Context: an optimization exercise on an open-source flow, tuned for a short achievable clock period and few clock cycles. The choices shown serve that exercise and are no tape-out recipe. At most, simulation tests tie the RTL to the original design; equivalence was not proved. Not every run is shown, and edits may drop behaviour that the tests do not exercise. Only the layout flow was run in run 2; the RTL was not checked for function there. No activity file was given, so power comes from the tool's default toggle rates.

$ cat flow/config.mk
export PLATFORM = sky130hd
export DESIGN_NAME = RV32Core
export DESIGN_NICKNAME = RV32Core
export VERILOG_FILES = /design/flow/design.v
export SDC_FILE = /design/flow/constraint.sdc
export NUM_CORES = 4
export LEC_CHECK = 0
export ABC_CLOCK_PERIOD_IN_PS = 3000
export CAP_MARGIN = 20
export CORE_MARGIN = 2
export CORE_UTILIZATION = 30
export PLACE_DENSITY = 0.45
export SLEW_MARGIN = 20
$ cat flow/constraint.sdc
create_clock -name core_clock -period 12.0 [get_ports {CPU_CLK}]
set_input_delay 2.4000 -clock core_clock [delete_from_list [all_inputs] [get_ports {CPU_CLK}]]
set_output_delay 2.4000 -clock core_clock [all_outputs]
set_load 0.01 [all_outputs]
$ cat flow/design.v
`timescale 1ns / 1ps
`timescale 1ns / 1ps
module RV32Core(
    input wire CPU_CLK,
    input wire CPU_RST,
    output wire [31:0] imem_addr,
    input wire [31:0] imem_rdata,
    output wire [31:0] dmem_addr,
    output wire [3:0] dmem_we,
    output wire [31:0] dmem_wdata,
    input wire [31:0] dmem_rdata
    );
    wire clk = CPU_CLK;
    wire rst = CPU_RST;
    integer k;
    wire stall;              
    wire mis_e, mis_m;       
    wire redir = mis_e | mis_m;
    wire [31:0] redir_pc;
    reg  [31:0] pc_f;
    assign imem_addr = pc_f;
    reg  [31:0] btb_v;
    reg  [7:0]  btb_tag [0:31];
    reg  [11:0] btb_tgt [0:31];
    reg  [1:0]  btb_ctr [0:31];
    wire [4:0]  f_idx = pc_f[6:2];
    wire        f_take = btb_v[f_idx] & (btb_tag[f_idx] == pc_f[14:7]) & btb_ctr[f_idx][1];
    wire [31:0] pc_f4 = pc_f + 32'd4;
    wire [31:0] pred_npc = f_take ? {18'b0, btb_tgt[f_idx], 2'b00} : pc_f4;
    always @(posedge clk)
        if (rst)         pc_f <= 32'b0;
        else if (redir)  pc_f <= redir_pc;
        else if (!stall) pc_f <= pred_npc;
    reg        v_d;
    reg [31:0] pc_d, npcp_d;
    reg        held;         
    reg [31:0] ibuf;
    wire [31:0] instr_d = held ? ibuf : imem_rdata;
    always @(posedge clk) begin
        if (rst | redir)  v_d <= 1'b0;
        else if (!stall)  v_d <= 1'b1;
        if (!stall) begin
            pc_d   <= pc_f;
            npcp_d <= pred_npc;
        end
        held <= ~rst & ~redir & stall;
        if (stall) ibuf <= instr_d;
    end
    wire [6:0] op  = instr_d[6:0];
    wire [2:0] f3  = instr_d[14:12];
    wire       f7b = instr_d[30];
    wire [4:0] rs1 = instr_d[19:15];
    wire [4:0] rs2 = instr_d[24:20];
    wire [4:0] rd  = instr_d[11:7];
    wire d_lui   = (op == 7'b0110111);
    wire d_auipc = (op == 7'b0010111);
    wire d_jal   = (op == 7'b1101111);
    wire d_jalr  = (op == 7'b1100111);
    wire d_br    = (op == 7'b1100011);
    wire d_load  = (op == 7'b0000011);
    wire d_store = (op == 7'b0100011);
    wire d_alui  = (op == 7'b0010011);
    wire d_alur  = (op == 7'b0110011);
    wire d_use1 = d_jalr | d_br | d_load | d_store | d_alui | d_alur;
    wire d_use2 = d_br | d_store | d_alur;
    wire d_wen  = (d_lui | d_auipc | d_jal | d_jalr | d_load | d_alui | d_alur) & (rd != 5'd0);
    wire [31:0] immI = {{20{instr_d[31]}}, instr_d[31:20]};
    wire [31:0] immS = {{20{instr_d[31]}}, instr_d[31:25], instr_d[11:7]};
    wire [31:0] immB = {{20{instr_d[31]}}, instr_d[7], instr_d[30:25], instr_d[11:8], 1'b0};
    wire [31:0] immU = {instr_d[31:12], 12'b0};
    wire [31:0] immJ = {{12{instr_d[31]}}, instr_d[19:12], instr_d[20], instr_d[30:21], 1'b0};
    wire d_isop  = d_alui | d_alur;
    wire d_sub   = (d_alur & (f3 == 3'b000) & f7b) | (d_isop & (f3 == 3'b010 || f3 == 3'b011)) | d_br;
    wire d_s_add = (d_isop & (f3 == 3'b000)) | d_lui | d_auipc | d_load | d_store;
    wire d_s_sll = d_isop & (f3 == 3'b001);
    wire d_s_sr  = d_isop & (f3 == 3'b101);
    wire d_sra   = f7b;
    wire d_s_slt = d_isop & (f3 == 3'b010);
    wire d_s_sltu= d_isop & (f3 == 3'b011);
    wire d_s_xor = d_isop & (f3 == 3'b100);
    wire d_s_or  = d_isop & (f3 == 3'b110);
    wire d_s_and = d_isop & (f3 == 3'b111);
    wire d_link  = d_jal | d_jalr;
    reg [31:0] rf [1:31];
    wire [31:0] rf1 = (rs1 == 5'd0) ? 32'b0 : rf[rs1];
    wire [31:0] rf2 = (rs2 == 5'd0) ? 32'b0 : rf[rs2];
    reg        v_e, wen_e, load_e;
    reg [4:0]  rd_e;
    reg        v_m, wen_m, load_m;
    reg [4:0]  rd_m;
    reg [31:0] res_m;
    reg        v_w, wen_w, load_w;
    reg [4:0]  rd_w;
    reg [31:0] res_w;
    reg        v_x, wen_x;
    reg [4:0]  rd_x;
    reg [31:0] res_x;
    wire [31:0] alu_res_e;    
    wire [31:0] ldat_w;       
    wire e1 = v_e & wen_e & (rd_e == rs1);
    wire m1 = v_m & wen_m & (rd_m == rs1);
    wire w1 = v_w & wen_w & (rd_w == rs1);
    wire x1 = v_x & wen_x & (rd_x == rs1);
    wire e2 = v_e & wen_e & (rd_e == rs2);
    wire m2 = v_m & wen_m & (rd_m == rs2);
    wire w2 = v_w & wen_w & (rd_w == rs2);
    wire x2 = v_x & wen_x & (rd_x == rs2);
    assign stall = v_d & ((d_use1 & ((e1 & load_e) | (~e1 & m1 & load_m))) |
                          (d_use2 & ((e2 & load_e) | (~e2 & m2 & load_m))));
    wire [31:0] r1_early = m1 ? res_m : (w1 & ~load_w) ? res_w : x1 ? res_x : rf1;
    wire [31:0] r2_early = m2 ? res_m : (w2 & ~load_w) ? res_w : x2 ? res_x : rf2;
    wire        r1_ld = ~e1 & ~m1 & w1 & load_w;
    wire        r2_ld = ~e2 & ~m2 & w2 & load_w;
    wire [31:0] r1 = e1 ? alu_res_e : r1_ld ? ldat_w : r1_early;
    wire [31:0] r2 = e2 ? alu_res_e : r2_ld ? ldat_w : r2_early;
    wire        a_pc   = d_auipc | d_jal;
    wire        a_zero = d_lui;
    wire [31:0] a_early = a_pc ? pc_d : a_zero ? 32'b0 : r1_early;
    wire [31:0] opa_n = (a_pc | a_zero) ? a_early :
                        e1 ? alu_res_e : r1_ld ? ldat_w : r1_early;
    wire        b_reg  = d_alur | d_br;
    wire [31:0] immX = d_store ? immS : (d_lui | d_auipc) ? immU : immI;
    wire [31:0] opb_n = b_reg ? r2 : immX;
    reg [31:0] opa_e, opb_e, sd_e, pc_e, npcp_e, link_e, tgt_e;
    reg        sub_e, s_add_e, s_sll_e, s_sr_e, sra_e, s_slt_e, s_sltu_e;
    reg        s_xor_e, s_or_e, s_and_e, link_sel_e;
    reg        br_e, jal_e, jalr_e, store_e;
    reg [2:0]  f3_e;
    always @(posedge clk) begin
        if (rst | redir | stall) v_e <= 1'b0;
        else                     v_e <= v_d;
        opa_e   <= opa_n;
        opb_e   <= opb_n;
        sd_e    <= r2;
        pc_e    <= pc_d;
        npcp_e  <= npcp_d;
        link_e  <= pc_d + 32'd4;
        tgt_e   <= pc_d + (d_jal ? immJ : immB);
        wen_e   <= d_wen;
        load_e  <= d_load;
        rd_e    <= rd;
        sub_e   <= d_sub;
        s_add_e <= d_s_add;
        s_sll_e <= d_s_sll;
        s_sr_e  <= d_s_sr;
        sra_e   <= d_sra;
        s_slt_e <= d_s_slt;
        s_sltu_e<= d_s_sltu;
        s_xor_e <= d_s_xor;
        s_or_e  <= d_s_or;
        s_and_e <= d_s_and;
        link_sel_e <= d_link;
        br_e    <= d_br;
        jal_e   <= d_jal;
        jalr_e  <= d_jalr;
        store_e <= d_store;
        f3_e    <= f3;
    end
    wire [31:0] b_in = opb_e ^ {32{sub_e}};
    wire [32:0] sum33 = {1'b0, opa_e} + {1'b0, b_in} + {32'b0, sub_e};
    wire [31:0] sum = sum33[31:0];
    wire        ltu = ~sum33[32];
    wire        lt  = (opa_e[31] ^ opb_e[31]) ? opa_e[31] : sum[31];
    wire        eq  = (opa_e == opb_e);
    wire [31:0] shl = opa_e << opb_e[4:0];
    wire [31:0] shr = $signed({sra_e & opa_e[31], opa_e}) >>> opb_e[4:0];
    assign alu_res_e = ({32{s_add_e}}  & sum)
                     | ({32{s_sll_e}}  & shl)
                     | ({32{s_sr_e}}   & shr)
                     | ({32{s_slt_e}}  & {31'b0, lt})
                     | ({32{s_sltu_e}} & {31'b0, ltu})
                     | ({32{s_xor_e}}  & (opa_e ^ opb_e))
                     | ({32{s_or_e}}   & (opa_e | opb_e))
                     | ({32{s_and_e}}  & (opa_e & opb_e))
                     | ({32{link_sel_e}} & link_e);
    reg cond;
    always @(*)
        case (f3_e)
            3'b000:  cond = eq;
            3'b001:  cond = ~eq;
            3'b100:  cond = lt;
            3'b101:  cond = ~lt;
            3'b110:  cond = ltu;
            default: cond = ~ltu;
        endcase
    wire taken_e = jal_e | (br_e & cond);
    wire eqT = (tgt_e == npcp_e);
    wire eqN = (link_e == npcp_e);
    assign mis_e = v_e & ~jalr_e & ~mis_m & (taken_e ? ~eqT : ~eqN);
    reg [31:0] addr_m, wdata_m, tgt_m, npcp_m, pc_m;
    reg [3:0]  we_m;
    reg        jalr_m, ctl_m, taken_m, jal_m;
    reg [1:0]  off_m;
    reg [2:0]  f3_m;
    wire [3:0] st_mask = (f3_e[1:0] == 2'b00) ? 4'b0001 :
                         (f3_e[1:0] == 2'b01) ? 4'b0011 : 4'b1111;
    always @(posedge clk) begin
        if (rst) begin
            v_m  <= 1'b0;
            we_m <= 4'b0;
        end else begin
            v_m  <= v_e & ~mis_m;
            we_m <= (v_e & store_e & ~mis_m) ? (st_mask << sum[1:0]) : 4'b0;
        end
        addr_m  <= sum;
        wdata_m <= sd_e << {sum[1:0], 3'b000};
        res_m   <= alu_res_e;
        rd_m    <= rd_e;
        wen_m   <= wen_e;
        load_m  <= load_e;
        off_m   <= sum[1:0];
        f3_m    <= f3_e;
        jalr_m  <= jalr_e;
        jal_m   <= jal_e;
        ctl_m   <= br_e | jal_e | jalr_e;
        taken_m <= taken_e | jalr_e;
        tgt_m   <= jalr_e ? {sum[31:1], 1'b0} : tgt_e;
        npcp_m  <= npcp_e;
        pc_m    <= pc_e;
    end
    assign dmem_addr  = addr_m;
    assign dmem_we    = we_m;
    assign dmem_wdata = wdata_m;
    assign mis_m = v_m & jalr_m & (tgt_m != npcp_m);
    assign redir_pc = mis_m ? tgt_m : (taken_e ? tgt_e : link_e);
    wire [4:0] u_idx = pc_m[6:2];
    wire       u_hit = btb_v[u_idx] & (btb_tag[u_idx] == pc_m[14:7]);
    wire [1:0] u_ctr = btb_ctr[u_idx];
    always @(posedge clk) begin
        if (rst)
            btb_v <= 32'b0;
        else if (v_m & ctl_m & taken_m)
            btb_v[u_idx] <= 1'b1;
        if (v_m & ctl_m) begin
            if (taken_m) begin
                btb_tag[u_idx] <= pc_m[14:7];
                btb_tgt[u_idx] <= tgt_m[13:2];
                btb_ctr[u_idx] <= (u_hit & (u_ctr != 2'b00)) ? ((u_ctr == 2'b11) ? 2'b11 : u_ctr + 2'b01)
                                                               : 2'b10;
            end else if (u_hit) begin
                btb_ctr[u_idx] <= (u_ctr == 2'b00) ? 2'b00 : u_ctr - 2'b01;
            end
        end
    end
    reg [1:0] off_w;
    reg [2:0] f3_w;
    always @(posedge clk) begin
        if (rst) v_w <= 1'b0;
        else     v_w <= v_m;
        res_w  <= res_m;
        rd_w   <= rd_m;
        wen_w  <= wen_m;
        load_w <= load_m;
        off_w  <= off_m;
        f3_w   <= f3_m;
    end
    wire [15:0] ld_half = off_w[1] ? dmem_rdata[31:16] : dmem_rdata[15:0];
    wire [7:0]  ld_byte = off_w[0] ? ld_half[15:8] : ld_half[7:0];
    wire        ld_sgn  = ~f3_w[2];
    assign ldat_w = (f3_w[1:0] == 2'b10) ? dmem_rdata :
                    (f3_w[1:0] == 2'b01) ? {{16{ld_sgn & ld_half[15]}}, ld_half} :
                                           {{24{ld_sgn & ld_byte[7]}}, ld_byte};
    always @(posedge clk) begin
        if (rst) v_x <= 1'b0;
        else     v_x <= v_w;
        res_x <= load_w ? ldat_w : res_w;
        rd_x  <= rd_w;
        wen_x <= wen_w;
    end
    always @(posedge clk)
        if (rst) begin
            for (k = 1; k < 32; k = k + 1) rf[k] <= 32'b0;
        end else if (v_x & wen_x)
            rf[rd_x] <= res_x;
endmodule
$ cat flow/flow/run.sh
#!/bin/bash
set -euo pipefail
bash standard.sh SETUP_SLACK_MARGIN=8 TNS_END_PERCENT=20 finish > standard_flow.log 2>&1
$ cat flow/standard.sh
#!/bin/bash
# synth_recipe.tcl (not shown) runs the flow's synth.tcl, then flattens the netlist and writes it again
# the make line also repeats each setting of config.mk as NAME=value (left out here)
make -C /OpenROAD-flow-scripts/flow DESIGN_CONFIG=/design/flow/config.mk WORK_HOME=/design/flow/orfs CLKGATE_MAP_FILE= SYNTH_SCRIPT=/design/flow/synth_recipe.tcl "${@:-finish}"
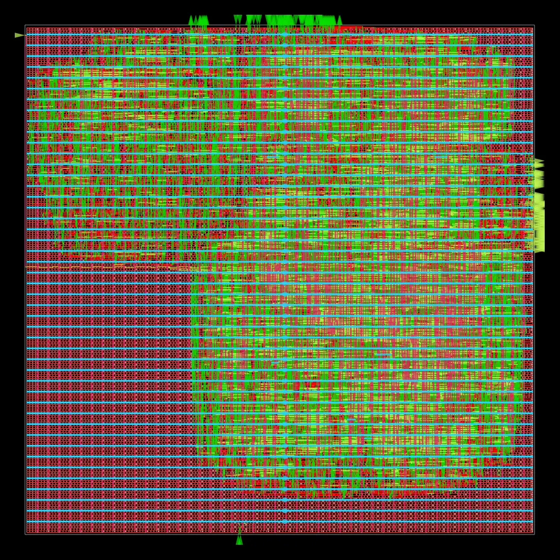
Figure 1: run 1, final layout.
final wirelength: 611000 um
IO Pins: 166
utilization of the core after routing: 0.388
Post-Layout Inst Area: 0.156 mm2

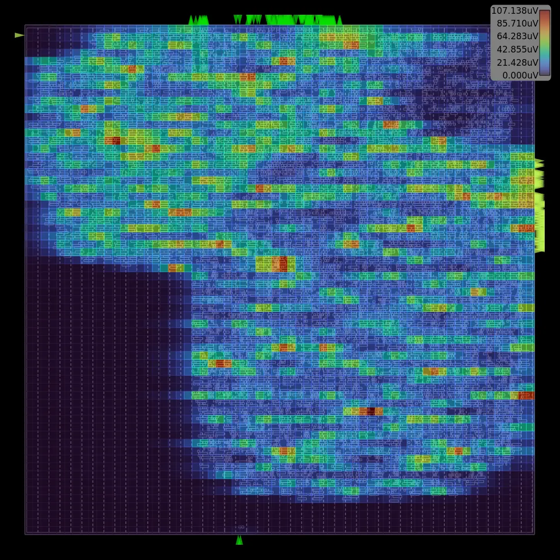
Figure 2: run 1, IR drop map.
ratio of total power to cell area: 149 mW/mm2
PnR Total Power: 0.0233 W

==> Implementation_results.wiki, run 1 <==
{| class="wikitable"
! Metric !! Value
|-
| Outcome || no timing/DRC/antenna violations
|-
| Global routing usage on met1 || 0.378
|-
| Die footprint || 0.410 mm2
|-
| Die Width || about 640 um
|-
| Most frequent cells after synthesis || sky130_fd_sc_hd__nand2_1, sky130_fd_sc_hd__edfxtp_1, sky130_fd_sc_hd__and2_1
|-
| Area share of the largest cell type after synthesis || 0.451
|-
| Post-Syn Instances || 11100
|-
| Count of unique library cells instantiated by Yosys || between 80 and 90
|-
| Worst setup path startpoint || imem_rdata[9]
|-
| Hold Violations, Final || 0
|-
| Pre-CTS worst setup slack || 3.99 ns
|-
| Seq cells post-synth || 2400
|-
| Req. time, crit path || 12.84 ns
|-
| Relative max-transition margin || 0.122
|-
| Seq pwr share || 0.415
|-
| Worst Tran Pin Value || roughly 1.3 ns
|-
| Switching Power || 0.00710 W
|-
| Crit path to || tgt_e[29]$_DFF_P_
|-
| Total of hold buffers inserted after clock tree synthesis || 0
|-
| Number of resized instances in the post-cts repair step || 1352
|-
| DRC || 0
|-
| Overall Global Routing Usage || 0.286
|-
| Worst hold path class || flop to flop
|-
| Fill count || 38300
|-
| Via density || 5.95
|-
| Most instantiated flip-flop cell in the synthesis netlist || sky130_fd_sc_hd__edfxtp_1
|-
| Wire length of the first global-routing pass || approximately 820000 um
|-
| Unrepaired setup endpoints after global routing || true
|-
| Number of cells traversed by the worst register-to-register path || 17
|-
| Floorplan die height || 640 um
|-
| TritonCTS clock tree || built
|-
| Area growth, synth to finish || 28.9%
|-
| Category of the worst setup path capture point || flop
|-
| Internal portion of total power || about 0.016 W
|-
| Most common cell after layout, fill and taps aside || sky130_fd_sc_hd__nand2_1
|-
| Via count of the first global-routing pass || just under 100k
|-
| Critical Path Fanout Max || 4
|-
| Clock Power Share || 0.375
|-
| Largest register FFs || 1024
|-
| Most area-consuming cells after synthesis || sky130_fd_sc_hd__edfxtp_1, sky130_fd_sc_hd__dfxtp_1, sky130_fd_sc_hd__mux4_2
|-
| Clock skew || 0.0956 ns
|-
| Minimum setup slack in the final design || 6.63 ns
|-
| Kind of critical path || primary input to flop
|-
| Cell area after synthesis || 0.121 mm2
|-
| Starting Density || 0.301
|-
| Combinational cell fraction of total power || 0.210
|-
| Reported max-cap violation count || 0
|-
| Share of cells above drive strength 1 || 0.244
|-
| Synth Warn # || 1
|-
| Number of flops mapped to enable cells by yosys || 1824
|-
| Mean instance size in the synthesized netlist || 11.0 um2
|-
| Worst hold path endpoint || pc_m[11]$_DFF_P_
|-
| Detail Route Antenna Nets || 0
|-
| WL/cell || ~35 um
|-
| Maximum ir drop on the vdd rail || roughly 0.11 mV
|-
| Master cell of the clock root buffer || sky130_fd_sc_hd__clkbuf_16
|-
| Capture point of the worst reg-to-reg path || tgt_e[29]$_DFF_P_
|-
| Initial antenna violation count || 52
|-
| Met2 usage in global routing || 0.427
|-
| Worst Path Arrival || ~6.2 ns
|-
| Post-synth top area cell || sky130_fd_sc_hd__edfxtp_1
|-
| Async set-reset flop share out of synthesis || 0
|-
| Switching part of the total power || 0.305
|-
| Placeable Area || 0.403 mm2
|-
| Slack of the worst reg-to-reg path || 7.15 ns
|-
| Largest registers in the final layout || rf: 1024 flops, btb_tgt: 384 flops, btb_tag: 256 flops
|-
| Number of buffers added by the clock tree synthesis step || ~290
|-
| Pin count of the biggest net entering global routing || 60
|-
| Final TNS setup || 0 ns
|-
| Dominant cell by count in the synthesized netlist || sky130_fd_sc_hd__nand2_1
|-
| Startpoint class of the critical path || primary input
|-
| Met3 usage in global routing || 0.0641
|-
| Portion of the post-synthesis area used by sequential elements || 0.546
|-
| Count of H-tree levels built during CTS || 5
|-
| Peak-usage layer in the global routing report || met2
|-
| Pins over their slew limit || 0
|-
| Reported leakage power || between 50 and 60 nW
|-
| HPWL reported at the end of detailed placement || 323000 um
|-
| Setup Viol. Count Final || 0
|-
| Vias || ~100k
|-
| GRT Residual Overflow || 0
|-
| Net count, final || ~12000
|-
| Clock-pin slew on the worst setup and hold paths || 0.06 ns
|-
| Startpoint of the most critical register-to-register path || held$_DFF_P_
|-
| Gpl congestion || 0.946
|-
| Highest attainable clock frequency || 0.186 GHz
|-
| Number of buffers added for setup after CTS || approximately 370
|-
| Multi-input logic area || approximately 0.057 mm2
|-
| Share of the cycle needed by the critical path after routing || 0.448
|-
| # clock sinks || 2400
|}
Testbench counts for the RTL of run 1, summed over its fixed seeds: cycles 18,034.
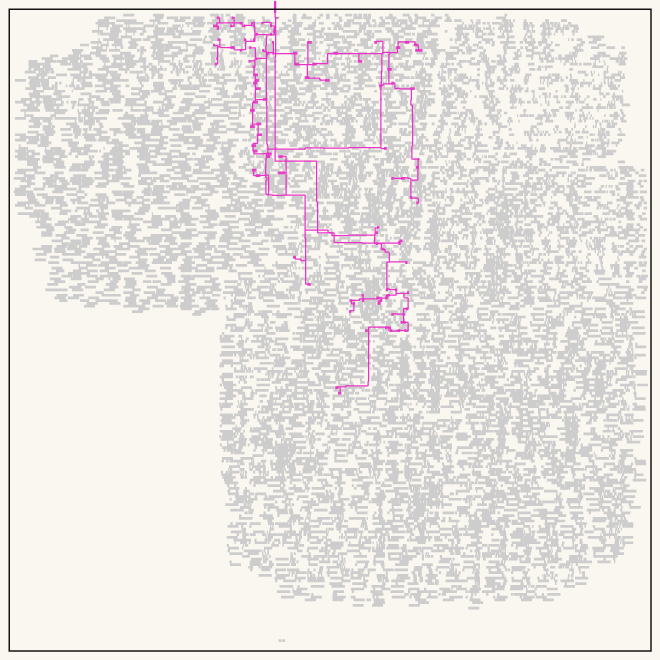
Figure 3: run 1, port wiring.
(1 px per um)
colour	port	bits	direction	end cells	buffers	wire
magenta	CPU_RST	1	input	109	4	2450 um
buffers added on ports: 165

run 1: critical path, stage by stage:
cell and delay, ns:
sky130_fd_sc_hd__clkdlybuf4s50_1 0.61, sky130_fd_sc_hd__mux2i_2 0.45, sky130_fd_sc_hd__mux2i_4 0.13, sky130_fd_sc_hd__fa_2 0.41, sky130_fd_sc_hd__a211oi_4 0.29, sky130_fd_sc_hd__o21ai_2 0.10, sky130_fd_sc_hd__a311o_1 0.36, sky130_fd_sc_hd__o211ai_1 0.29
sky130_fd_sc_hd__nand3_1 0.14, sky130_fd_sc_hd__o211ai_1 0.20, sky130_fd_sc_hd__o21a_1 0.26, sky130_fd_sc_hd__o21bai_2 0.10, sky130_fd_sc_hd__a21o_1 0.17, sky130_fd_sc_hd__a21oi_2 0.14, sky130_fd_sc_hd__xnor2_1 0.13
run 1: final cells by class:
| class | instances | area share |
|---|---|---|
| timing repair inverter | 26 | 0.00252 |
| sequential | 2400 | 0.424 |
| antenna | 29 | 0.000464 |
| clock inverter | 145 | 0.00897 |
| timing repair buffer | 1148 | 0.102 |
| tap | 5405 | 0.0432 |
| inverter | 155 | 0.00485 |
| clock buffer | 366 | 0.0493 |
| multi-input combinational | 7602 | 0.364 |
run 1: power by group through the flow:
stage / logic, W / registers [W] / clock network [W]
after global placement: 0.00372 / 0.00986 / 0
after global routing: 0.00503 / 0.00966 / 0.00911
after floorplan: 0.00218 / 0.00968 / 0
after CTS: 0.00463 / 0.00964 / 0.00881
final: 0.00488 / 0.00965 / 0.00873
after detailed placement: 0.00374 / 0.00986 / 0
run 1: per-stage QoR:
stage	cells	hold slack [ns]	instance area [um2]	total power (W)
6_report	17300	0.328	156000	0.0233
5_1_grt	17300	0.337	156000	0.0238
4_1_cts	17100	0.327	153000	0.0231
3_5_place_dp	16000	0.312	130000	0.0136
3_3_place_gp	16000	0.314	130000	0.0136
2_1_floorplan	11100	0.310	123000	0.0119
run 1: routing by layer:
layer  vias up  wire (um)
li1      41700          -
met1     52200     239000
met2      7107     263000
met3      1772      66200
met4        12      43200
met5         -         68
run 1: kinds of logic after synthesis:
kind of cell    Yosys count  synth area share
compound gates         1606            0.0934
xor+xnor                297            0.0214
fa+ha+maj               136            0.0141
buf+inv                1060            0.0351
flops                  2400             0.546
mux                     742             0.102
simple gates           4812             0.188
==> run 1 -> run 2 <==
--- a/flow/design.v
+++ b/flow/design.v
@@ -33,16 +33,27 @@
         else if (!stall) pc_f <= pred_npc;
-    reg        v_d;
-    reg [31:0] pc_d, npcp_d;
+    reg        v_i;
+    reg [31:0] pc_i, npcp_i;
     reg        held;         
     reg [31:0] ibuf;
-    wire [31:0] instr_d = held ? ibuf : imem_rdata;
+    wire [31:0] instr_i = held ? ibuf : imem_rdata;
+    always @(posedge clk) begin
+        if (rst | redir)  v_i <= 1'b0;
+        else if (!stall)  v_i <= 1'b1;
+        if (!stall) begin
+            pc_i   <= pc_f;
+            npcp_i <= pred_npc;
+        end
+        held <= ~rst & ~redir & stall;
+        if (stall) ibuf <= instr_i;
+    end
+    reg        v_d;
+    reg [31:0] instr_d, pc_d, npcp_d;
     always @(posedge clk) begin
         if (rst | redir)  v_d <= 1'b0;
-        else if (!stall)  v_d <= 1'b1;
+        else if (!stall)  v_d <= v_i;
         if (!stall) begin
-            pc_d   <= pc_f;
-            npcp_d <= pred_npc;
-        end
-        held <= ~rst & ~redir & stall;
-        if (stall) ibuf <= instr_d;
+            instr_d <= instr_i;
+            pc_d    <= pc_i;
+            npcp_d  <= npcp_i;
+        end
     end
==> flow/run.sh (new file) <==
#!/bin/bash
# synth_recipe.tcl (not shown) runs the flow's synth.tcl, then flattens the netlist and writes it again
# the make line also repeats each setting of config.mk as NAME=value (left out here)
make -C /OpenROAD-flow-scripts/flow DESIGN_CONFIG=/design/flow/config.mk WORK_HOME=/design/flow/orfs CLKGATE_MAP_FILE= SYNTH_SCRIPT=/design/flow/synth_recipe.tcl finish
removed: flow/flow/run.sh
removed: flow/standard.sh
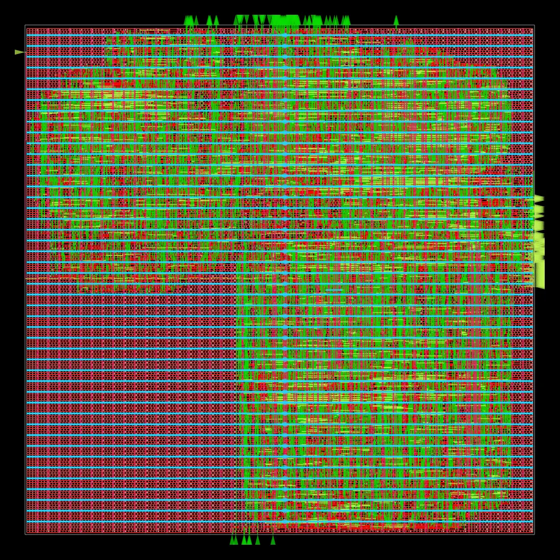
Figure 4: run 2, final layout.
number of cells in the finished layout apart from fillers: 14100
final wirelength: 465000 um
die footprint: 0.411 mm2

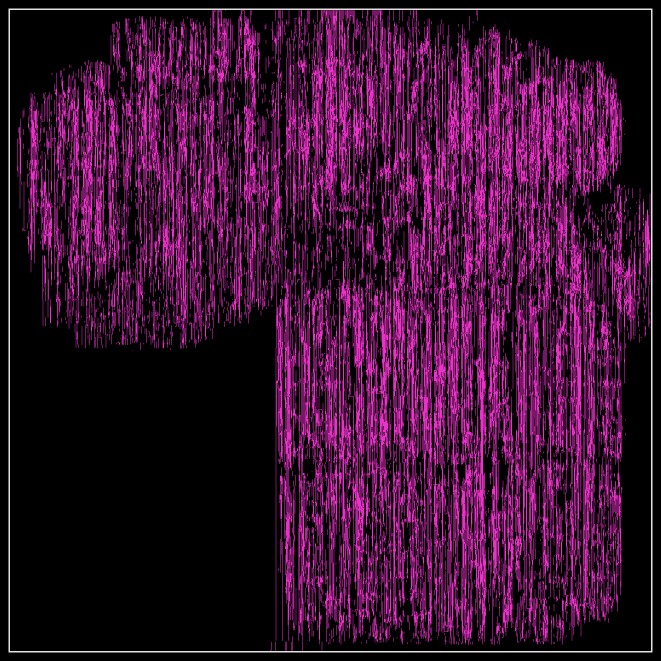
Figure 5: run 2, the metal 2 layer.
(1 px per um)
main direction	vertical
longest straight run	293 um
share of all routed wire	47%
nets with wire on the layer	7373
wire length on this layer	217 mm
met2 usage in global routing: 0.354
vias: 78000

==> run 2 against run 1 <==
Net effect:
- routed wire length decreased by 24%
- largest power group unchanged
- synthesized cell count fell by 24%
- hold slack lost 0.0032 ns
- critical path depth grew 1
- die area rose by 0.28%
- combinational power is 36% lower
- setup slack got worse by 0.32 ns
- utilization shrank 4.2 points
==> Implementation_results.wiki, run 2 <==
{| class="wikitable"
! Metric !! Value
|-
| TritonCTS clock tree || built (unchanged)
|-
| Seq cells post-synth || 2507 (was 2400)
|-
| Wire length of the first global-routing pass || 641000 um (was 819000 um)
|-
| Hold Violations, Final || 0 (unchanged)
|-
| Ratio of total power to cell area || 159 mW/mm2 (was 149 mW/mm2)
|-
| Count of H-tree levels built during CTS || 5 (unchanged)
|-
| Die Width || 641 um (was 640 um)
|-
| Number of cells traversed by the worst register-to-register path || 16 (was 17)
|-
| Net count, final || 8618 (was 11800)
|-
| Share of cells above drive strength 1 || 0.235 (was 0.244)
|-
| Req. time, crit path || 12.81 ns (was 12.84 ns)
|-
| Share of the cycle needed by the critical path after routing || 0.475 (was 0.448)
|-
| DRC || 0 (unchanged)
|-
| Slack of the worst reg-to-reg path || 6.30 ns (was 7.15 ns)
|-
| Area share of the largest cell type after synthesis || 0.473 (was 0.451)
|-
| Most instantiated flip-flop cell in the synthesis netlist || sky130_fd_sc_hd__edfxtp_1 (unchanged)
|-
| Startpoint class of the critical path || flop (was primary input)
|-
| Master cell of the clock root buffer || sky130_fd_sc_hd__clkbuf_16 (unchanged)
|-
| Clock skew || 0.0886 ns (was 0.0956 ns)
|-
| Number of resized instances in the post-cts repair step || 0 (was 1352)
|-
| Initial antenna violation count || 42 (was 52)
|-
| Mean instance size in the synthesized netlist || 14.5 um2 (was 11.0 um2)
|-
| Pin count of the biggest net entering global routing || 101 (was 60)
|-
| Metal3 WL || 33200 um (was 66200 um)
|-
| Placeable Area || 0.403 mm2 (about the same)
|-
| Worst hold path class || flop to flop (unchanged)
|-
| Fill count || 38700 (was 38300)
|-
| Gpl congestion || 0.915 (was 0.946)
|-
| Number of buffers added for setup after CTS || 0 (was 371)
|-
| Pre-CTS worst setup slack || 5.93 ns (was 3.99 ns)
|-
| Clock-pin slew on the worst setup and hold paths || 0.08 ns (was 0.06 ns)
|-
| Most frequent cells after synthesis || sky130_fd_sc_hd__edfxtp_1, sky130_fd_sc_hd__and2_1, sky130_fd_sc_hd__mux4_2 (was sky130_fd_sc_hd__nand2_1, sky130_fd_sc_hd__edfxtp_1, sky130_fd_sc_hd__and2_1)
|-
| Worst path max stage delay || 0.76 ns (was 0.61 ns)
|-
| HPWL reported at the end of detailed placement || 303000 um (was 323000 um)
|-
| # clock sinks || 2507 (was 2400)
|-
| Crit-path most repeated cell || sky130_fd_sc_hd__buf_4 (was sky130_fd_sc_hd__o211ai_1)
|-
| Crit path to || pc_f[29]$_SDFFE_PP0P_ (was tgt_e[29]$_DFF_P_)
|-
| Slowest cell on crit path || sky130_fd_sc_hd__dfxtp_4 (was sky130_fd_sc_hd__clkdlybuf4s50_1)
|-
| Largest register FFs || 1024 (unchanged)
|-
| Area growth, synth to finish || 14.6% (was 28.9%)
|-
| Capture point of the worst reg-to-reg path || pc_f[29]$_SDFFE_PP0P_ (was tgt_e[29]$_DFF_P_)
|-
| Async set-reset flop share out of synthesis || 0 (unchanged)
|-
| Pins over their slew limit || 0 (unchanged)
|-
| Critical Path Fanout Max || 38 (was 4)
|-
| IO Pins || 166 (unchanged)
|-
| Highest attainable clock frequency || 0.176 GHz (was 0.186 GHz)
|-
| Startpoint of the most critical register-to-register path || opb_e[0]$_DFF_P_ (was held$_DFF_P_)
|-
| Unrepaired setup endpoints after global routing || false (was true)
|-
| Number of flops mapped to enable cells by yosys || 1920 (was 1824)
|-
| Kind of critical path || flop to flop (was primary input to flop)
|-
| Minimum setup slack in the final design || 6.30 ns (was 6.63 ns)
|-
| Largest registers in the final layout || rf: 1024 flops, btb_tgt: 384 flops, btb_tag: 256 flops (unchanged)
|-
| Portion of the post-synthesis area used by sequential elements || 0.570 (was 0.546)
|-
| Worst setup path startpoint || opb_e[0]$_DFF_P_ (was imem_rdata[9])
|-
| Total of hold buffers inserted after clock tree synthesis || 0 (unchanged)
|-
| Synth Warn # || 1 (unchanged)
|-
| Post-synth top area cell || sky130_fd_sc_hd__edfxtp_1 (unchanged)
|-
| Count of unique library cells instantiated by Yosys || 83 (unchanged)
|-
| Wire length on met2 || 217000 um (was 263000 um)
|-
| Floorplan die height || 641 um (was 640 um)
|-
| Starting Density || 0.302 (was 0.301)
|-
| Via count of the first global-routing pass || 77900 (was 97600)
|-
| Detail Route Antenna Nets || 0 (unchanged)
|-
| Worst Path Arrival || 6.51 ns (was 6.21 ns)
|-
| Number of buffers added by the clock tree synthesis step || 296 (was 285)
|-
| Category of the worst setup path capture point || flop (unchanged)
|-
| Maximum ir drop on the vdd rail || 0.112 mV (was 0.113 mV)
|-
| Routed metal-1 wirelength || 195000 um (was 239000 um)
|-
| GRT Residual Overflow || 0 (unchanged)
|-
| Outcome || no timing/DRC/antenna violations (unchanged)
|-
| Reported max-cap violation count || 0 (unchanged)
|-
| Relative max-transition margin || 0.232 (was 0.122)
|-
| Worst Tran Pin Value || 1.14 ns (was 1.32 ns)
|-
| Topmost layer with routed signal wires || met5 (unchanged)
|-
| Setup Viol. Count Final || 0 (unchanged)
|-
| Via density || 5.53 (was 5.95)
|-
| Most area-consuming cells after synthesis || sky130_fd_sc_hd__edfxtp_1, sky130_fd_sc_hd__mux4_2, sky130_fd_sc_hd__dfxtp_1 (was sky130_fd_sc_hd__edfxtp_1, sky130_fd_sc_hd__dfxtp_1, sky130_fd_sc_hd__mux4_2)
|-
| Buffers added on ports || 165 (unchanged)
|-
| Dominant cell by count in the synthesized netlist || sky130_fd_sc_hd__edfxtp_1 (was sky130_fd_sc_hd__nand2_1)
|-
| Final TNS setup || 0 ns (unchanged)
|-
| Cell area after synthesis || 0.122 mm2 (was 0.121 mm2)
|-
| Total placed cells including tap cells || 13500 (was 16000)
|}
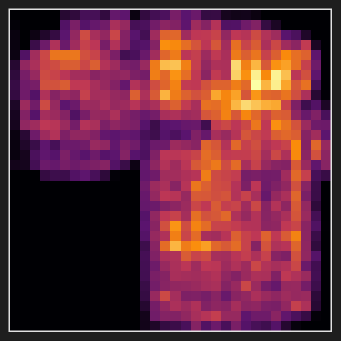
Figure 6: run 2, routed metal per tile.
(0.5 px per um) 32 x 32 tiles, from black (low) to pale yellow (high), scaled to the fullest tile. Values are wire area over tile area, all layers added.
fullest tile	0.58
mean over tiles	0.18
nearly empty tiles	25%
emptiest ninth of the die	south-west
tiles over half the peak	24%
WL/cell: 33.0 um
Overall Global Routing Usage: 0.221

-- run 2: final cells by class --
type	count	area (um2)	share of cell area
timing repair buffer	413	3600	0.0258
clock inverter	148	1350	0.00968
antenna	39	97.6	0.000699
inverter	163	612	0.00438
tap	5405	6760	0.0484
multi-input combinational	5035	49600	0.355
clock buffer	385	8080	0.0579
sequential	2507	69500	0.498
-- run 2: cell families (layout without fill, tap and decap cells) --
kind of cell | after synthesis | count (layout) | share of synthesized area
XOR/XNOR | 295 | 295 | 0.0212
flip-flops | 2507 | 2507 | 0.570
buffers and inverters | 845 | 1109 | 0.0278
other | 0 | 39 | 0
adder cells (fa/ha/maj) | 136 | 136 | 0.0141
AND/OR/NAND/NOR | 2239 | 2239 | 0.0983
AO/OA/AOI/OAI | 1094 | 1094 | 0.0613
multiplexers | 1271 | 1271 | 0.207
-- run 2: power by group --
part,switching (W),internal [W]
Sequential,0.000429,0.00966
Combinational,0.00186,0.00127
Clock,0.00377,0.00517
-- run 2: stage by stage --
stage	util	cell area [um2]	power (W)	hold WS [ns]
2_1_floorplan	-	122000	0.0119	0.310
3_3_place_gp	0.322	130000	0.0134	0.315
3_5_place_dp	0.322	130000	0.0134	0.312
4_1_cts	0.346	139000	0.0223	0.325
5_1_grt	0.346	140000	0.0228	0.330
6_report	0.346	140000	0.0222	0.325
-- run 2: worst min-delay path by stage --
stage,from,endpoint
finish,f3_m[1]$_DFF_P_,f3_w[1]$_DFF_P_
global route,npcp_d[1]$_DFFE_PN_,npcp_e[1]$_DFF_P_
CTS,npcp_d[1]$_DFFE_PN_,npcp_e[1]$_DFF_P_
detailed placement,pc_e[10]$_DFF_P_,pc_m[10]$_DFF_P_
global placement,f3_m[0]$_DFF_P_,f3_w[0]$_DFF_P_
floorplan,f3_m[0]$_DFF_P_,f3_w[0]$_DFF_P_
-- run 2: worst max-delay path: cells and delay by family, from the launching register on --
| family | cells | cell delay [ns] |
|---|---|---|
| AO/OA/AOI/OAI | 10 | 2.41 |
| adder cells (fa/ha/maj) | 1 | 0.41 |
| buffers and inverters | 3 | 1.17 |
| flip-flops | 1 | 0.76 |
| multiplexers | 2 | 0.70 |
-- run 2: per-layer routing --
| metal | track usage | up-vias |
|---|---|---|
| met4 | 0.0830 | 2 |
| met5 | 0 | - |
| li1 | - | 32400 |
| met1 | 0.301 | 41400 |
| met2 | 0.354 | 3444 |
| met3 | 0.0378 | 689 |
==> run 2 -> run 3 <==
--- a/flow/design.v
+++ b/flow/design.v
@@ -2,2 +2,62 @@
 `timescale 1ns / 1ps
+module KSAdd32(
+    input  wire [31:0] a,
+    input  wire [31:0] b,
+    input  wire        cin,
+    output wire [31:0] s,
+    output wire        cout
+    );
+    wire [31:0] p0 = a ^ b;
+    wire [31:0] g0 = {a[31:1] & b[31:1], (a[0] & b[0]) | ((a[0] ^ b[0]) & cin)};
+    wire [31:0] g1, p1, g2, p2, g3, p3, g4, p4, g5;
+    genvar i;
+    generate
+        for (i = 0; i < 32; i = i + 1) begin : lv1
+            if (i == 0) begin : b0
+                assign g1[i] = g0[i];
+                assign p1[i] = 1'b0;
+            end else begin : bn
+                assign g1[i] = g0[i] | (p0[i] & g0[i-1]);
+                assign p1[i] = p0[i] & p0[i-1];
+            end
+        end
+        for (i = 0; i < 32; i = i + 1) begin : lv2
+            if (i < 2) begin : b0
+                assign g2[i] = g1[i];
+                assign p2[i] = 1'b0;
+            end else begin : bn
+                assign g2[i] = g1[i] | (p1[i] & g1[i-2]);
+                assign p2[i] = p1[i] & p1[i-2];
+            end
+        end
+        for (i = 0; i < 32; i = i + 1) begin : lv3
+            if (i < 4) begin : b0
+                assign g3[i] = g2[i];
+                assign p3[i] = 1'b0;
+            end else begin : bn
+                assign g3[i] = g2[i] | (p2[i] & g2[i-4]);
+                assign p3[i] = p2[i] & p2[i-4];
+            end
+        end
+        for (i = 0; i < 32; i = i + 1) begin : lv4
+            if (i < 8) begin : b0
+                assign g4[i] = g3[i];
+                assign p4[i] = 1'b0;
+            end else begin : bn
+                assign g4[i] = g3[i] | (p3[i] & g3[i-8]);
+                assign p4[i] = p3[i] & p3[i-8];
+            end
+        end
+        for (i = 0; i < 32; i = i + 1) begin : lv5
+            if (i < 16) begin : b0
+                assign g5[i] = g4[i];
+            end else begin : bn
+                assign g5[i] = g4[i] | (p4[i] & g4[i-16]);
+            end
+        end
+    endgenerate
+    assign s    = p0 ^ {g5[30:0], cin};
+    assign cout = g5[31];
+endmodule
+`timescale 1ns / 1ps
 module RV32Core(
@@ -33,27 +93,16 @@
         else if (!stall) pc_f <= pred_npc;
-    reg        v_i;
-    reg [31:0] pc_i, npcp_i;
+    reg        v_d;
+    reg [31:0] pc_d, npcp_d;
     reg        held;         
     reg [31:0] ibuf;
-    wire [31:0] instr_i = held ? ibuf : imem_rdata;
-    always @(posedge clk) begin
-        if (rst | redir)  v_i <= 1'b0;
-        else if (!stall)  v_i <= 1'b1;
-        if (!stall) begin
-            pc_i   <= pc_f;
-            npcp_i <= pred_npc;
-        end
-        held <= ~rst & ~redir & stall;
-        if (stall) ibuf <= instr_i;
-    end
-    reg        v_d;
-    reg [31:0] instr_d, pc_d, npcp_d;
+    wire [31:0] instr_d = held ? ibuf : imem_rdata;
     always @(posedge clk) begin
         if (rst | redir)  v_d <= 1'b0;
-        else if (!stall)  v_d <= v_i;
+        else if (!stall)  v_d <= 1'b1;
         if (!stall) begin
-            instr_d <= instr_i;
-            pc_d    <= pc_i;
-            npcp_d  <= npcp_i;
+            pc_d   <= pc_f;
+            npcp_d <= pred_npc;
         end
+        held <= ~rst & ~redir & stall;
+        if (stall) ibuf <= instr_d;
     end
@@ -134,2 +183,5 @@
     wire [31:0] opb_n = b_reg ? r2 : immX;
+    wire [31:0] tgt_d;
+    wire        tgt_co;
+    KSAdd32 u_tgt_add(.a(pc_d), .b(d_jal ? immJ : immB), .cin(1'b0), .s(tgt_d), .cout(tgt_co));
     reg [31:0] opa_e, opb_e, sd_e, pc_e, npcp_e, link_e, tgt_e;
@@ -148,3 +200,3 @@
         link_e  <= pc_d + 32'd4;
-        tgt_e   <= pc_d + (d_jal ? immJ : immB);
+        tgt_e   <= tgt_d;
         wen_e   <= d_wen;
@@ -170,5 +222,6 @@
     wire [31:0] b_in = opb_e ^ {32{sub_e}};
-    wire [32:0] sum33 = {1'b0, opa_e} + {1'b0, b_in} + {32'b0, sub_e};
-    wire [31:0] sum = sum33[31:0];
-    wire        ltu = ~sum33[32];
+    wire [31:0] sum;
+    wire        cout;
+    KSAdd32 u_alu_add(.a(opa_e), .b(b_in), .cin(sub_e), .s(sum), .cout(cout));
+    wire        ltu = ~cout;
     wire        lt  = (opa_e[31] ^ opb_e[31]) ? opa_e[31] : sum[31];
==> flow/flow/run.sh (new file) <==
#!/bin/bash
set -euo pipefail
bash standard.sh SETUP_SLACK_MARGIN=8 TNS_END_PERCENT=20 finish > standard_flow.log 2>&1
==> flow/standard.sh (new file) <==
#!/bin/bash
# synth_recipe.tcl (not shown) runs the flow's synth.tcl, then flattens the netlist and writes it again
# the make line also repeats each setting of config.mk as NAME=value (left out here)
make -C /OpenROAD-flow-scripts/flow DESIGN_CONFIG=/design/flow/config.mk WORK_HOME=/design/flow/orfs CLKGATE_MAP_FILE= SYNTH_SCRIPT=/design/flow/synth_recipe.tcl "${@:-finish}"
removed: flow/run.sh
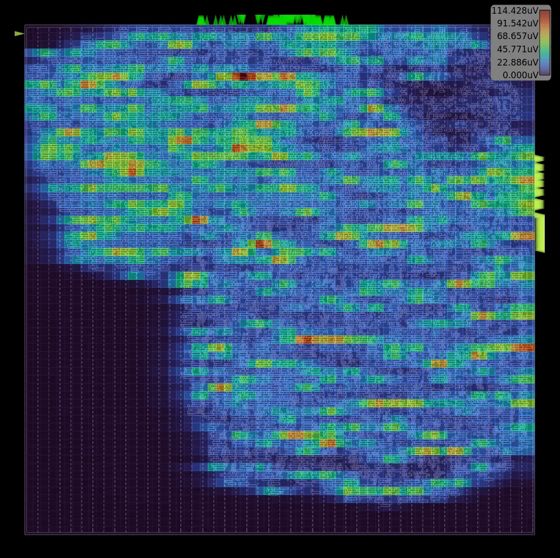
Figure 7: run 3, IR drop map.
internal portion of total power: 0.0166 W
Switching Power: 0.00731 W
PnR Total Power: 0.0239 W
ratio of total power to cell area: 149 mW/mm2

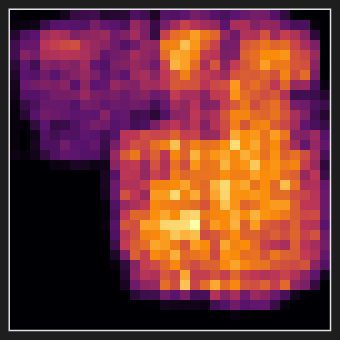
Figure 8: run 3, routed metal per tile.
(0.5 px per um) 32 x 32 tiles, from black (low) to pale yellow (high), scaled to the fullest tile. Values are wire area over tile area, all layers added.
tiles over half the peak	35%
nearly empty tiles	24%
fullest tile	0.75
mean over tiles	0.27
emptiest ninth of the die	south-west
final wirelength: 632000 um
vias: 107000
WL/cell: 35.2 um

==> run 3 against run 2 <==
Net effect:
- still clean
- synthesized area shrank 0.48%
- critical path depth grew 5
- synthesized cell count grew 38%
- count of clock-buffer cells in the layout grew 17
- sequential share of layout area shrank 8.5 points
- final area grew 15%
- first-iteration DRC count grew 91%
- critical path type is now primary input to flop
- critical endpoint is now tgt_e[31]$_DFF_P_
- highest routed layer unchanged
==> Implementation_results.wiki, run 3 <==
{| class="wikitable"
! Metric !! Value
|-
| Count of H-tree levels built during CTS || 5 (unchanged)
|-
| Most instantiated flip-flop cell in the synthesis netlist || sky130_fd_sc_hd__edfxtp_1 (unchanged)
|-
| Layout clock buffers || 402 (was 385)
|-
| Buffers added on ports || 165 (unchanged)
|-
| Worst Tran Pin Value || 1.30 ns (was 1.14 ns)
|-
| Total of hold buffers inserted after clock tree synthesis || 0 (unchanged)
|-
| Most frequent cells after synthesis || sky130_fd_sc_hd__nand2_1, sky130_fd_sc_hd__edfxtp_1, sky130_fd_sc_hd__nand3_1 (was sky130_fd_sc_hd__edfxtp_1, sky130_fd_sc_hd__and2_1, sky130_fd_sc_hd__mux4_2)
|-
| Placed Instance Area || 0.130 mm2 (about the same)
|-
| Async set-reset flop share out of synthesis || 0 (unchanged)
|-
| Clock skew || 0.0847 ns (was 0.0886 ns)
|-
| Maximum ir drop on the vdd rail || 0.115 mV (was 0.112 mV)
|-
| Comb pwr || 0.00520 W (was 0.00313 W)
|-
| TritonCTS clock tree || built (unchanged)
|-
| Area share of the largest cell type after synthesis || 0.452 (was 0.473)
|-
| Sequential cell power || 0.00968 W (was 0.0101 W)
|-
| Sequential cell area share || 0.412 (was 0.498)
|-
| Outcome || no timing/DRC/antenna violations (unchanged)
|-
| Net count, final || 12500 (was 8618)
|-
| # clock sinks || 2400 (was 2507)
|-
| Clock Power Share || 0.378 (was 0.403)
|-
| Die Width || 640 um (was 641 um)
|-
| Final TNS setup || 0 ns (unchanged)
|-
| Clock network area share || 0.0592 (was 0.0676)
|-
| Seq pwr share || 0.404 (was 0.455)
|-
| Multi-input logic portion of the cell area || 0.361 (was 0.355)
|-
| Overall Global Routing Usage || 0.296 (was 0.221)
|-
| Unrepaired setup endpoints after global routing || true (was false)
|-
| Setup Viol. Count Final || 0 (unchanged)
|-
| IO Pins || 166 (unchanged)
|-
| Via count of the first global-routing pass || 100000 (was 77900)
|-
| Relative area of non-clock buffer cells in the final design || 0.120 (was 0.0258)
|-
| Sequential cell count of the final layout || 2400 (was 2507)
|-
| Reported max-cap violation count || 0 (unchanged)
|-
| Starting Density || 0.301 (was 0.302)
|-
| Startpoint class of the critical path || primary input (was flop)
|-
| Floorplan die height || 640 um (was 641 um)
|-
| Mean instance size in the synthesized netlist || 10.5 um2 (was 14.5 um2)
|-
| Worst hold path class || flop to flop (unchanged)
|-
| Req. time, crit path || 12.86 ns (was 12.81 ns)
|-
| Number of flops mapped to enable cells by yosys || 1824 (was 1920)
|-
| Share of cells above drive strength 1 || 0.259 (was 0.235)
|-
| Number of buffers added by the clock tree synthesis step || 289 (was 296)
|-
| Most area-consuming cells after synthesis || sky130_fd_sc_hd__edfxtp_1, sky130_fd_sc_hd__dfxtp_1, sky130_fd_sc_hd__nand2_1 (was sky130_fd_sc_hd__edfxtp_1, sky130_fd_sc_hd__mux4_2, sky130_fd_sc_hd__dfxtp_1)
|-
| Multi-input gates || 8054 (was 5035)
|-
| Post-Syn Instances || 11500 (was 8387)
|-
| Placeable Area || 0.403 mm2 (about the same)
|-
| Clock-pin slew on the worst setup and hold paths || 0.06 ns (was 0.08 ns)
|-
| Largest register FFs || 1024 (unchanged)
|-
| Wire length of the first global-routing pass || 845000 um (was 641000 um)
|-
| Hold Violations, Final || 0 (unchanged)
|-
| Largest registers in the final layout || rf: 1024 flops, btb_tgt: 384 flops, btb_tag: 256 flops (unchanged)
|-
| Number of buffers added for setup after CTS || 458 (was 0)
|-
| Via density || 5.95 (was 5.53)
|-
| Largest contributor to cell area by class || flip-flops and latches (unchanged)
|-
| Multi-input logic area || 0.0582 mm2 (was 0.0496 mm2)
|-
| Relative max-transition margin || 0.121 (was 0.232)
|-
| Highest attainable clock frequency || 0.188 GHz (was 0.176 GHz)
|-
| Combined flip-flop and latch cell area || 0.0665 mm2 (was 0.0695 mm2)
|}
Testbench counts for the RTL of run 3, summed over its fixed seeds: cycles 18,034.
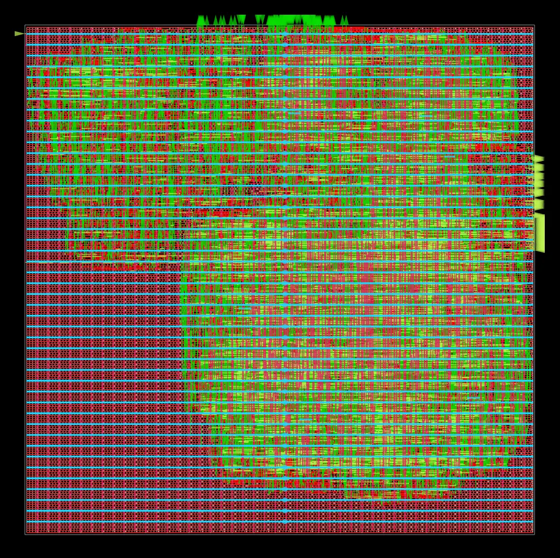
Figure 9: run 3, final layout.
utilization of the core after routing: 0.400
number of cells in the finished layout apart from fillers: 17900
number of core rows: 233
die footprint: 0.409 mm2
Post-Layout Inst Area: 0.161 mm2

run 3: metal layers:
| layer | part of all wire | GRT usage |
|---|---|---|
| met4 | 0.076 | 0.184 |
| met3 | 0.11 | 0.0691 |
| met5 | 0.00013 | 0 |
| met2 | 0.42 | 0.437 |
| met1 | 0.39 | 0.390 |
run 3: metrics by stage:
stage	cells	hold WS (ns)	setup slack [ns]	util
CTS	17700	0.326	6.70	0.387
finish	17900	0.326	6.68	0.400
global placement	16500	0.312	3.90	0.323
detailed placement	16500	0.312	4.11	0.323
global route	17900	0.334	6.56	0.400
floorplan	11500	0.310	6.13	-
run 3: worst max-delay path: stages:
cell and delay (ns):
sky130_fd_sc_hd__buf_6 0.09, sky130_fd_sc_hd__nor2b_4 0.12, sky130_fd_sc_hd__a32oi_4 0.37, sky130_fd_sc_hd__nor2_4 0.07
sky130_fd_sc_hd__and2_4 0.16, sky130_fd_sc_hd__buf_12 0.13, sky130_fd_sc_hd__buf_12 0.12, sky130_fd_sc_hd__mux2i_4 0.19
sky130_fd_sc_hd__fa_2 0.39, sky130_fd_sc_hd__a21o_1 0.18, sky130_fd_sc_hd__a21oi_2 0.13, sky130_fd_sc_hd__nand2b_4 0.16
sky130_fd_sc_hd__a21boi_4 0.06, sky130_fd_sc_hd__o31ai_4 0.29, sky130_fd_sc_hd__a21bo_2 0.20, sky130_fd_sc_hd__a311o_1 0.21
sky130_fd_sc_hd__and3_4 0.22, sky130_fd_sc_hd__o41ai_4 0.07, sky130_fd_sc_hd__a221o_1 0.34, sky130_fd_sc_hd__a21oi_2 0.13
sky130_fd_sc_hd__xnor2_1 0.12
run 3: cell families after synthesis:
group	share of synthesized area
and+or+nand+nor	0.211
AOI/OAI and AO/OA	0.0894
xor gates and xnor gates	0.0215
DFF	0.547
buffers and inverters	0.0346
muxes	0.0821
adders and majority gates	0.0142
run 3: final timing paths:
| path | startpoint | end | slack (ns) | cells after the start |
|---|---|---|---|---|
| worst max-delay path | imem_rdata[0] | tgt_e[31]$_DFF_P_ | 6.68 | 21 |
| worst min-delay path | f3_m[1]$_DFF_P_ | f3_w[1]$_DFF_P_ | 0.33 | 0 |
| worst max register to register | held$_DFF_P_ | tgt_e[31]$_DFF_P_ | 6.87 | 22 |
| worst min register to register | f3_m[1]$_DFF_P_ | f3_w[1]$_DFF_P_ | 0.33 | 0 |
==> run 3 -> run 4 <==
--- a/flow/design.v
+++ b/flow/design.v
@@ -131,2 +131,3 @@
     wire [31:0] immJ = {{12{instr_d[31]}}, instr_d[19:12], instr_d[20], instr_d[30:21], 1'b0};
+    wire [31:0] immT = d_jal ? immJ : immB;
     wire d_isop  = d_alui | d_alur;
@@ -143,5 +144,8 @@
     wire d_link  = d_jal | d_jalr;
+    wire [31:0] pdiff_d;
+    wire        pdiff_co;
+    KSAdd32 u_pdiff(.a(npcp_d), .b(~pc_d), .cin(1'b1), .s(pdiff_d), .cout(pdiff_co));
+    wire eqT_d = (pdiff_d == immT);
+    wire eqN_d = (pdiff_d == 32'd4);
     reg [31:0] rf [1:31];
-    wire [31:0] rf1 = (rs1 == 5'd0) ? 32'b0 : rf[rs1];
-    wire [31:0] rf2 = (rs2 == 5'd0) ? 32'b0 : rf[rs2];
     reg        v_e, wen_e, load_e;
@@ -167,22 +171,66 @@
     wire x2 = v_x & wen_x & (rd_x == rs2);
-    assign stall = v_d & ((d_use1 & ((e1 & load_e) | (~e1 & m1 & load_m))) |
-                          (d_use2 & ((e2 & load_e) | (~e2 & m2 & load_m))));
-    wire [31:0] r1_early = m1 ? res_m : (w1 & ~load_w) ? res_w : x1 ? res_x : rf1;
-    wire [31:0] r2_early = m2 ? res_m : (w2 & ~load_w) ? res_w : x2 ? res_x : rf2;
-    wire        r1_ld = ~e1 & ~m1 & w1 & load_w;
-    wire        r2_ld = ~e2 & ~m2 & w2 & load_w;
-    wire [31:0] r1 = e1 ? alu_res_e : r1_ld ? ldat_w : r1_early;
-    wire [31:0] r2 = e2 ? alu_res_e : r2_ld ? ldat_w : r2_early;
-    wire        a_pc   = d_auipc | d_jal;
-    wire        a_zero = d_lui;
-    wire [31:0] a_early = a_pc ? pc_d : a_zero ? 32'b0 : r1_early;
-    wire [31:0] opa_n = (a_pc | a_zero) ? a_early :
-                        e1 ? alu_res_e : r1_ld ? ldat_w : r1_early;
-    wire        b_reg  = d_alur | d_br;
+    wire pe1 = d_use1 & e1 & load_e;
+    wire pm1 = d_use1 & ~e1 & m1 & load_m;
+    wire pe2 = d_use2 & e2 & load_e;
+    wire pm2 = d_use2 & ~e2 & m2 & load_m;
+    reg  pe1_e, pm1_e, pe2_e, pm2_e, breg_e;
+    assign stall = v_e & (pe1_e | pm1_e | pe2_e | pm2_e);
+    wire rz1 = (rs1 == 5'd0);
+    wire rz2 = (rs2 == 5'd0);
+    wire f1_e  = e1;
+    wire f1_m  = ~e1 & m1;
+    wire f1_w  = ~e1 & ~m1 & w1 & ~load_w;
+    wire f1_l  = ~e1 & ~m1 & w1 & load_w;
+    wire f1_x  = ~e1 & ~m1 & ~w1 & x1;
+    wire f1_rf = ~e1 & ~m1 & ~w1 & ~x1 & ~rz1;
+    wire f2_e  = e2;
+    wire f2_m  = ~e2 & m2;
+    wire f2_w  = ~e2 & ~m2 & w2 & ~load_w;
+    wire f2_l  = ~e2 & ~m2 & w2 & load_w;
+    wire f2_x  = ~e2 & ~m2 & ~w2 & x2;
+    wire f2_rf = ~e2 & ~m2 & ~w2 & ~x2 & ~rz2;
+    wire [31:0] rf1_raw = rf[rs1];
+    wire [31:0] rf2_raw = rf[rs2];
+    reg  [31:0] opa_e, opb_e, sd_e;
+    wire ka  = stall & ~pm1_e;             
+    wire la  = stall & pm1_e;              
+    wire kb  = stall & ~(pm2_e & breg_e);  
+    wire lb  = stall & pm2_e & breg_e;     
+    wire ks  = stall & ~pm2_e;             
+    wire ls  = stall & pm2_e;              
+    wire go  = ~stall;
+    wire        a_pc  = go & (d_auipc | d_jal);
+    wire        a_reg = go & ~d_auipc & ~d_jal & ~d_lui;
+    wire [31:0] opa_n = ({32{a_pc}}          & pc_d)
+                      | ({32{a_reg & f1_e}}  & alu_res_e)
+                      | ({32{a_reg & f1_m}}  & res_m)
+                      | ({32{a_reg & f1_w}}  & res_w)
+                      | ({32{a_reg & f1_l}}  & ldat_w)
+                      | ({32{a_reg & f1_x}}  & res_x)
+                      | ({32{a_reg & f1_rf}} & rf1_raw)
+                      | ({32{ka}}            & opa_e)
+                      | ({32{la}}            & ldat_w);
+    wire        b_reg = d_alur | d_br;
+    wire        b_imm = go & ~b_reg;
+    wire        b_rs  = go & b_reg;
     wire [31:0] immX = d_store ? immS : (d_lui | d_auipc) ? immU : immI;
-    wire [31:0] opb_n = b_reg ? r2 : immX;
-    wire [31:0] tgt_d;
-    wire        tgt_co;
-    KSAdd32 u_tgt_add(.a(pc_d), .b(d_jal ? immJ : immB), .cin(1'b0), .s(tgt_d), .cout(tgt_co));
-    reg [31:0] opa_e, opb_e, sd_e, pc_e, npcp_e, link_e, tgt_e;
+    wire [31:0] opb_n = ({32{b_imm}}        & immX)
+                      | ({32{b_rs & f2_e}}  & alu_res_e)
+                      | ({32{b_rs & f2_m}}  & res_m)
+                      | ({32{b_rs & f2_w}}  & res_w)
+                      | ({32{b_rs & f2_l}}  & ldat_w)
+                      | ({32{b_rs & f2_x}}  & res_x)
+                      | ({32{b_rs & f2_rf}} & rf2_raw)
+                      | ({32{kb}}           & opb_e)
+                      | ({32{lb}}           & ldat_w);
+    wire [31:0] sd_n  = ({32{go & f2_e}}  & alu_res_e)
+                      | ({32{go & f2_m}}  & res_m)
+                      | ({32{go & f2_w}}  & res_w)
+                      | ({32{go & f2_l}}  & ldat_w)
+                      | ({32{go & f2_x}}  & res_x)
+                      | ({32{go & f2_rf}} & rf2_raw)
+                      | ({32{ks}}         & sd_e)
+                      | ({32{ls}}         & ldat_w);
+    reg [31:0] pc_e, link_e, immT_e;
+    reg        eqT_e, eqN_e;
     reg        sub_e, s_add_e, s_sll_e, s_sr_e, sra_e, s_slt_e, s_sltu_e;
@@ -192,30 +240,44 @@
     always @(posedge clk) begin
-        if (rst | redir | stall) v_e <= 1'b0;
-        else                     v_e <= v_d;
-        opa_e   <= opa_n;
-        opb_e   <= opb_n;
-        sd_e    <= r2;
-        pc_e    <= pc_d;
-        npcp_e  <= npcp_d;
-        link_e  <= pc_d + 32'd4;
-        tgt_e   <= tgt_d;
-        wen_e   <= d_wen;
-        load_e  <= d_load;
-        rd_e    <= rd;
-        sub_e   <= d_sub;
-        s_add_e <= d_s_add;
-        s_sll_e <= d_s_sll;
-        s_sr_e  <= d_s_sr;
-        sra_e   <= d_sra;
-        s_slt_e <= d_s_slt;
-        s_sltu_e<= d_s_sltu;
-        s_xor_e <= d_s_xor;
-        s_or_e  <= d_s_or;
-        s_and_e <= d_s_and;
-        link_sel_e <= d_link;
-        br_e    <= d_br;
-        jal_e   <= d_jal;
-        jalr_e  <= d_jalr;
-        store_e <= d_store;
-        f3_e    <= f3;
+        opa_e <= opa_n;
+        opb_e <= opb_n;
+        sd_e  <= sd_n;
+        if (rst | mis_m)
+            v_e <= 1'b0;
+        else if (stall) begin
+            pe1_e <= 1'b0;
+            pm1_e <= pe1_e;
+            pe2_e <= 1'b0;
+            pm2_e <= pe2_e;
+        end else begin
+            v_e     <= v_d & ~mis_e;
+            pe1_e   <= pe1;
+            pm1_e   <= pm1;
+            pe2_e   <= pe2;
+            pm2_e   <= pm2;
+            breg_e  <= b_reg;
+            pc_e    <= pc_d;
+            link_e  <= pc_d + 32'd4;
+            immT_e  <= immT;
+            eqT_e   <= eqT_d;
+            eqN_e   <= eqN_d;
+            wen_e   <= d_wen;
+            load_e  <= d_load;
+            rd_e    <= rd;
+            sub_e   <= d_sub;
+            s_add_e <= d_s_add;
+            s_sll_e <= d_s_sll;
+            s_sr_e  <= d_s_sr;
+            sra_e   <= d_sra;
+            s_slt_e <= d_s_slt;
+            s_sltu_e<= d_s_sltu;
+            s_xor_e <= d_s_xor;
+            s_or_e  <= d_s_or;
+            s_and_e <= d_s_and;
+            link_sel_e <= d_link;
+            br_e    <= d_br;
+            jal_e   <= d_jal;
+            jalr_e  <= d_jalr;
+            store_e <= d_store;
+            f3_e    <= f3;
+        end
     end
@@ -239,2 +301,5 @@
                      | ({32{link_sel_e}} & link_e);
+    wire [31:0] tgt_e;
+    wire        tgt_co;
+    KSAdd32 u_tgt_add(.a(pc_e), .b(immT_e), .cin(1'b0), .s(tgt_e), .cout(tgt_co));
     reg cond;
@@ -250,12 +315,14 @@
     wire taken_e = jal_e | (br_e & cond);
-    wire eqT = (tgt_e == npcp_e);
-    wire eqN = (link_e == npcp_e);
-    assign mis_e = v_e & ~jalr_e & ~mis_m & (taken_e ? ~eqT : ~eqN);
+    assign mis_e = v_e & ~stall & ~jalr_e & ~mis_m & (taken_e ? ~eqT_e : ~eqN_e);
     reg [31:0] addr_m, wdata_m, tgt_m, npcp_m, pc_m;
     reg [3:0]  we_m;
-    reg        jalr_m, ctl_m, taken_m, jal_m;
+    reg        jalr_m, ctl_m, taken_m;
     reg [1:0]  off_m;
     reg [2:0]  f3_m;
+    reg [31:0] npcp_e;
+    always @(posedge clk)
+        if (!stall) npcp_e <= npcp_d;
     wire [3:0] st_mask = (f3_e[1:0] == 2'b00) ? 4'b0001 :
                          (f3_e[1:0] == 2'b01) ? 4'b0011 : 4'b1111;
+    wire e_go = v_e & ~stall & ~mis_m;
     always @(posedge clk) begin
@@ -265,4 +332,4 @@
         end else begin
-            v_m  <= v_e & ~mis_m;
-            we_m <= (v_e & store_e & ~mis_m) ? (st_mask << sum[1:0]) : 4'b0;
+            v_m  <= e_go;
+            we_m <= (e_go & store_e) ? (st_mask << sum[1:0]) : 4'b0;
         end
@@ -277,3 +344,2 @@
         jalr_m  <= jalr_e;
-        jal_m   <= jal_e;
         ctl_m   <= br_e | jal_e | jalr_e;
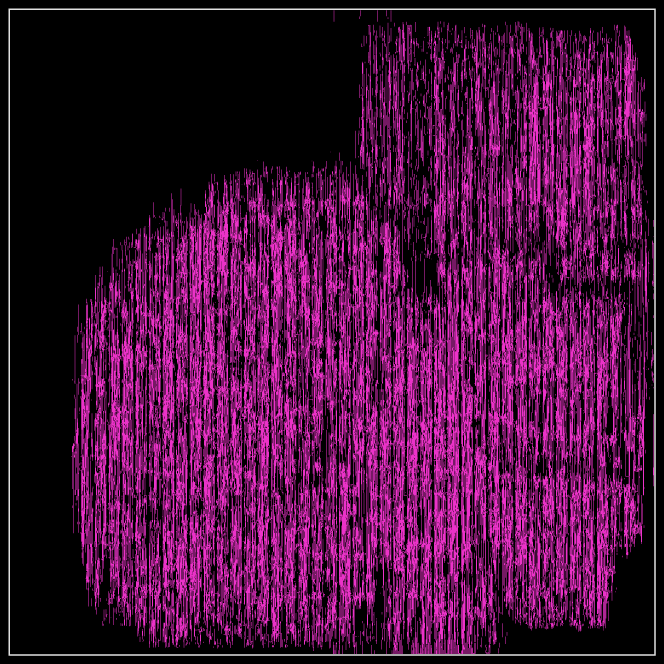
Figure 10: run 4, the metal 2 layer.
(1 px per um)
share of all routed wire	44%
main direction	vertical
longest straight run	202 um
wire length on this layer	270 mm
met2 usage in global routing: 0.439
final wirelength: 610000 um

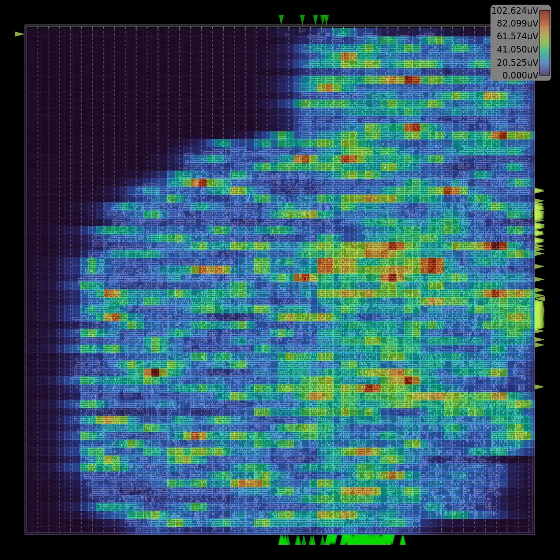
Figure 11: run 4, IR drop map.
internal portion of total power: 0.0177 W
Switching Power: 0.00987 W
PnR Total Power: 0.0276 W

==> run 4 against run 3 <==
Net effect:
- clock power is 5.6% lower
- sequential power grew 9.5%
- non-clock buffer count decreased by 269
- final area down 3.7%
- largest cell class unchanged
- first-iteration DRC count is 12% lower
- still clean
==> Implementation_results.wiki, run 4 <==
{| class="wikitable"
! Metric !! Value
|-
| Outcome || no timing/DRC/antenna violations (unchanged)
|-
| Cell area after synthesis || 0.123 mm2 (was 0.121 mm2)
|-
| Combinational cell fraction of total power || 0.304 (was 0.217)
|-
| Starting Density || 0.301 (about the same)
|-
| Gpl congestion || 0.952 (was 0.948)
|-
| Vias || 99700 (was 107000)
|-
| Startpoint class of the critical path || primary input (unchanged)
|-
| Seq cells post-synth || 2412 (was 2400)
|-
| Number of flops mapped to enable cells by yosys || 1969 (was 1824)
|-
| Clock skew || 0.0927 ns (was 0.0847 ns)
|-
| HPWL reported at the end of detailed placement || 356000 um (was 330000 um)
|-
| Fill count || 38900 (was 37800)
|-
| Worst path top cell family by delay || buffers and inverters (was compound AO/OA/AOI/OAI gates)
|-
| Worst Tran Pin Value || 1.22 ns (was 1.30 ns)
|-
| Minimum setup slack in the final design || 7.35 ns (was 6.68 ns)
|-
| Most common cell after layout, fill and taps aside || sky130_fd_sc_hd__edfxtp_1 (was sky130_fd_sc_hd__nand2_1)
|-
| Maximum ir drop on the vdd rail || 0.121 mV (was 0.115 mV)
|-
| Peak-usage layer in the global routing report || met2 (unchanged)
|-
| Share of the cycle needed by the critical path after routing || 0.387 (was 0.443)
|-
| Placeable Area || 0.409 mm2 (was 0.403 mm2)
|-
| Most area-consuming cells after synthesis || sky130_fd_sc_hd__edfxtp_1, sky130_fd_sc_hd__mux4_2, sky130_fd_sc_hd__dfxtp_1 (was sky130_fd_sc_hd__edfxtp_1, sky130_fd_sc_hd__dfxtp_1, sky130_fd_sc_hd__nand2_1)
|-
| Worst path max stage delay || 0.91 ns (was 0.39 ns)
|-
| Global routing usage on met1 || 0.361 (was 0.390)
|-
| Area growth, synth to finish || 26.1% (was 33.0%)
|-
| Series of cell instances along the critical path || clkdlybuf4s50_1 > mux2i_1 > a21oi_1 > xnor2_1 > or4_4 > nor4_4 > o2111a_1 (was buf_6 > nor2b_4 > a32oi_4 > nor2_4 > and2_4 > buf_12 > buf_12 > mux2i_4 > fa_2 > a21o_1 > a21oi_2 > nand2b_4 > a21boi_4 > o31ai_4 > a21bo_2 > a311o_1 > and3_4 > o41ai_4 > a221o_1 > a21oi_2 > xnor2_1)
|-
| Worst hold path class || flop to flop (unchanged)
|-
| TritonCTS clock tree || built (unchanged)
|-
| Clock-pin slew on the worst setup and hold paths || 0.07 ns (was 0.06 ns)
|-
| Largest registers in the final layout || rf: 1024 flops, btb_tgt: 384 flops, btb_tag: 256 flops (unchanged)
|-
| Share of cells above drive strength 1 || 0.255 (was 0.259)
|-
| Setup Viol. Count Final || 0 (unchanged)
|-
| Slowest cell on crit path || sky130_fd_sc_hd__clkdlybuf4s50_1 (was sky130_fd_sc_hd__fa_2)
|-
| Relative max-transition margin || 0.184 (was 0.121)
|-
| Seq pwr share || 0.386 (was 0.404)
|-
| Mean instance size in the synthesized netlist || 11.7 um2 (was 10.5 um2)
|-
| Reported leakage power || 55.6 nW (was 59.1 nW)
|-
| Most frequent cells after synthesis || sky130_fd_sc_hd__edfxtp_1, sky130_fd_sc_hd__nand2_1, sky130_fd_sc_hd__and2_1 (was sky130_fd_sc_hd__nand2_1, sky130_fd_sc_hd__edfxtp_1, sky130_fd_sc_hd__nand3_1)
|-
| Detail Route Antenna Nets || 0 (unchanged)
|-
| Metal3 WL || 64200 um (was 69500 um)
|-
| Number of buffers added by the clock tree synthesis step || 284 (was 289)
|-
| Wire length on met2 || 270000 um (was 267000 um)
|-
| Area share of the largest cell type after synthesis || 0.481 (was 0.452)
|-
| Net count, final || 11300 (was 12500)
|-
| Critical Path Fanout Max || 4 (was 5)
|-
| Most instantiated flip-flop cell in the synthesis netlist || sky130_fd_sc_hd__edfxtp_1 (unchanged)
|-
| Via density || 5.95 (about the same)
|-
| Final TNS setup || 0 ns (unchanged)
|-
| Pre-CTS worst setup slack || 4.24 ns (was 4.11 ns)
|-
| Reported max-cap violation count || 0 (unchanged)
|-
| Pin count of the biggest net entering global routing || 71 (was 72)
|-
| GRT Residual Overflow || 0 (unchanged)
|-
| Routed metal-1 wirelength || 231000 um (was 247000 um)
|-
| Buffers added on ports || 165 (unchanged)
|-
| Largest register FFs || 1024 (unchanged)
|-
| Highest attainable clock frequency || 0.215 GHz (was 0.188 GHz)
|-
| Category of the worst setup path capture point || flop (unchanged)
|}
Testbench counts for the RTL of run 4, summed over its fixed seeds: cycles 18,034.
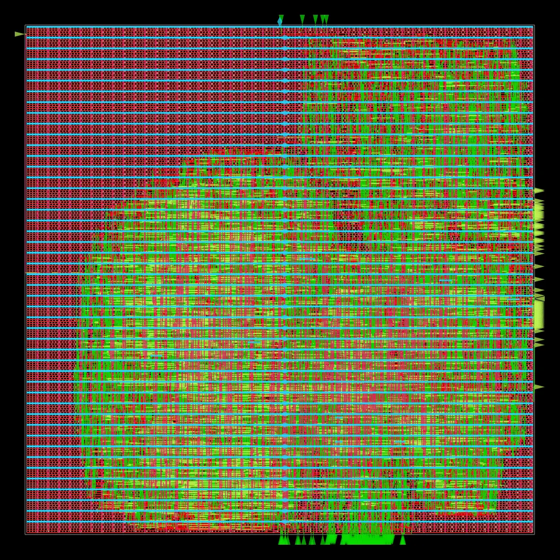
Figure 12: run 4, final layout.
number of cells in the finished layout apart from fillers: 16800
Post-Layout Inst Area: 0.155 mm2
floorplan die height: 644 um
Die Width: 644 um

-- run 4: cell count changes after synthesis, sizes merged, moves of 103 or more --
cell / delta
dfxtp: -133
nand3: -482
mux4: +277
edfxtp: +145
a311oi: -157
nand2: -793
clkbuf: -103
-- run 4: worst paths after layout --
path / startpoint / to / slack, ns / cells after the start
max: imem_rdata[7] / eqT_e$_DFFE_PP_ / 7.35 / 7
min: f3_m[2]$_DFF_P_ / f3_w[2]$_DFF_P_ / 0.31 / 0
max reg2reg: sub_e$_DFFE_PP_ / pc_f[27]$_SDFFE_PP0N_ / 7.44 / 19
min reg2reg: f3_m[2]$_DFF_P_ / f3_w[2]$_DFF_P_ / 0.31 / 0
-- run 4: metrics by stage --
stage                     utilization  std cells
after floorplan                     -      10500
after global placement          0.323      15600
after detailed placement        0.323      15600
after CTS                       0.373      16600
after global routing            0.379      16700
final                           0.379      16800
-- run 4: logic make-up (layout without fill, tap and decap cells) --
group	after synthesis	in the layout	synth area share
AND/OR/NAND/NOR	4251	4259	0.166
flip-flops	2412	2412	0.553
AO/OA/AOI/OAI	1562	1562	0.0876
buffers and inverters	1032	1825	0.0322
multiplexers	767	767	0.124
XOR/XNOR	281	281	0.0200
adder cells (fa/ha/maj)	168	168	0.0173
other	0	33	0
-- run 4: cell type report --
| cell class | count | area, um2 | share of cell area |
|---|---|---|---|
| Inverter | 191 | 880 | 0.00567 |
| Tap cell | 5451 | 6820 | 0.0440 |
| Timing Repair inverter | 12 | 146 | 0.000944 |
| Clock buffer | 390 | 7970 | 0.0514 |
| Sequential cell | 2412 | 68100 | 0.439 |
| Antenna cell | 33 | 82.6 | 0.000532 |
| Timing Repair Buffer | 1110 | 13500 | 0.0872 |
| Multi-Input combinational cell | 7037 | 56700 | 0.365 |
| Clock inverter | 122 | 898 | 0.00579 |
-- run 4: power groups by stage --
stage	Clock (W)	Sequential [W]	Combinational, W
after floorplan	0	0.0106	0.00351
after global placement	0	0.0108	0.00668
after detailed placement	0	0.0108	0.00672
after CTS	0.00863	0.0106	0.00791
after global routing	0.00892	0.0107	0.00863
final	0.00855	0.0106	0.00839
-- run 4: what timing repair did --
action                                 in CTS  in global routing
pin swaps                                 274                154
endpoints found under the hold margin       0                  0
setup endpoints to repair                 976                854
setup buffers                             349                119
cloned                                    114                  5
resized for setup                        1275                309
==> run 4 -> run 5 <==
--- a/flow/design.v
+++ b/flow/design.v
@@ -7,3 +7,4 @@
     output wire [31:0] s,
-    output wire        cout
+    output wire        cout,
+    output wire        c31       
     );
@@ -60,2 +61,3 @@
     assign cout = g5[31];
+    assign c31  = g5[30];
 endmodule
@@ -78,3 +80,2 @@
     wire redir = mis_e | mis_m;
-    wire [31:0] redir_pc;
     reg  [31:0] pc_f;
@@ -89,11 +90,18 @@
     wire [31:0] pred_npc = f_take ? {18'b0, btb_tgt[f_idx], 2'b00} : pc_f4;
+    wire        e_chk;                  
+    wire        e_cond;                 
+    wire        eqT_e, eqN_e;           
+    wire [31:0] tgt_e, link_e, tgt_m;
+    wire        stall_nx;
+    wire [31:0] pc_nrm = stall_nx ? pc_f : pred_npc;
+    wire        eqT_x;                  
+    wire [31:0] tgt_x;                  
+    wire [31:0] pc_c1  = (e_chk & ~eqT_x) ? tgt_x  : pc_nrm;
+    wire [31:0] pc_c0  = (e_chk & ~eqN_e) ? link_e : pc_nrm;
     always @(posedge clk)
         if (rst)         pc_f <= 32'b0;
-        else if (redir)  pc_f <= redir_pc;
-        else if (!stall) pc_f <= pred_npc;
+        else             pc_f <= e_cond ? pc_c1 : pc_c0;
     reg        v_d;
     reg [31:0] pc_d, npcp_d;
-    reg        held;         
-    reg [31:0] ibuf;
-    wire [31:0] instr_d = held ? ibuf : imem_rdata;
+    wire [31:0] instr_d = imem_rdata;
     always @(posedge clk) begin
@@ -101,8 +109,4 @@
         else if (!stall)  v_d <= 1'b1;
-        if (!stall) begin
-            pc_d   <= pc_f;
-            npcp_d <= pred_npc;
-        end
-        held <= ~rst & ~redir & stall;
-        if (stall) ibuf <= instr_d;
+        pc_d   <= pc_f;
+        npcp_d <= pred_npc;
     end
@@ -147,3 +151,5 @@
     KSAdd32 u_pdiff(.a(npcp_d), .b(~pc_d), .cin(1'b1), .s(pdiff_d), .cout(pdiff_co));
-    wire eqT_d = (pdiff_d == immT);
+    wire eqB_d = (pdiff_d == immB);
+    wire eqJ_d = (pdiff_d == immJ);
+    wire eqT_d = d_jal ? eqJ_d : eqB_d;
     wire eqN_d = (pdiff_d == 32'd4);
@@ -177,2 +183,3 @@
     assign stall = v_e & (pe1_e | pm1_e | pe2_e | pm2_e);
+    assign stall_nx = stall ? (pe1_e | pe2_e) : (v_d & (pe1 | pm1 | pe2 | pm2));
     wire rz1 = (rs1 == 5'd0);
@@ -233,7 +240,11 @@
                       | ({32{ls}}         & ldat_w);
-    reg [31:0] pc_e, link_e, immT_e;
-    reg        eqT_e, eqN_e;
-    reg        sub_e, s_add_e, s_sll_e, s_sr_e, sra_e, s_slt_e, s_sltu_e;
+    reg [31:0] pc_e, link_e_r, immT_e;
+    reg        eqT_e_r, eqN_e_r;
+    assign link_e = link_e_r;
+    assign eqT_e = eqT_e_r;
+    assign eqN_e = eqN_e_r;
+    reg        s_addp_e, s_subp_e, s_sll_e, s_sr_e, sra_e, s_slt_e, s_sltu_e;
     reg        s_xor_e, s_or_e, s_and_e, link_sel_e;
     reg        br_e, jal_e, jalr_e, store_e;
+    reg        c_eq_e, c_ne_e, c_lt_e, c_ge_e, c_ltu_e, c_geu_e;
     reg [2:0]  f3_e;
@@ -243,3 +254,3 @@
         sd_e  <= sd_n;
-        if (rst | mis_m)
+        if (rst)
             v_e <= 1'b0;
@@ -258,6 +269,6 @@
             pc_e    <= pc_d;
-            link_e  <= pc_d + 32'd4;
+            link_e_r <= pc_d + 32'd4;
             immT_e  <= immT;
-            eqT_e   <= eqT_d;
-            eqN_e   <= eqN_d;
+            eqT_e_r <= eqT_d;
+            eqN_e_r <= eqN_d;
             wen_e   <= d_wen;
@@ -265,4 +276,4 @@
             rd_e    <= rd;
-            sub_e   <= d_sub;
-            s_add_e <= d_s_add;
+            s_addp_e <= d_s_add & ~d_sub;
+            s_subp_e <= d_s_add & d_sub;
             s_sll_e <= d_s_sll;
@@ -277,2 +288,8 @@
             br_e    <= d_br;
+            c_eq_e  <= d_br & (f3 == 3'b000);
+            c_ne_e  <= d_br & (f3 == 3'b001);
+            c_lt_e  <= d_br & (f3 == 3'b100);
+            c_ge_e  <= d_br & (f3 == 3'b101);
+            c_ltu_e <= d_br & (f3 == 3'b110);
+            c_geu_e <= d_br & (f3 == 3'b111);
             jal_e   <= d_jal;
@@ -283,8 +300,9 @@
     end
-    wire [31:0] b_in = opb_e ^ {32{sub_e}};
-    wire [31:0] sum;
-    wire        cout;
-    KSAdd32 u_alu_add(.a(opa_e), .b(b_in), .cin(sub_e), .s(sum), .cout(cout));
-    wire        ltu = ~cout;
-    wire        lt  = (opa_e[31] ^ opb_e[31]) ? opa_e[31] : sum[31];
+    wire [31:0] sum, dif;
+    wire        sum_co, dif_co;
+    KSAdd32 u_alu_add(.a(opa_e), .b(opb_e), .cin(1'b0), .s(sum), .cout(sum_co));
+    wire        dif_c31;
+    KSAdd32 u_alu_sub(.a(opa_e), .b(~opb_e), .cin(1'b1), .s(dif), .cout(dif_co), .c31(dif_c31));
+    wire        ltu = ~((opa_e[31] & ~opb_e[31]) | ((opa_e[31] ^ ~opb_e[31]) & dif_c31));
+    wire        lt  = ~((~opa_e[31] & opb_e[31]) | ((~opa_e[31] ^ opb_e[31]) & dif_c31));
     wire        eq  = (opa_e == opb_e);
@@ -292,3 +310,4 @@
     wire [31:0] shr = $signed({sra_e & opa_e[31], opa_e}) >>> opb_e[4:0];
-    assign alu_res_e = ({32{s_add_e}}  & sum)
+    assign alu_res_e = ({32{s_addp_e}} & sum)
+                     | ({32{s_subp_e}} & dif)
                      | ({32{s_sll_e}}  & shl)
@@ -301,18 +320,18 @@
                      | ({32{link_sel_e}} & link_e);
-    wire [31:0] tgt_e;
     wire        tgt_co;
     KSAdd32 u_tgt_add(.a(pc_e), .b(immT_e), .cin(1'b0), .s(tgt_e), .cout(tgt_co));
-    reg cond;
-    always @(*)
-        case (f3_e)
-            3'b000:  cond = eq;
-            3'b001:  cond = ~eq;
-            3'b100:  cond = lt;
-            3'b101:  cond = ~lt;
-            3'b110:  cond = ltu;
-            default: cond = ~ltu;
-        endcase
-    wire taken_e = jal_e | (br_e & cond);
-    assign mis_e = v_e & ~stall & ~jalr_e & ~mis_m & (taken_e ? ~eqT_e : ~eqN_e);
-    reg [31:0] addr_m, wdata_m, tgt_m, npcp_m, pc_m;
+    wire taken_e = jal_e
+                 | (c_eq_e  & eq)  | (c_ne_e  & ~eq)
+                 | (c_lt_e  & lt)  | (c_ge_e  & ~lt)
+                 | (c_ltu_e & ltu) | (c_geu_e & ~ltu);
+    wire [31:0] jx = opa_e ^ opb_e;
+    wire [31:1] jk = {(opa_e[30:1] & opb_e[30:1]) | (jx[30:1] & ~npcp_e[30:1]), opa_e[0] & opb_e[0]};
+    wire        jalr_ok = ((jx[31:1] ^ npcp_e[31:1]) == jk[31:1]);
+    assign eqT_x  = jalr_e ? jalr_ok : eqT_e;
+    assign tgt_x  = jalr_e ? {sum[31:1], 1'b0} : tgt_e;
+    assign e_cond = taken_e | jalr_e;
+    assign e_chk  = v_e & ~stall;
+    assign mis_e  = e_chk & (e_cond ? ~eqT_x : ~eqN_e);
+    reg [31:0] addr_m, wdata_m, tgt_m_r, npcp_m, pc_m;
+    assign tgt_m = tgt_m_r;
     reg [3:0]  we_m;
@@ -326,3 +345,3 @@
                          (f3_e[1:0] == 2'b01) ? 4'b0011 : 4'b1111;
-    wire e_go = v_e & ~stall & ~mis_m;
+    wire e_go = v_e & ~stall;
     always @(posedge clk) begin
@@ -346,3 +365,3 @@
         taken_m <= taken_e | jalr_e;
-        tgt_m   <= jalr_e ? {sum[31:1], 1'b0} : tgt_e;
+        tgt_m_r <= jalr_e ? {sum[31:1], 1'b0} : tgt_e;
         npcp_m  <= npcp_e;
@@ -353,4 +372,3 @@
     assign dmem_wdata = wdata_m;
-    assign mis_m = v_m & jalr_m & (tgt_m != npcp_m);
-    assign redir_pc = mis_m ? tgt_m : (taken_e ? tgt_e : link_e);
+    assign mis_m = 1'b0;     
     wire [4:0] u_idx = pc_m[6:2];
@@ -358,2 +376,16 @@
     wire [1:0] u_ctr = btb_ctr[u_idx];
+    reg        bu_v, bu_taken, bu_hit;
+    reg [1:0]  bu_ctr;
+    reg [4:0]  bu_idx;
+    reg [7:0]  bu_tag;
+    reg [11:0] bu_tgt;
+    always @(posedge clk) begin
+        bu_v     <= ~rst & v_m & ctl_m;
+        bu_taken <= taken_m;
+        bu_hit   <= u_hit;
+        bu_ctr   <= u_ctr;
+        bu_idx   <= u_idx;
+        bu_tag   <= pc_m[14:7];
+        bu_tgt   <= tgt_m[13:2];
+    end
     always @(posedge clk) begin
@@ -361,12 +393,12 @@
             btb_v <= 32'b0;
-        else if (v_m & ctl_m & taken_m)
-            btb_v[u_idx] <= 1'b1;
-        if (v_m & ctl_m) begin
-            if (taken_m) begin
-                btb_tag[u_idx] <= pc_m[14:7];
-                btb_tgt[u_idx] <= tgt_m[13:2];
-                btb_ctr[u_idx] <= (u_hit & (u_ctr != 2'b00)) ? ((u_ctr == 2'b11) ? 2'b11 : u_ctr + 2'b01)
-                                                               : 2'b10;
-            end else if (u_hit) begin
-                btb_ctr[u_idx] <= (u_ctr == 2'b00) ? 2'b00 : u_ctr - 2'b01;
+        else if (bu_v & bu_taken)
+            btb_v[bu_idx] <= 1'b1;
+        if (bu_v) begin
+            if (bu_taken) begin
+                btb_tag[bu_idx] <= bu_tag;
+                btb_tgt[bu_idx] <= bu_tgt;
+                btb_ctr[bu_idx] <= (bu_hit & (bu_ctr != 2'b00)) ? ((bu_ctr == 2'b11) ? 2'b11 : bu_ctr + 2'b01)
+                                                                : 2'b10;
+            end else if (bu_hit) begin
+                btb_ctr[bu_idx] <= (bu_ctr == 2'b00) ? 2'b00 : bu_ctr - 2'b01;
             end
@@ -374,4 +406,7 @@
     end
-    reg [1:0] off_w;
-    reg [2:0] f3_w;
+    reg lw_w, lh0_w, lh1_w, lb0_w, lb1_w, lb2_w, lb3_w, ls_w;
+    wire m_word = (f3_m[1:0] == 2'b10);
+    wire m_half = (f3_m[1:0] == 2'b01);
+    wire m_byte = (f3_m[1:0] == 2'b00);
+    wire m_sgn  = ~f3_m[2];
     always @(posedge clk) begin
@@ -383,11 +418,23 @@
         load_w <= load_m;
-        off_w  <= off_m;
-        f3_w   <= f3_m;
+        lw_w   <= m_word;
+        lh0_w  <= m_half & ~off_m[1];
+        lh1_w  <= m_half &  off_m[1];
+        lb0_w  <= m_byte & (off_m == 2'd0);
+        lb1_w  <= m_byte & (off_m == 2'd1);
+        lb2_w  <= m_byte & (off_m == 2'd2);
+        lb3_w  <= m_byte & (off_m == 2'd3);
+        ls_w   <= m_sgn;
     end
-    wire [15:0] ld_half = off_w[1] ? dmem_rdata[31:16] : dmem_rdata[15:0];
-    wire [7:0]  ld_byte = off_w[0] ? ld_half[15:8] : ld_half[7:0];
-    wire        ld_sgn  = ~f3_w[2];
-    assign ldat_w = (f3_w[1:0] == 2'b10) ? dmem_rdata :
-                    (f3_w[1:0] == 2'b01) ? {{16{ld_sgn & ld_half[15]}}, ld_half} :
-                                           {{24{ld_sgn & ld_byte[7]}}, ld_byte};
+    wire [31:0] dr = dmem_rdata;
+    wire sb_w = ls_w & ((lb0_w & dr[7]) | (lb1_w & dr[15]) | (lb2_w & dr[23]) | (lb3_w & dr[31]));
+    wire sh_w = ls_w & ((lh0_w & dr[15]) | (lh1_w & dr[31]));
+    assign ldat_w[7:0]   = ({8{lw_w | lh0_w | lb0_w}} & dr[7:0])
+                         | ({8{lb1_w}}                & dr[15:8])
+                         | ({8{lh1_w | lb2_w}}        & dr[23:16])
+                         | ({8{lb3_w}}                & dr[31:24]);
+    assign ldat_w[15:8]  = ({8{lw_w | lh0_w}}         & dr[15:8])
+                         | ({8{lh1_w}}                & dr[31:24])
+                         | {8{sb_w}};
+    assign ldat_w[31:16] = ({16{lw_w}}                & dr[31:16])
+                         | {16{sb_w | sh_w}};
     always @(posedge clk) begin
@@ -399,4 +446,7 @@
     end
+    reg rst_q;
     always @(posedge clk)
-        if (rst) begin
+        rst_q <= rst;
+    always @(posedge clk)
+        if (rst_q) begin
             for (k = 1; k < 32; k = k + 1) rf[k] <= 32'b0;
--- a/flow/config.mk
+++ b/flow/config.mk
@@ -8,3 +8,3 @@
 export ABC_CLOCK_PERIOD_IN_PS = 3000
-export CAP_MARGIN = 20
+export CAP_MARGIN = 35
 export CORE_MARGIN = 2
@@ -12,2 +12,4 @@
 export PLACE_DENSITY = 0.45
-export SLEW_MARGIN = 20
+export SLEW_MARGIN = 35
+export SYNTH_HIERARCHICAL = 1
+export SYNTH_MINIMUM_KEEP_SIZE = 0
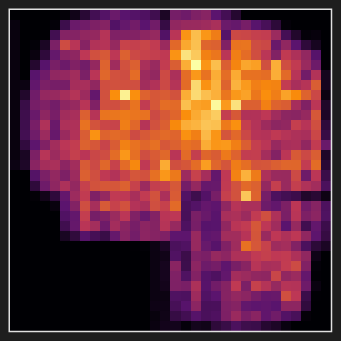
Figure 13: run 5, routed metal per tile.
(0.5 px per um) 32 x 32 tiles, from black (low) to pale yellow (high), scaled to the fullest tile. Values are wire area over tile area, all layers added.
tiles over half the peak	31%
nearly empty tiles	20%
mean over tiles	0.22
emptiest ninth of the die	south-west
fullest tile	0.63
final wirelength: 542000 um
vias: 86300
WL/cell: 36.5 um

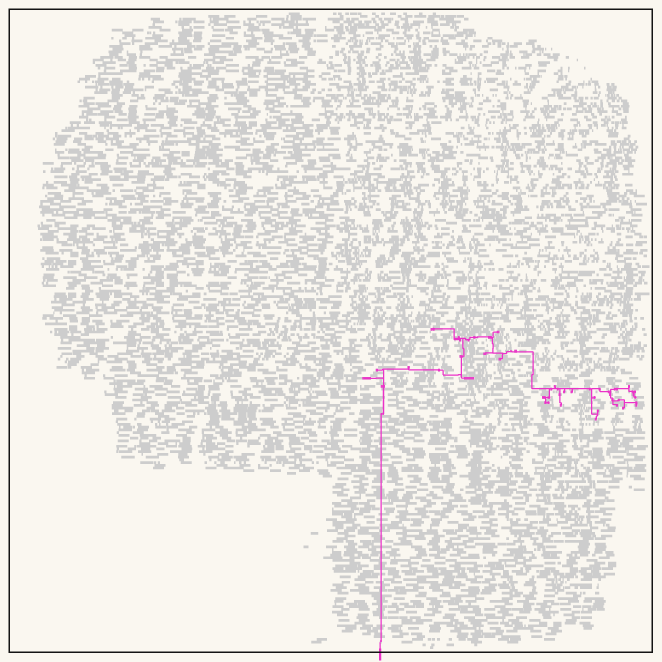
Figure 14: run 5, port wiring.
(1 px per um)
colour	port	bits	direction	end cells	buffers	wire
magenta	CPU_RST	1	input	50	2	965 um

==> run 5 against run 4 <==
Net effect:
- still clean
- final area shrank 4.3%
- utilization shrank 1.3 points
- register-to-register slack gained 0.21 ns
- cell count down 11%
- clock skew up 0.0042 ns
- count of clock-buffer cells in the layout down 23
- combinational power is about 10% lower
- hold slack worse by 0.038 ns
- synthesized cell count is 16% lower
- setup slack better by 0.29 ns
- critical endpoint is now pc_f[2]$_SDFF_PP0_
- largest cell class unchanged
==> Implementation_results.wiki, run 5 <==
{| class="wikitable"
! Metric !! Value
|-
| Req. time, crit path || 12.83 ns (was 12.77 ns)
|-
| Floorplan die height || 642 um (was 644 um)
|-
| Net count, final || 9487 (was 11300)
|-
| Clock skew || 0.0969 ns (was 0.0927 ns)
|-
| Pins over their slew limit || 0 (unchanged)
|-
| Master cell of the clock root buffer || sky130_fd_sc_hd__clkbuf_16 (unchanged)
|-
| Setup Viol. Count Final || 0 (unchanged)
|-
| Reported leakage power || 51.9 nW (was 55.6 nW)
|-
| Via count of the first global-routing pass || 84900 (was 95500)
|-
| Mean instance size in the synthesized netlist || 13.9 um2 (was 11.7 um2)
|-
| Relative max-transition margin || 0.303 (was 0.184)
|-
| Highest-count cells in the layout ignoring fill and taps || sky130_fd_sc_hd__edfxtp_1, sky130_fd_sc_hd__and2_1, sky130_fd_sc_hd__mux4_2 (was sky130_fd_sc_hd__edfxtp_1, sky130_fd_sc_hd__nand2_1, sky130_fd_sc_hd__and2_1)
|-
| HPWL reported at the end of detailed placement || 341000 um (was 356000 um)
|-
| Ratio of total power to cell area || 179 mW/mm2 (was 178 mW/mm2)
|-
| Number of buffers added by the clock tree synthesis step || 280 (was 284)
|-
| Total placed cells including tap cells || 14000 (was 15600)
|-
| Final TNS setup || 0 ns (unchanged)
|-
| Minimum setup slack in the final design || 7.65 ns (was 7.35 ns)
|-
| Pin count of the biggest net entering global routing || 68 (was 71)
|-
| Number of core rows || 234 (was 235)
|-
| IO Pins || 166 (unchanged)
|-
| Detail Route Antenna Nets || 0 (unchanged)
|-
| Clock-pin slew on the worst setup and hold paths || 0.06 ns (was 0.07 ns)
|-
| Largest register FFs || 1024 (unchanged)
|-
| Buffers added on ports || 165 (unchanged)
|-
| Slowest cell on crit path || sky130_fd_sc_hd__nor4_1 (was sky130_fd_sc_hd__clkdlybuf4s50_1)
|-
| Overall Global Routing Usage || 0.257 (was 0.284)
|-
| Unrepaired setup endpoints after global routing || true (unchanged)
|-
| Drt pass-1 iters || 8 (unchanged)
|-
| Gpl congestion || 0.948 (was 0.952)
|-
| Placeable Area || 0.406 mm2 (was 0.409 mm2)
|-
| Area growth, synth to finish || 21.7% (was 26.1%)
|-
| TritonCTS clock tree || built (unchanged)
|-
| Worst Tran Pin Value || 1.04 ns (was 1.22 ns)
|-
| Starting Density || 0.301 (about the same)
|-
| Share of cells above drive strength 1 || 0.282 (was 0.255)
|-
| Pre-CTS worst setup slack || 4.93 ns (was 4.24 ns)
|-
| Number of cells in the finished layout apart from fillers || 14900 (was 16800)
|-
| Synth Warn # || 7 (was 1)
|-
| Worst path max stage delay || 0.63 ns (was 0.91 ns)
|-
| Hold Violations, Final || 0 (unchanged)
|-
| Wire length of the first global-routing pass || 731000 um (was 822000 um)
|-
| Category of the worst setup path capture point || flop (unchanged)
|-
| Worst Path Arrival || 5.18 ns (was 5.42 ns)
|-
| Most common cell after layout, fill and taps aside || sky130_fd_sc_hd__edfxtp_1 (unchanged)
|-
| CP bufs+invs || 4 (was 1)
|-
| Reported max-cap violation count || 0 (unchanged)
|-
| Outcome || no timing/DRC/antenna violations (unchanged)
|-
| Largest registers in the final layout || rf: 1024 flops, btb_tgt: 384 flops, btb_tag: 256 flops (unchanged)
|-
| Utilization of the core after routing || 0.366 (was 0.379)
|-
| Post-Syn Instances || 8789 (was 10500)
|-
| Count of H-tree levels built during CTS || 5 (unchanged)
|-
| # clock sinks || 2360 (was 2412)
|-
| Highest attainable clock frequency || 0.230 GHz (was 0.215 GHz)
|-
| Worst hold path class || flop to flop (unchanged)
|-
| Initial antenna violation count || 60 (was 56)
|-
| Via density || 5.81 (was 5.95)
|-
| Worst path top cell family by delay || simple AND/OR/NAND/NOR gates (was buffers and inverters)
|-
| Maximum ir drop on the vdd rail || 0.113 mV (was 0.121 mV)
|-
| Kind of critical path || flop to flop (was primary input to flop)
|-
| Share of the cycle needed by the critical path after routing || 0.363 (was 0.387)
|-
| Startpoint class of the critical path || flop (was primary input)
|-
| Die Width || 642 um (was 644 um)
|-
| Critical Path Fanout Max || 13 (was 4)
|-
| GRT Residual Overflow || 0 (unchanged)
|-
| Die footprint || 0.412 mm2 (was 0.415 mm2)
|-
| PnR Total Power || 0.0266 W (was 0.0276 W)
|-
| Series of cell instances along the critical path || buf_4 > inv_1 > ha_1 > nor4_1 > nand4_1 > nor2_1 > mux2i_1 > and4_4 > clkinv_8 > nor2_4 > buf_8 > o311ai_0 > o31a_1 > o22ai_1 (was clkdlybuf4s50_1 > mux2i_1 > a21oi_1 > xnor2_1 > or4_4 > nor4_4 > o2111a_1)
|-
| DRC || 0 (unchanged)
|-
| Cell area after synthesis || 0.122 mm2 (was 0.123 mm2)
|-
| Slack of the worst reg-to-reg path || 7.65 ns (was 7.44 ns)
|}
Testbench counts for the RTL of run 5, summed over its fixed seeds: cycles 17,970.
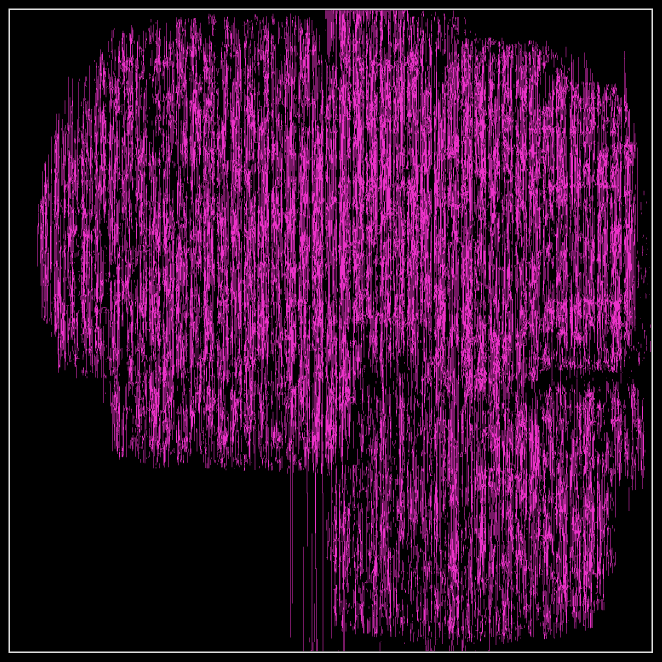
Figure 15: run 5, the metal 2 layer.
(1 px per um)
share of all routed wire	46%
longest straight run	202 um
met2 usage in global routing: 0.411

-- run 5: where the power goes --
group | internal, W | switching [W]
Sequential | 0.00963 | 0.000829
Combinational | 0.00288 | 0.00465
Clock | 0.00499 | 0.00360
-- run 5: layer usage --
metal  share of wire  wire length (um)  track usage  vias to the layer above
li1                -                 -            -                    35000
met3           0.080             43200       0.0446                     1042
met4           0.058             31700        0.126                       10
met2            0.46            251000        0.411                     4634
met1            0.40            217000        0.337                    45700
met5         0.00014                74            0                        -
-- run 5: path summary, 6_finish.rpt --
path	startpoint	end	cells after the start
max	opa_e[31]$_DFF_P_	pc_f[2]$_SDFF_PP0_	14
max reg2reg	opa_e[31]$_DFF_P_	pc_f[2]$_SDFF_PP0_	14
min	tgt_m[12]$_DFF_P_	bu_tgt[10]$_DFF_P_	0
min reg2reg	tgt_m[12]$_DFF_P_	bu_tgt[10]$_DFF_P_	0
-- run 5: timing repair --
action / 4_1_cts / 5_1_grt
endpoints found under the setup margin: 417 / 343
gates resized for setup: 688 / 272
pin swaps: 89 / 80
setup buffers: 171 / 67
cloned: 57 / 8
-- run 5: layout make-up --
class                   count  area, um2
diodes                     21       52.6
clock buffers             367       7680
clock inverters           141       1350
fillers                 38300     257000
inverters                 194        792
multi-input cells        5545      55700
flip-flops and latches   2360      66300
well taps                5428       6790
repair buffers            802       9810
repair inverters            1       8.76
-- run 5: metrics by stage --
stage	instance area (um2)	hold slack, ns
4_1_cts	147000	0.284
6_report	148000	0.269
3_5_place_dp	132000	0.318
5_1_grt	148000	0.283
3_3_place_gp	130000	0.320
2_1_floorplan	122000	0.310
==> run 5 -> run 6 <==
==> flow/flow/run.sh (replaced) <==
#!/bin/bash
set -euo pipefail
bash standard.sh SETUP_SLACK_MARGIN=9 TNS_END_PERCENT=30 finish > standard_flow.log 2>&1
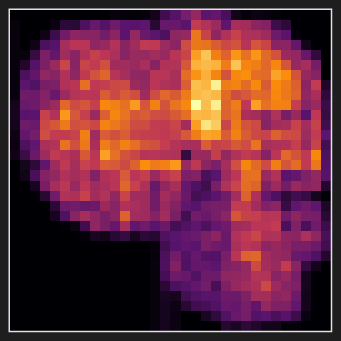
Figure 16: run 6, routed metal per tile.
(0.5 px per um) 32 x 32 tiles, from black (low) to pale yellow (high), scaled to the fullest tile. Values are wire area over tile area, all layers added.
densest ninth of the die	north
tiles over half the peak	26%
nearly empty tiles	22%
fullest tile	0.70
Overall Global Routing Usage: 0.264
final wirelength: 557000 um
vias: 87700
WL/cell: 36.9 um

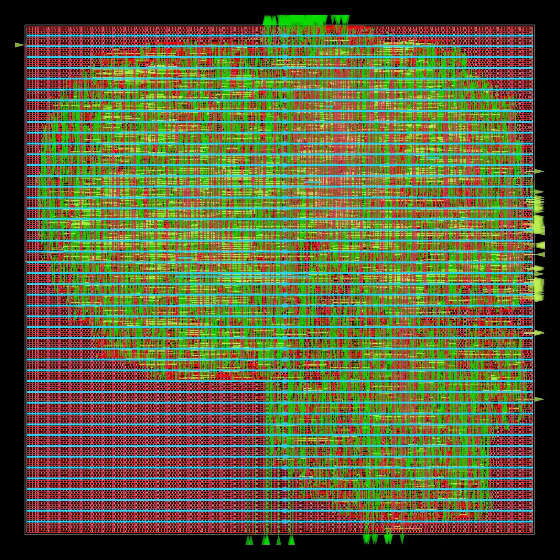
Figure 17: run 6, final layout.
utilization of the core after routing: 0.378
floorplan die height: 642 um

==> run 6 against run 5 <==
Net effect:
- still clean
- cell count rose by 1.5%
- utilization rose by 1.2 points
- register-to-register slack improved by 0.18 ns
- largest cell class unchanged
==> Implementation_results.wiki, run 6 <==
{| class="wikitable"
! Metric !! Value
|-
| Outcome || no timing/DRC/antenna violations (unchanged)
|-
| # clock sinks || 2360 (unchanged)
|-
| TritonCTS clock tree || built (unchanged)
|-
| HPWL reported at the end of detailed placement || 329000 um (was 341000 um)
|-
| Reported leakage power || 54.0 nW (was 51.9 nW)
|-
| Gpl congestion || 0.937 (was 0.948)
|-
| Unrepaired setup endpoints after global routing || true (unchanged)
|-
| Area growth, synth to finish || 25.6% (was 21.7%)
|-
| Starting Density || 0.301 (unchanged)
|-
| Mean instance size in the synthesized netlist || 13.9 um2 (unchanged)
|-
| Final TNS setup || 0 ns (unchanged)
|-
| Placeable Area || 0.406 mm2 (unchanged)
|-
| Number of core rows || 234 (unchanged)
|-
| Final period demand of the worst path || 4.25 ns (was 4.35 ns)
|-
| Largest registers in the final layout || rf: 1024 flops, btb_tgt: 384 flops, btb_tag: 256 flops (unchanged)
|-
| Detail Route Antenna Nets || 0 (unchanged)
|-
| Highest-count cells in the layout ignoring fill and taps || sky130_fd_sc_hd__edfxtp_1, sky130_fd_sc_hd__and2_1, sky130_fd_sc_hd__mux4_2 (unchanged)
|-
| Clk buf depth || 4 (unchanged)
|-
| Hold Violations, Final || 0 (unchanged)
|-
| Synth Warn # || 7 (unchanged)
|-
| Reported max-cap violation count || 0 (unchanged)
|-
| Pins over their slew limit || 0 (unchanged)
|-
| Largest register FFs || 1024 (unchanged)
|-
| Maximum ir drop on the vdd rail || 0.106 mV (was 0.113 mV)
|-
| Pin count of the biggest net entering global routing || 69 (was 68)
|-
| DRC || 0 (unchanged)
|-
| Net count, final || 9707 (was 9487)
|-
| Clock-pin slew on the worst setup and hold paths || 0.05 ns (was 0.06 ns)
|-
| Wire length of the first global-routing pass || 748000 um (was 731000 um)
|-
| Largest register by flop count || rf (unchanged)
|-
| Count of routing violations after the opening detailed-route iteration || 11700 (was 11100)
|-
| Clock skew || 0.0678 ns (was 0.0969 ns)
|-
| Worst path max stage delay || 0.37 ns (was 0.63 ns)
|-
| Worst Path Arrival || 5.05 ns (was 5.18 ns)
|-
| Skew-Pair Late Insertion Delay || 0.96 ns (was 0.93 ns)
|-
| IO Pins || 166 (unchanged)
|-
| Post-Syn Instances || 8789 (unchanged)
|-
| Most common cell after layout, fill and taps aside || sky130_fd_sc_hd__edfxtp_1 (unchanged)
|-
| Highest attainable clock frequency || 0.235 GHz (was 0.230 GHz)
|-
| Number of buffers added by the clock tree synthesis step || 286 (was 280)
|-
| Buffers added on ports || 165 (unchanged)
|-
| Share of cells above drive strength 1 || 0.333 (was 0.282)
|-
| GRT Residual Overflow || 0 (unchanged)
|-
| Worst path top cell family by delay || simple AND/OR/NAND/NOR gates (unchanged)
|-
| Ratio of total power to cell area || 176 mW/mm2 (was 179 mW/mm2)
|-
| CP bufs+invs || 4 (unchanged)
|-
| Relative max-transition margin || 0.310 (was 0.303)
|-
| Series of cell instances along the critical path || buf_16 > buf_16 > xnor2_2 > nand4_1 > or3_4 > mux2i_4 > a41oi_4 > nand2_4 > buf_12 > buf_12 > or3_4 > a21oi_4 > a211oi_2 > o32ai_2 (was buf_4 > inv_1 > ha_1 > nor4_1 > nand4_1 > nor2_1 > mux2i_1 > and4_4 > clkinv_8 > nor2_4 > buf_8 > o311ai_0 > o31a_1 > o22ai_1)
|-
| Die footprint || 0.412 mm2 (unchanged)
|-
| Req. time, crit path || 12.80 ns (was 12.83 ns)
|-
| Initial antenna violation count || 66 (was 60)
|-
| Critical Path Fanout Max || 6 (was 13)
|-
| Worst hold path class || flop to flop (unchanged)
|-
| Startpoint class of the critical path || primary input (was flop)
|-
| Master cell of the clock root buffer || sky130_fd_sc_hd__clkbuf_16 (unchanged)
|-
| Drt pass-1 iters || 6 (was 8)
|-
| Category of the worst setup path capture point || flop (unchanged)
|-
| Setup Viol. Count Final || 0 (unchanged)
|-
| Slowest cell on crit path || sky130_fd_sc_hd__or3_4 (was sky130_fd_sc_hd__nor4_1)
|-
| Count of H-tree levels built during CTS || 5 (unchanged)
|-
| Worst Tran Pin Value || 1.02 ns (was 1.04 ns)
|-
| Share of the cycle needed by the critical path after routing || 0.354 (was 0.363)
|-
| Cell area after synthesis || 0.122 mm2 (unchanged)
|-
| Die Width || 642 um (unchanged)
|-
| Via count of the first global-routing pass || 86000 (was 84900)
|-
| Kind of critical path || primary input to flop (was flop to flop)
|-
| Via density || 5.81 (about the same)
|}
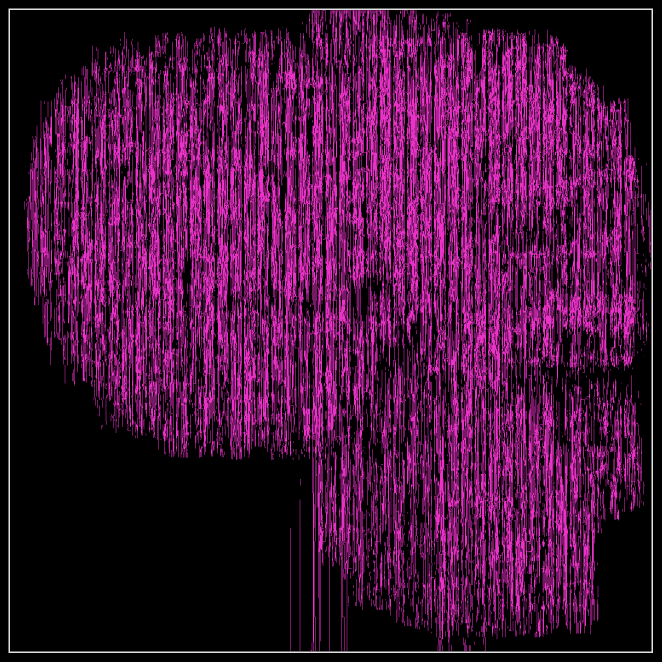
Figure 18: run 6, the metal 2 layer.
(1 px per um)
longest straight run	212 um
nets with wire on the layer	8361
wire length on this layer	259 mm
met2 usage in global routing: 0.422

[run 6: final cells by class]
class | instances | area [um2]
tap | 5428 | 6790
timing repair inverter | 1 | 8.76
antenna | 24 | 60.1
multi-input combinational | 5542 | 56900
sequential | 2360 | 66400
clock buffer | 384 | 7870
inverter | 194 | 811
timing repair buffer | 1019 | 13300
clock inverter | 129 | 1080
fill | 38000 | 252000
[run 6: per-layer routing]
metal,global-route usage,routed length [um],part of all wire,vias to the layer above
met5,0,224,0.00040,-
met4,0.138,34200,0.061,10
met3,0.0427,46500,0.083,1126
met2,0.422,259000,0.47,4972
met1,0.344,217000,0.39,46200
li1,-,-,-,35400
[run 6: per-stage QoR]
stage / area [um2] / power [W] / worst slack, ns / hold WS, ns / std cells
after floorplan: 122000 / 0.0139 / 7.20 / 0.310 / 8792
after global placement: 131000 / 0.0169 / 5.33 / 0.319 / 14000
after detailed placement: 131000 / 0.0170 / 5.32 / 0.316 / 14000
after CTS: 151000 / 0.0267 / 7.84 / 0.332 / 14900
after global routing: 153000 / 0.0277 / 7.71 / 0.337 / 15100
final: 153000 / 0.0270 / 7.75 / 0.329 / 15100
[run 6: path summary, 6_finish.rpt]
path | start | endpoint | slack (ns) | cells past startpoint
worst min-delay path | tgt_m[3]$_DFF_P_ | bu_tgt[1]$_DFF_P_ | 0.33 | 0
worst max register to register | opb_e[12]$_DFF_P_ | pc_f[30]$_SDFF_PP0_ | 7.83 | 20
worst min register to register | tgt_m[3]$_DFF_P_ | bu_tgt[1]$_DFF_P_ | 0.33 | 0
worst max-delay path | imem_rdata[23] | pc_f[29]$_SDFF_PP0_ | 7.75 | 14
[run 6: where the power goes]
| group | switching (W) | internal, W | total (W) |
|---|---|---|---|
| clock | 0.00367 | 0.00483 | 0.00850 |
| sequential | 0.000823 | 0.00964 | 0.0105 |
| combinational | 0.00483 | 0.00318 | 0.00801 |
| total | 0.00932 | 0.0177 | 0.0270 |
[run 6: what timing repair did]
item / 4_1_cts / 5_1_grt
cloned: 105 / 9
buffers inserted: 320 / 106
setup endpoints to repair: 1491 / 1225
pin swaps: 214 / 124
hold buffers: 0 / 0
gates resized for setup: 1661 / 333
==> run 6 -> run 7 <==
--- a/flow/config.mk
+++ b/flow/config.mk
@@ -11,3 +11,3 @@
 export CORE_UTILIZATION = 30
-export PLACE_DENSITY = 0.45
+export PLACE_DENSITY = 0.55
 export SLEW_MARGIN = 35
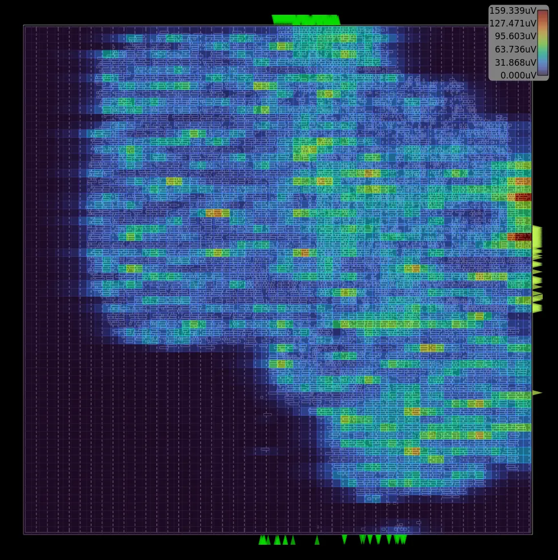
Figure 19: run 7, IR drop map.
Switching Power: 0.00915 W
internal portion of total power: 0.0177 W
ratio of total power to cell area: 173 mW/mm2

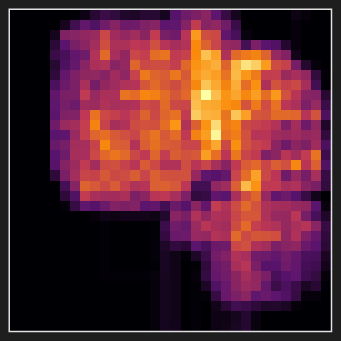
Figure 20: run 7, routed metal per tile.
(0.5 px per um) 32 x 32 tiles, from black (low) to pale yellow (high), scaled to the fullest tile. Values are wire area over tile area, all layers added.
densest ninth of the die	north
fullest tile	0.81
nearly empty tiles	33%
Overall Global Routing Usage: 0.252
WL/cell: 35.4 um
final wirelength: 537000 um
vias: 90900

==> run 7 against run 6 <==
Net effect:
- clock skew rose by 0.023 ns
- via count rose by 3.6%
- still clean
- non-clock buffer count rose by 99
- first-iteration DRC count rose by 17%
- sequential share of layout area fell by 0.60 points
- synthesized cell count did not move
- critical endpoint is now pc_f[31]$_SDFF_PP0_
==> Implementation_results.wiki, run 7 <==
{| class="wikitable"
! Metric !! Value
|-
| Unrepaired setup endpoints after global routing || true (unchanged)
|-
| Count of H-tree levels built during CTS || 5 (unchanged)
|-
| Share of cells above drive strength 1 || 0.343 (was 0.333)
|-
| Largest register by flop count || rf (unchanged)
|-
| Minimum setup slack in the final design || 7.66 ns (was 7.75 ns)
|-
| Topmost layer with routed signal wires || met5 (unchanged)
|-
| Startpoint class of the critical path || primary input (unchanged)
|-
| Hold_sp || f3_e[2]$_DFFE_PP_ (was tgt_m[3]$_DFF_P_)
|-
| Wire length of the first global-routing pass || 724000 um (was 748000 um)
|-
| Reported max-cap violation count || 0 (unchanged)
|-
| Worst hold path class || flop to flop (unchanged)
|-
| Clock Power Share || 0.310 (was 0.315)
|-
| Via count of the first global-routing pass || 87800 (was 86000)
|-
| Post-Syn Instances || 8789 (unchanged)
|-
| Highest attainable clock frequency || 0.231 GHz (was 0.235 GHz)
|-
| Floorplan die height || 642 um (unchanged)
|-
| Detail Route Antenna Nets || 0 (unchanged)
|-
| Crit-path most repeated cell || sky130_fd_sc_hd__buf_16
|-
| DRC || 0 (unchanged)
|-
| Req. time, crit path || 12.82 ns (was 12.80 ns)
|-
| Buffers added on ports || 165 (unchanged)
|-
| Most common cell after layout, fill and taps aside || sky130_fd_sc_hd__edfxtp_1 (unchanged)
|-
| Wire length on met2 || 236000 um (was 259000 um)
|-
| Share of the cycle needed by the critical path after routing || 0.361 (was 0.354)
|-
| Setup Viol. Count Final || 0 (unchanged)
|-
| Final period demand of the worst path || 4.34 ns (was 4.25 ns)
|-
| Clock-pin slew on the worst setup and hold paths || 0.06 ns (was 0.05 ns)
|-
| Count of routing violations after the opening detailed-route iteration || 13700 (was 11700)
|-
| Mean instance size in the synthesized netlist || 13.9 um2 (unchanged)
|-
| # clock sinks || 2360 (unchanged)
|-
| Starting Density || 0.301 (unchanged)
|-
| Routed metal-1 wirelength || 195000 um (was 217000 um)
|-
| Slowest cell on crit path || sky130_fd_sc_hd__or3_4 (unchanged)
|-
| Master cell of the clock root buffer || sky130_fd_sc_hd__clkbuf_16 (unchanged)
|-
| Worst Path Arrival || 5.15 ns (was 5.05 ns)
|-
| Outcome || no timing/DRC/antenna violations (unchanged)
|-
| Pins over their slew limit || 0 (unchanged)
|-
| Pin count of the biggest net entering global routing || 68 (was 69)
|-
| Drt pass-1 iters || 10 (was 6)
|-
| Largest registers in the final layout || rf: 1024 flops, btb_tgt: 384 flops, btb_tag: 256 flops (unchanged)
|-
| TritonCTS clock tree || built (unchanged)
|-
| Critical Path Fanout Max || 7 (was 6)
|-
| Synth Warn # || 7 (unchanged)
|-
| Kind of critical path || primary input to flop (unchanged)
|-
| Relative max-transition margin || 0.341 (was 0.310)
|-
| Via density || 5.99 (was 5.81)
|-
| Cell area after synthesis || 0.122 mm2 (unchanged)
|-
| Largest register FFs || 1024 (unchanged)
|-
| Number of buffers added by the clock tree synthesis step || 268 (was 286)
|-
| Combinational cell fraction of total power || 0.298 (was 0.297)
|-
| Hold Violations, Final || 0 (unchanged)
|-
| Clock skew || 0.0907 ns (was 0.0678 ns)
|-
| CP bufs+invs || 4 (unchanged)
|-
| Placeable Area || 0.406 mm2 (unchanged)
|-
| IO Pins || 166 (unchanged)
|-
| Clk buf depth || 4 (unchanged)
|-
| HPWL reported at the end of detailed placement || 310000 um (was 329000 um)
|-
| Metal3 WL || 62900 um (was 46500 um)
|-
| Worst setup path startpoint || imem_rdata[21] (was imem_rdata[23])
|-
| Skew-Pair Late Insertion Delay || 0.93 ns (was 0.96 ns)
|-
| Worst path top cell family by delay || simple AND/OR/NAND/NOR gates (unchanged)
|-
| Worst path max stage delay || 0.44 ns (was 0.37 ns)
|-
| Reported leakage power || 54.8 nW (was 54.0 nW)
|-
| Final TNS setup || 0 ns (unchanged)
|-
| Total of hold buffers inserted after clock tree synthesis || 0 (unchanged)
|-
| Gpl congestion || 0.995 (was 0.937)
|-
| Category of the worst setup path capture point || flop (unchanged)
|-
| Area growth, synth to finish || 27.4% (was 25.6%)
|-
| Seq pwr share || 0.392 (was 0.388)
|-
| Die footprint || 0.412 mm2 (unchanged)
|-
| Switching part of the total power || 0.340 (was 0.345)
|-
| Highest-count cells in the layout ignoring fill and taps || sky130_fd_sc_hd__edfxtp_1, sky130_fd_sc_hd__and2_1, sky130_fd_sc_hd__mux4_2 (unchanged)
|-
| Pre-CTS worst setup slack || 5.09 ns (was 5.32 ns)
|-
| Die Width || 642 um (unchanged)
|-
| Series of cell instances along the critical path || buf_16 > buf_16 > xnor2_4 > nand4_1 > or3_4 > mux2i_2 > a41oi_2 > nand2_4 > buf_6 > buf_16 > or3_1 > a21oi_2 > a211oi_1 > o32ai_1 (was buf_16 > buf_16 > xnor2_2 > nand4_1 > or3_4 > mux2i_4 > a41oi_4 > nand2_4 > buf_12 > buf_12 > or3_4 > a21oi_4 > a211oi_2 > o32ai_2)
|-
| GRT Residual Overflow || 0 (unchanged)
|-
| Worst Tran Pin Value || 0.982 ns (was 1.02 ns)
|-
| Net count, final || 9792 (was 9707)
|-
| Startpoint of the most critical register-to-register path || opb_e[10]$_DFF_P_ (was opb_e[12]$_DFF_P_)
|}
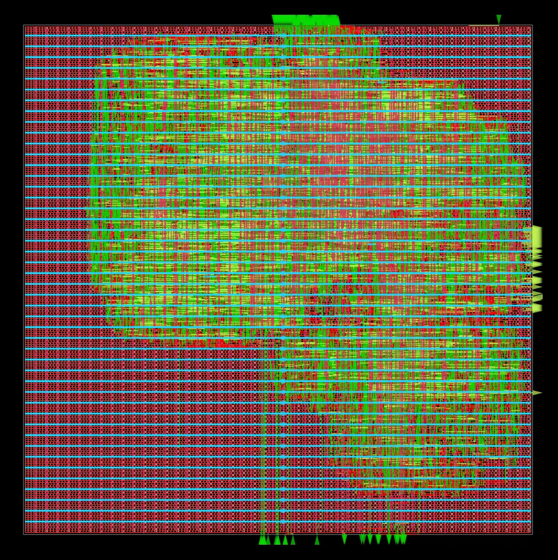
Figure 21: run 7, final layout.
utilization of the core after routing: 0.383
number of cells in the finished layout apart from fillers: 15200
Post-Layout Inst Area: 0.155 mm2
number of core rows: 234

## run 7: timing repair
action                                 4_1_cts  5_1_grt
endpoints found under the hold margin        0        0
cloned                                     116       28
resized for setup                         1743      307
setup buffers                              381      127
setup endpoints to repair                 1142     1002
pin swaps                                  200      119
## run 7: area by class of cell
cell class / instances / area [um2]
clock inverter: 131 / 1220
tap: 5428 / 6790
timing repair buffer: 1118 / 15300
antenna: 36 / 90.1
sequential: 2360 / 66400
timing repair inverter: 1 / 11.3
multi-input combinational: 5546 / 57200
inverter: 194 / 788
clock buffer: 353 / 7550
fill: 37500 / 250000
## run 7: final timing paths
path	to	slack, ns	cells after the start
worst min-delay path	f3_m[2]$_DFF_P_	0.34	0
worst max register to register	pc_f[2]$_SDFF_PP0_	7.73	19
worst min register to register	f3_m[2]$_DFF_P_	0.34	0
worst max-delay path	pc_f[31]$_SDFF_PP0_	7.66	14
## run 7: power by group through the flow
stage	combinational, W	clock, W	sequential [W]
final	0.00801	0.00834	0.0105
after floorplan	0.00370	0	0.0102
after global routing	0.00823	0.00871	0.0106
after global placement	0.00596	0	0.0106
after detailed placement	0.00601	0	0.0107
after CTS	0.00743	0.00840	0.0105
## run 7: layer usage
metal | GRT usage | up-vias
li1 | - | 35600
met1 | 0.316 | 46800
met2 | 0.384 | 6769
met3 | 0.0641 | 1646
met4 | 0.165 | 6
met5 | 0 | -
## run 7: per-stage QoR
step | power, W | utilization | std cells | instance area (um2) | hold WS [ns]
finish | 0.0269 | 0.383 | 15200 | 155000 | 0.342
floorplan | 0.0139 | - | 8792 | 122000 | 0.310
detailed placement | 0.0167 | 0.324 | 14000 | 131000 | 0.330
CTS | 0.0263 | 0.375 | 15000 | 152000 | 0.344
global route | 0.0275 | 0.383 | 15100 | 155000 | 0.359
global placement | 0.0166 | 0.321 | 14000 | 130000 | 0.330

re-timing with driven ports:
The flow's constraints put no driver on any port. The routed layouts listed below were extracted and timed again, unchanged, in two steps. Step 1, drivers: a clkbuf_16 drives CPU_CLK and a buf_2 each remaining input, both assumed. Step 2, shift: input delay + t, output delay - t, t = (earliest + latest rising clock arrival at the registers) / 2. This alone moves slack from input paths to output paths. a / b / c = ideal ports / drivers / drivers and shift; a / b = the first two.
run | shift t [ns] | setup WS [ns] | worst setup path after step 2 | worst data-port slew with drivers (ns)
run 1 | 1.004 | 6.626 / 6.687 / 5.684 | input to register | 0.07
run 2 | 0.988 | 6.304 / 6.304 / 5.979 | input to register | 0.07
run 3 | 1.005 | 6.681 / 6.751 / 5.746 | input to register | 0.07
run 4 | 1.015 | 7.351 / 7.437 / 6.425 | input to register | 0.06
run 5 | 1.000 | 7.645 / 7.395 / 6.395 | input to register | 0.56
run 6 | 1.039 | 7.746 / 7.434 / 6.395 | input to register | 0.53
run 7 | 1.000 | 7.664 / 7.519 / 6.519 | input to register | 0.45
After both steps setup and hold are still met in every run listed. The setup slack of run 6, which loses most, moves by -0.312 ns with the drivers and by -1.351 ns with both steps.
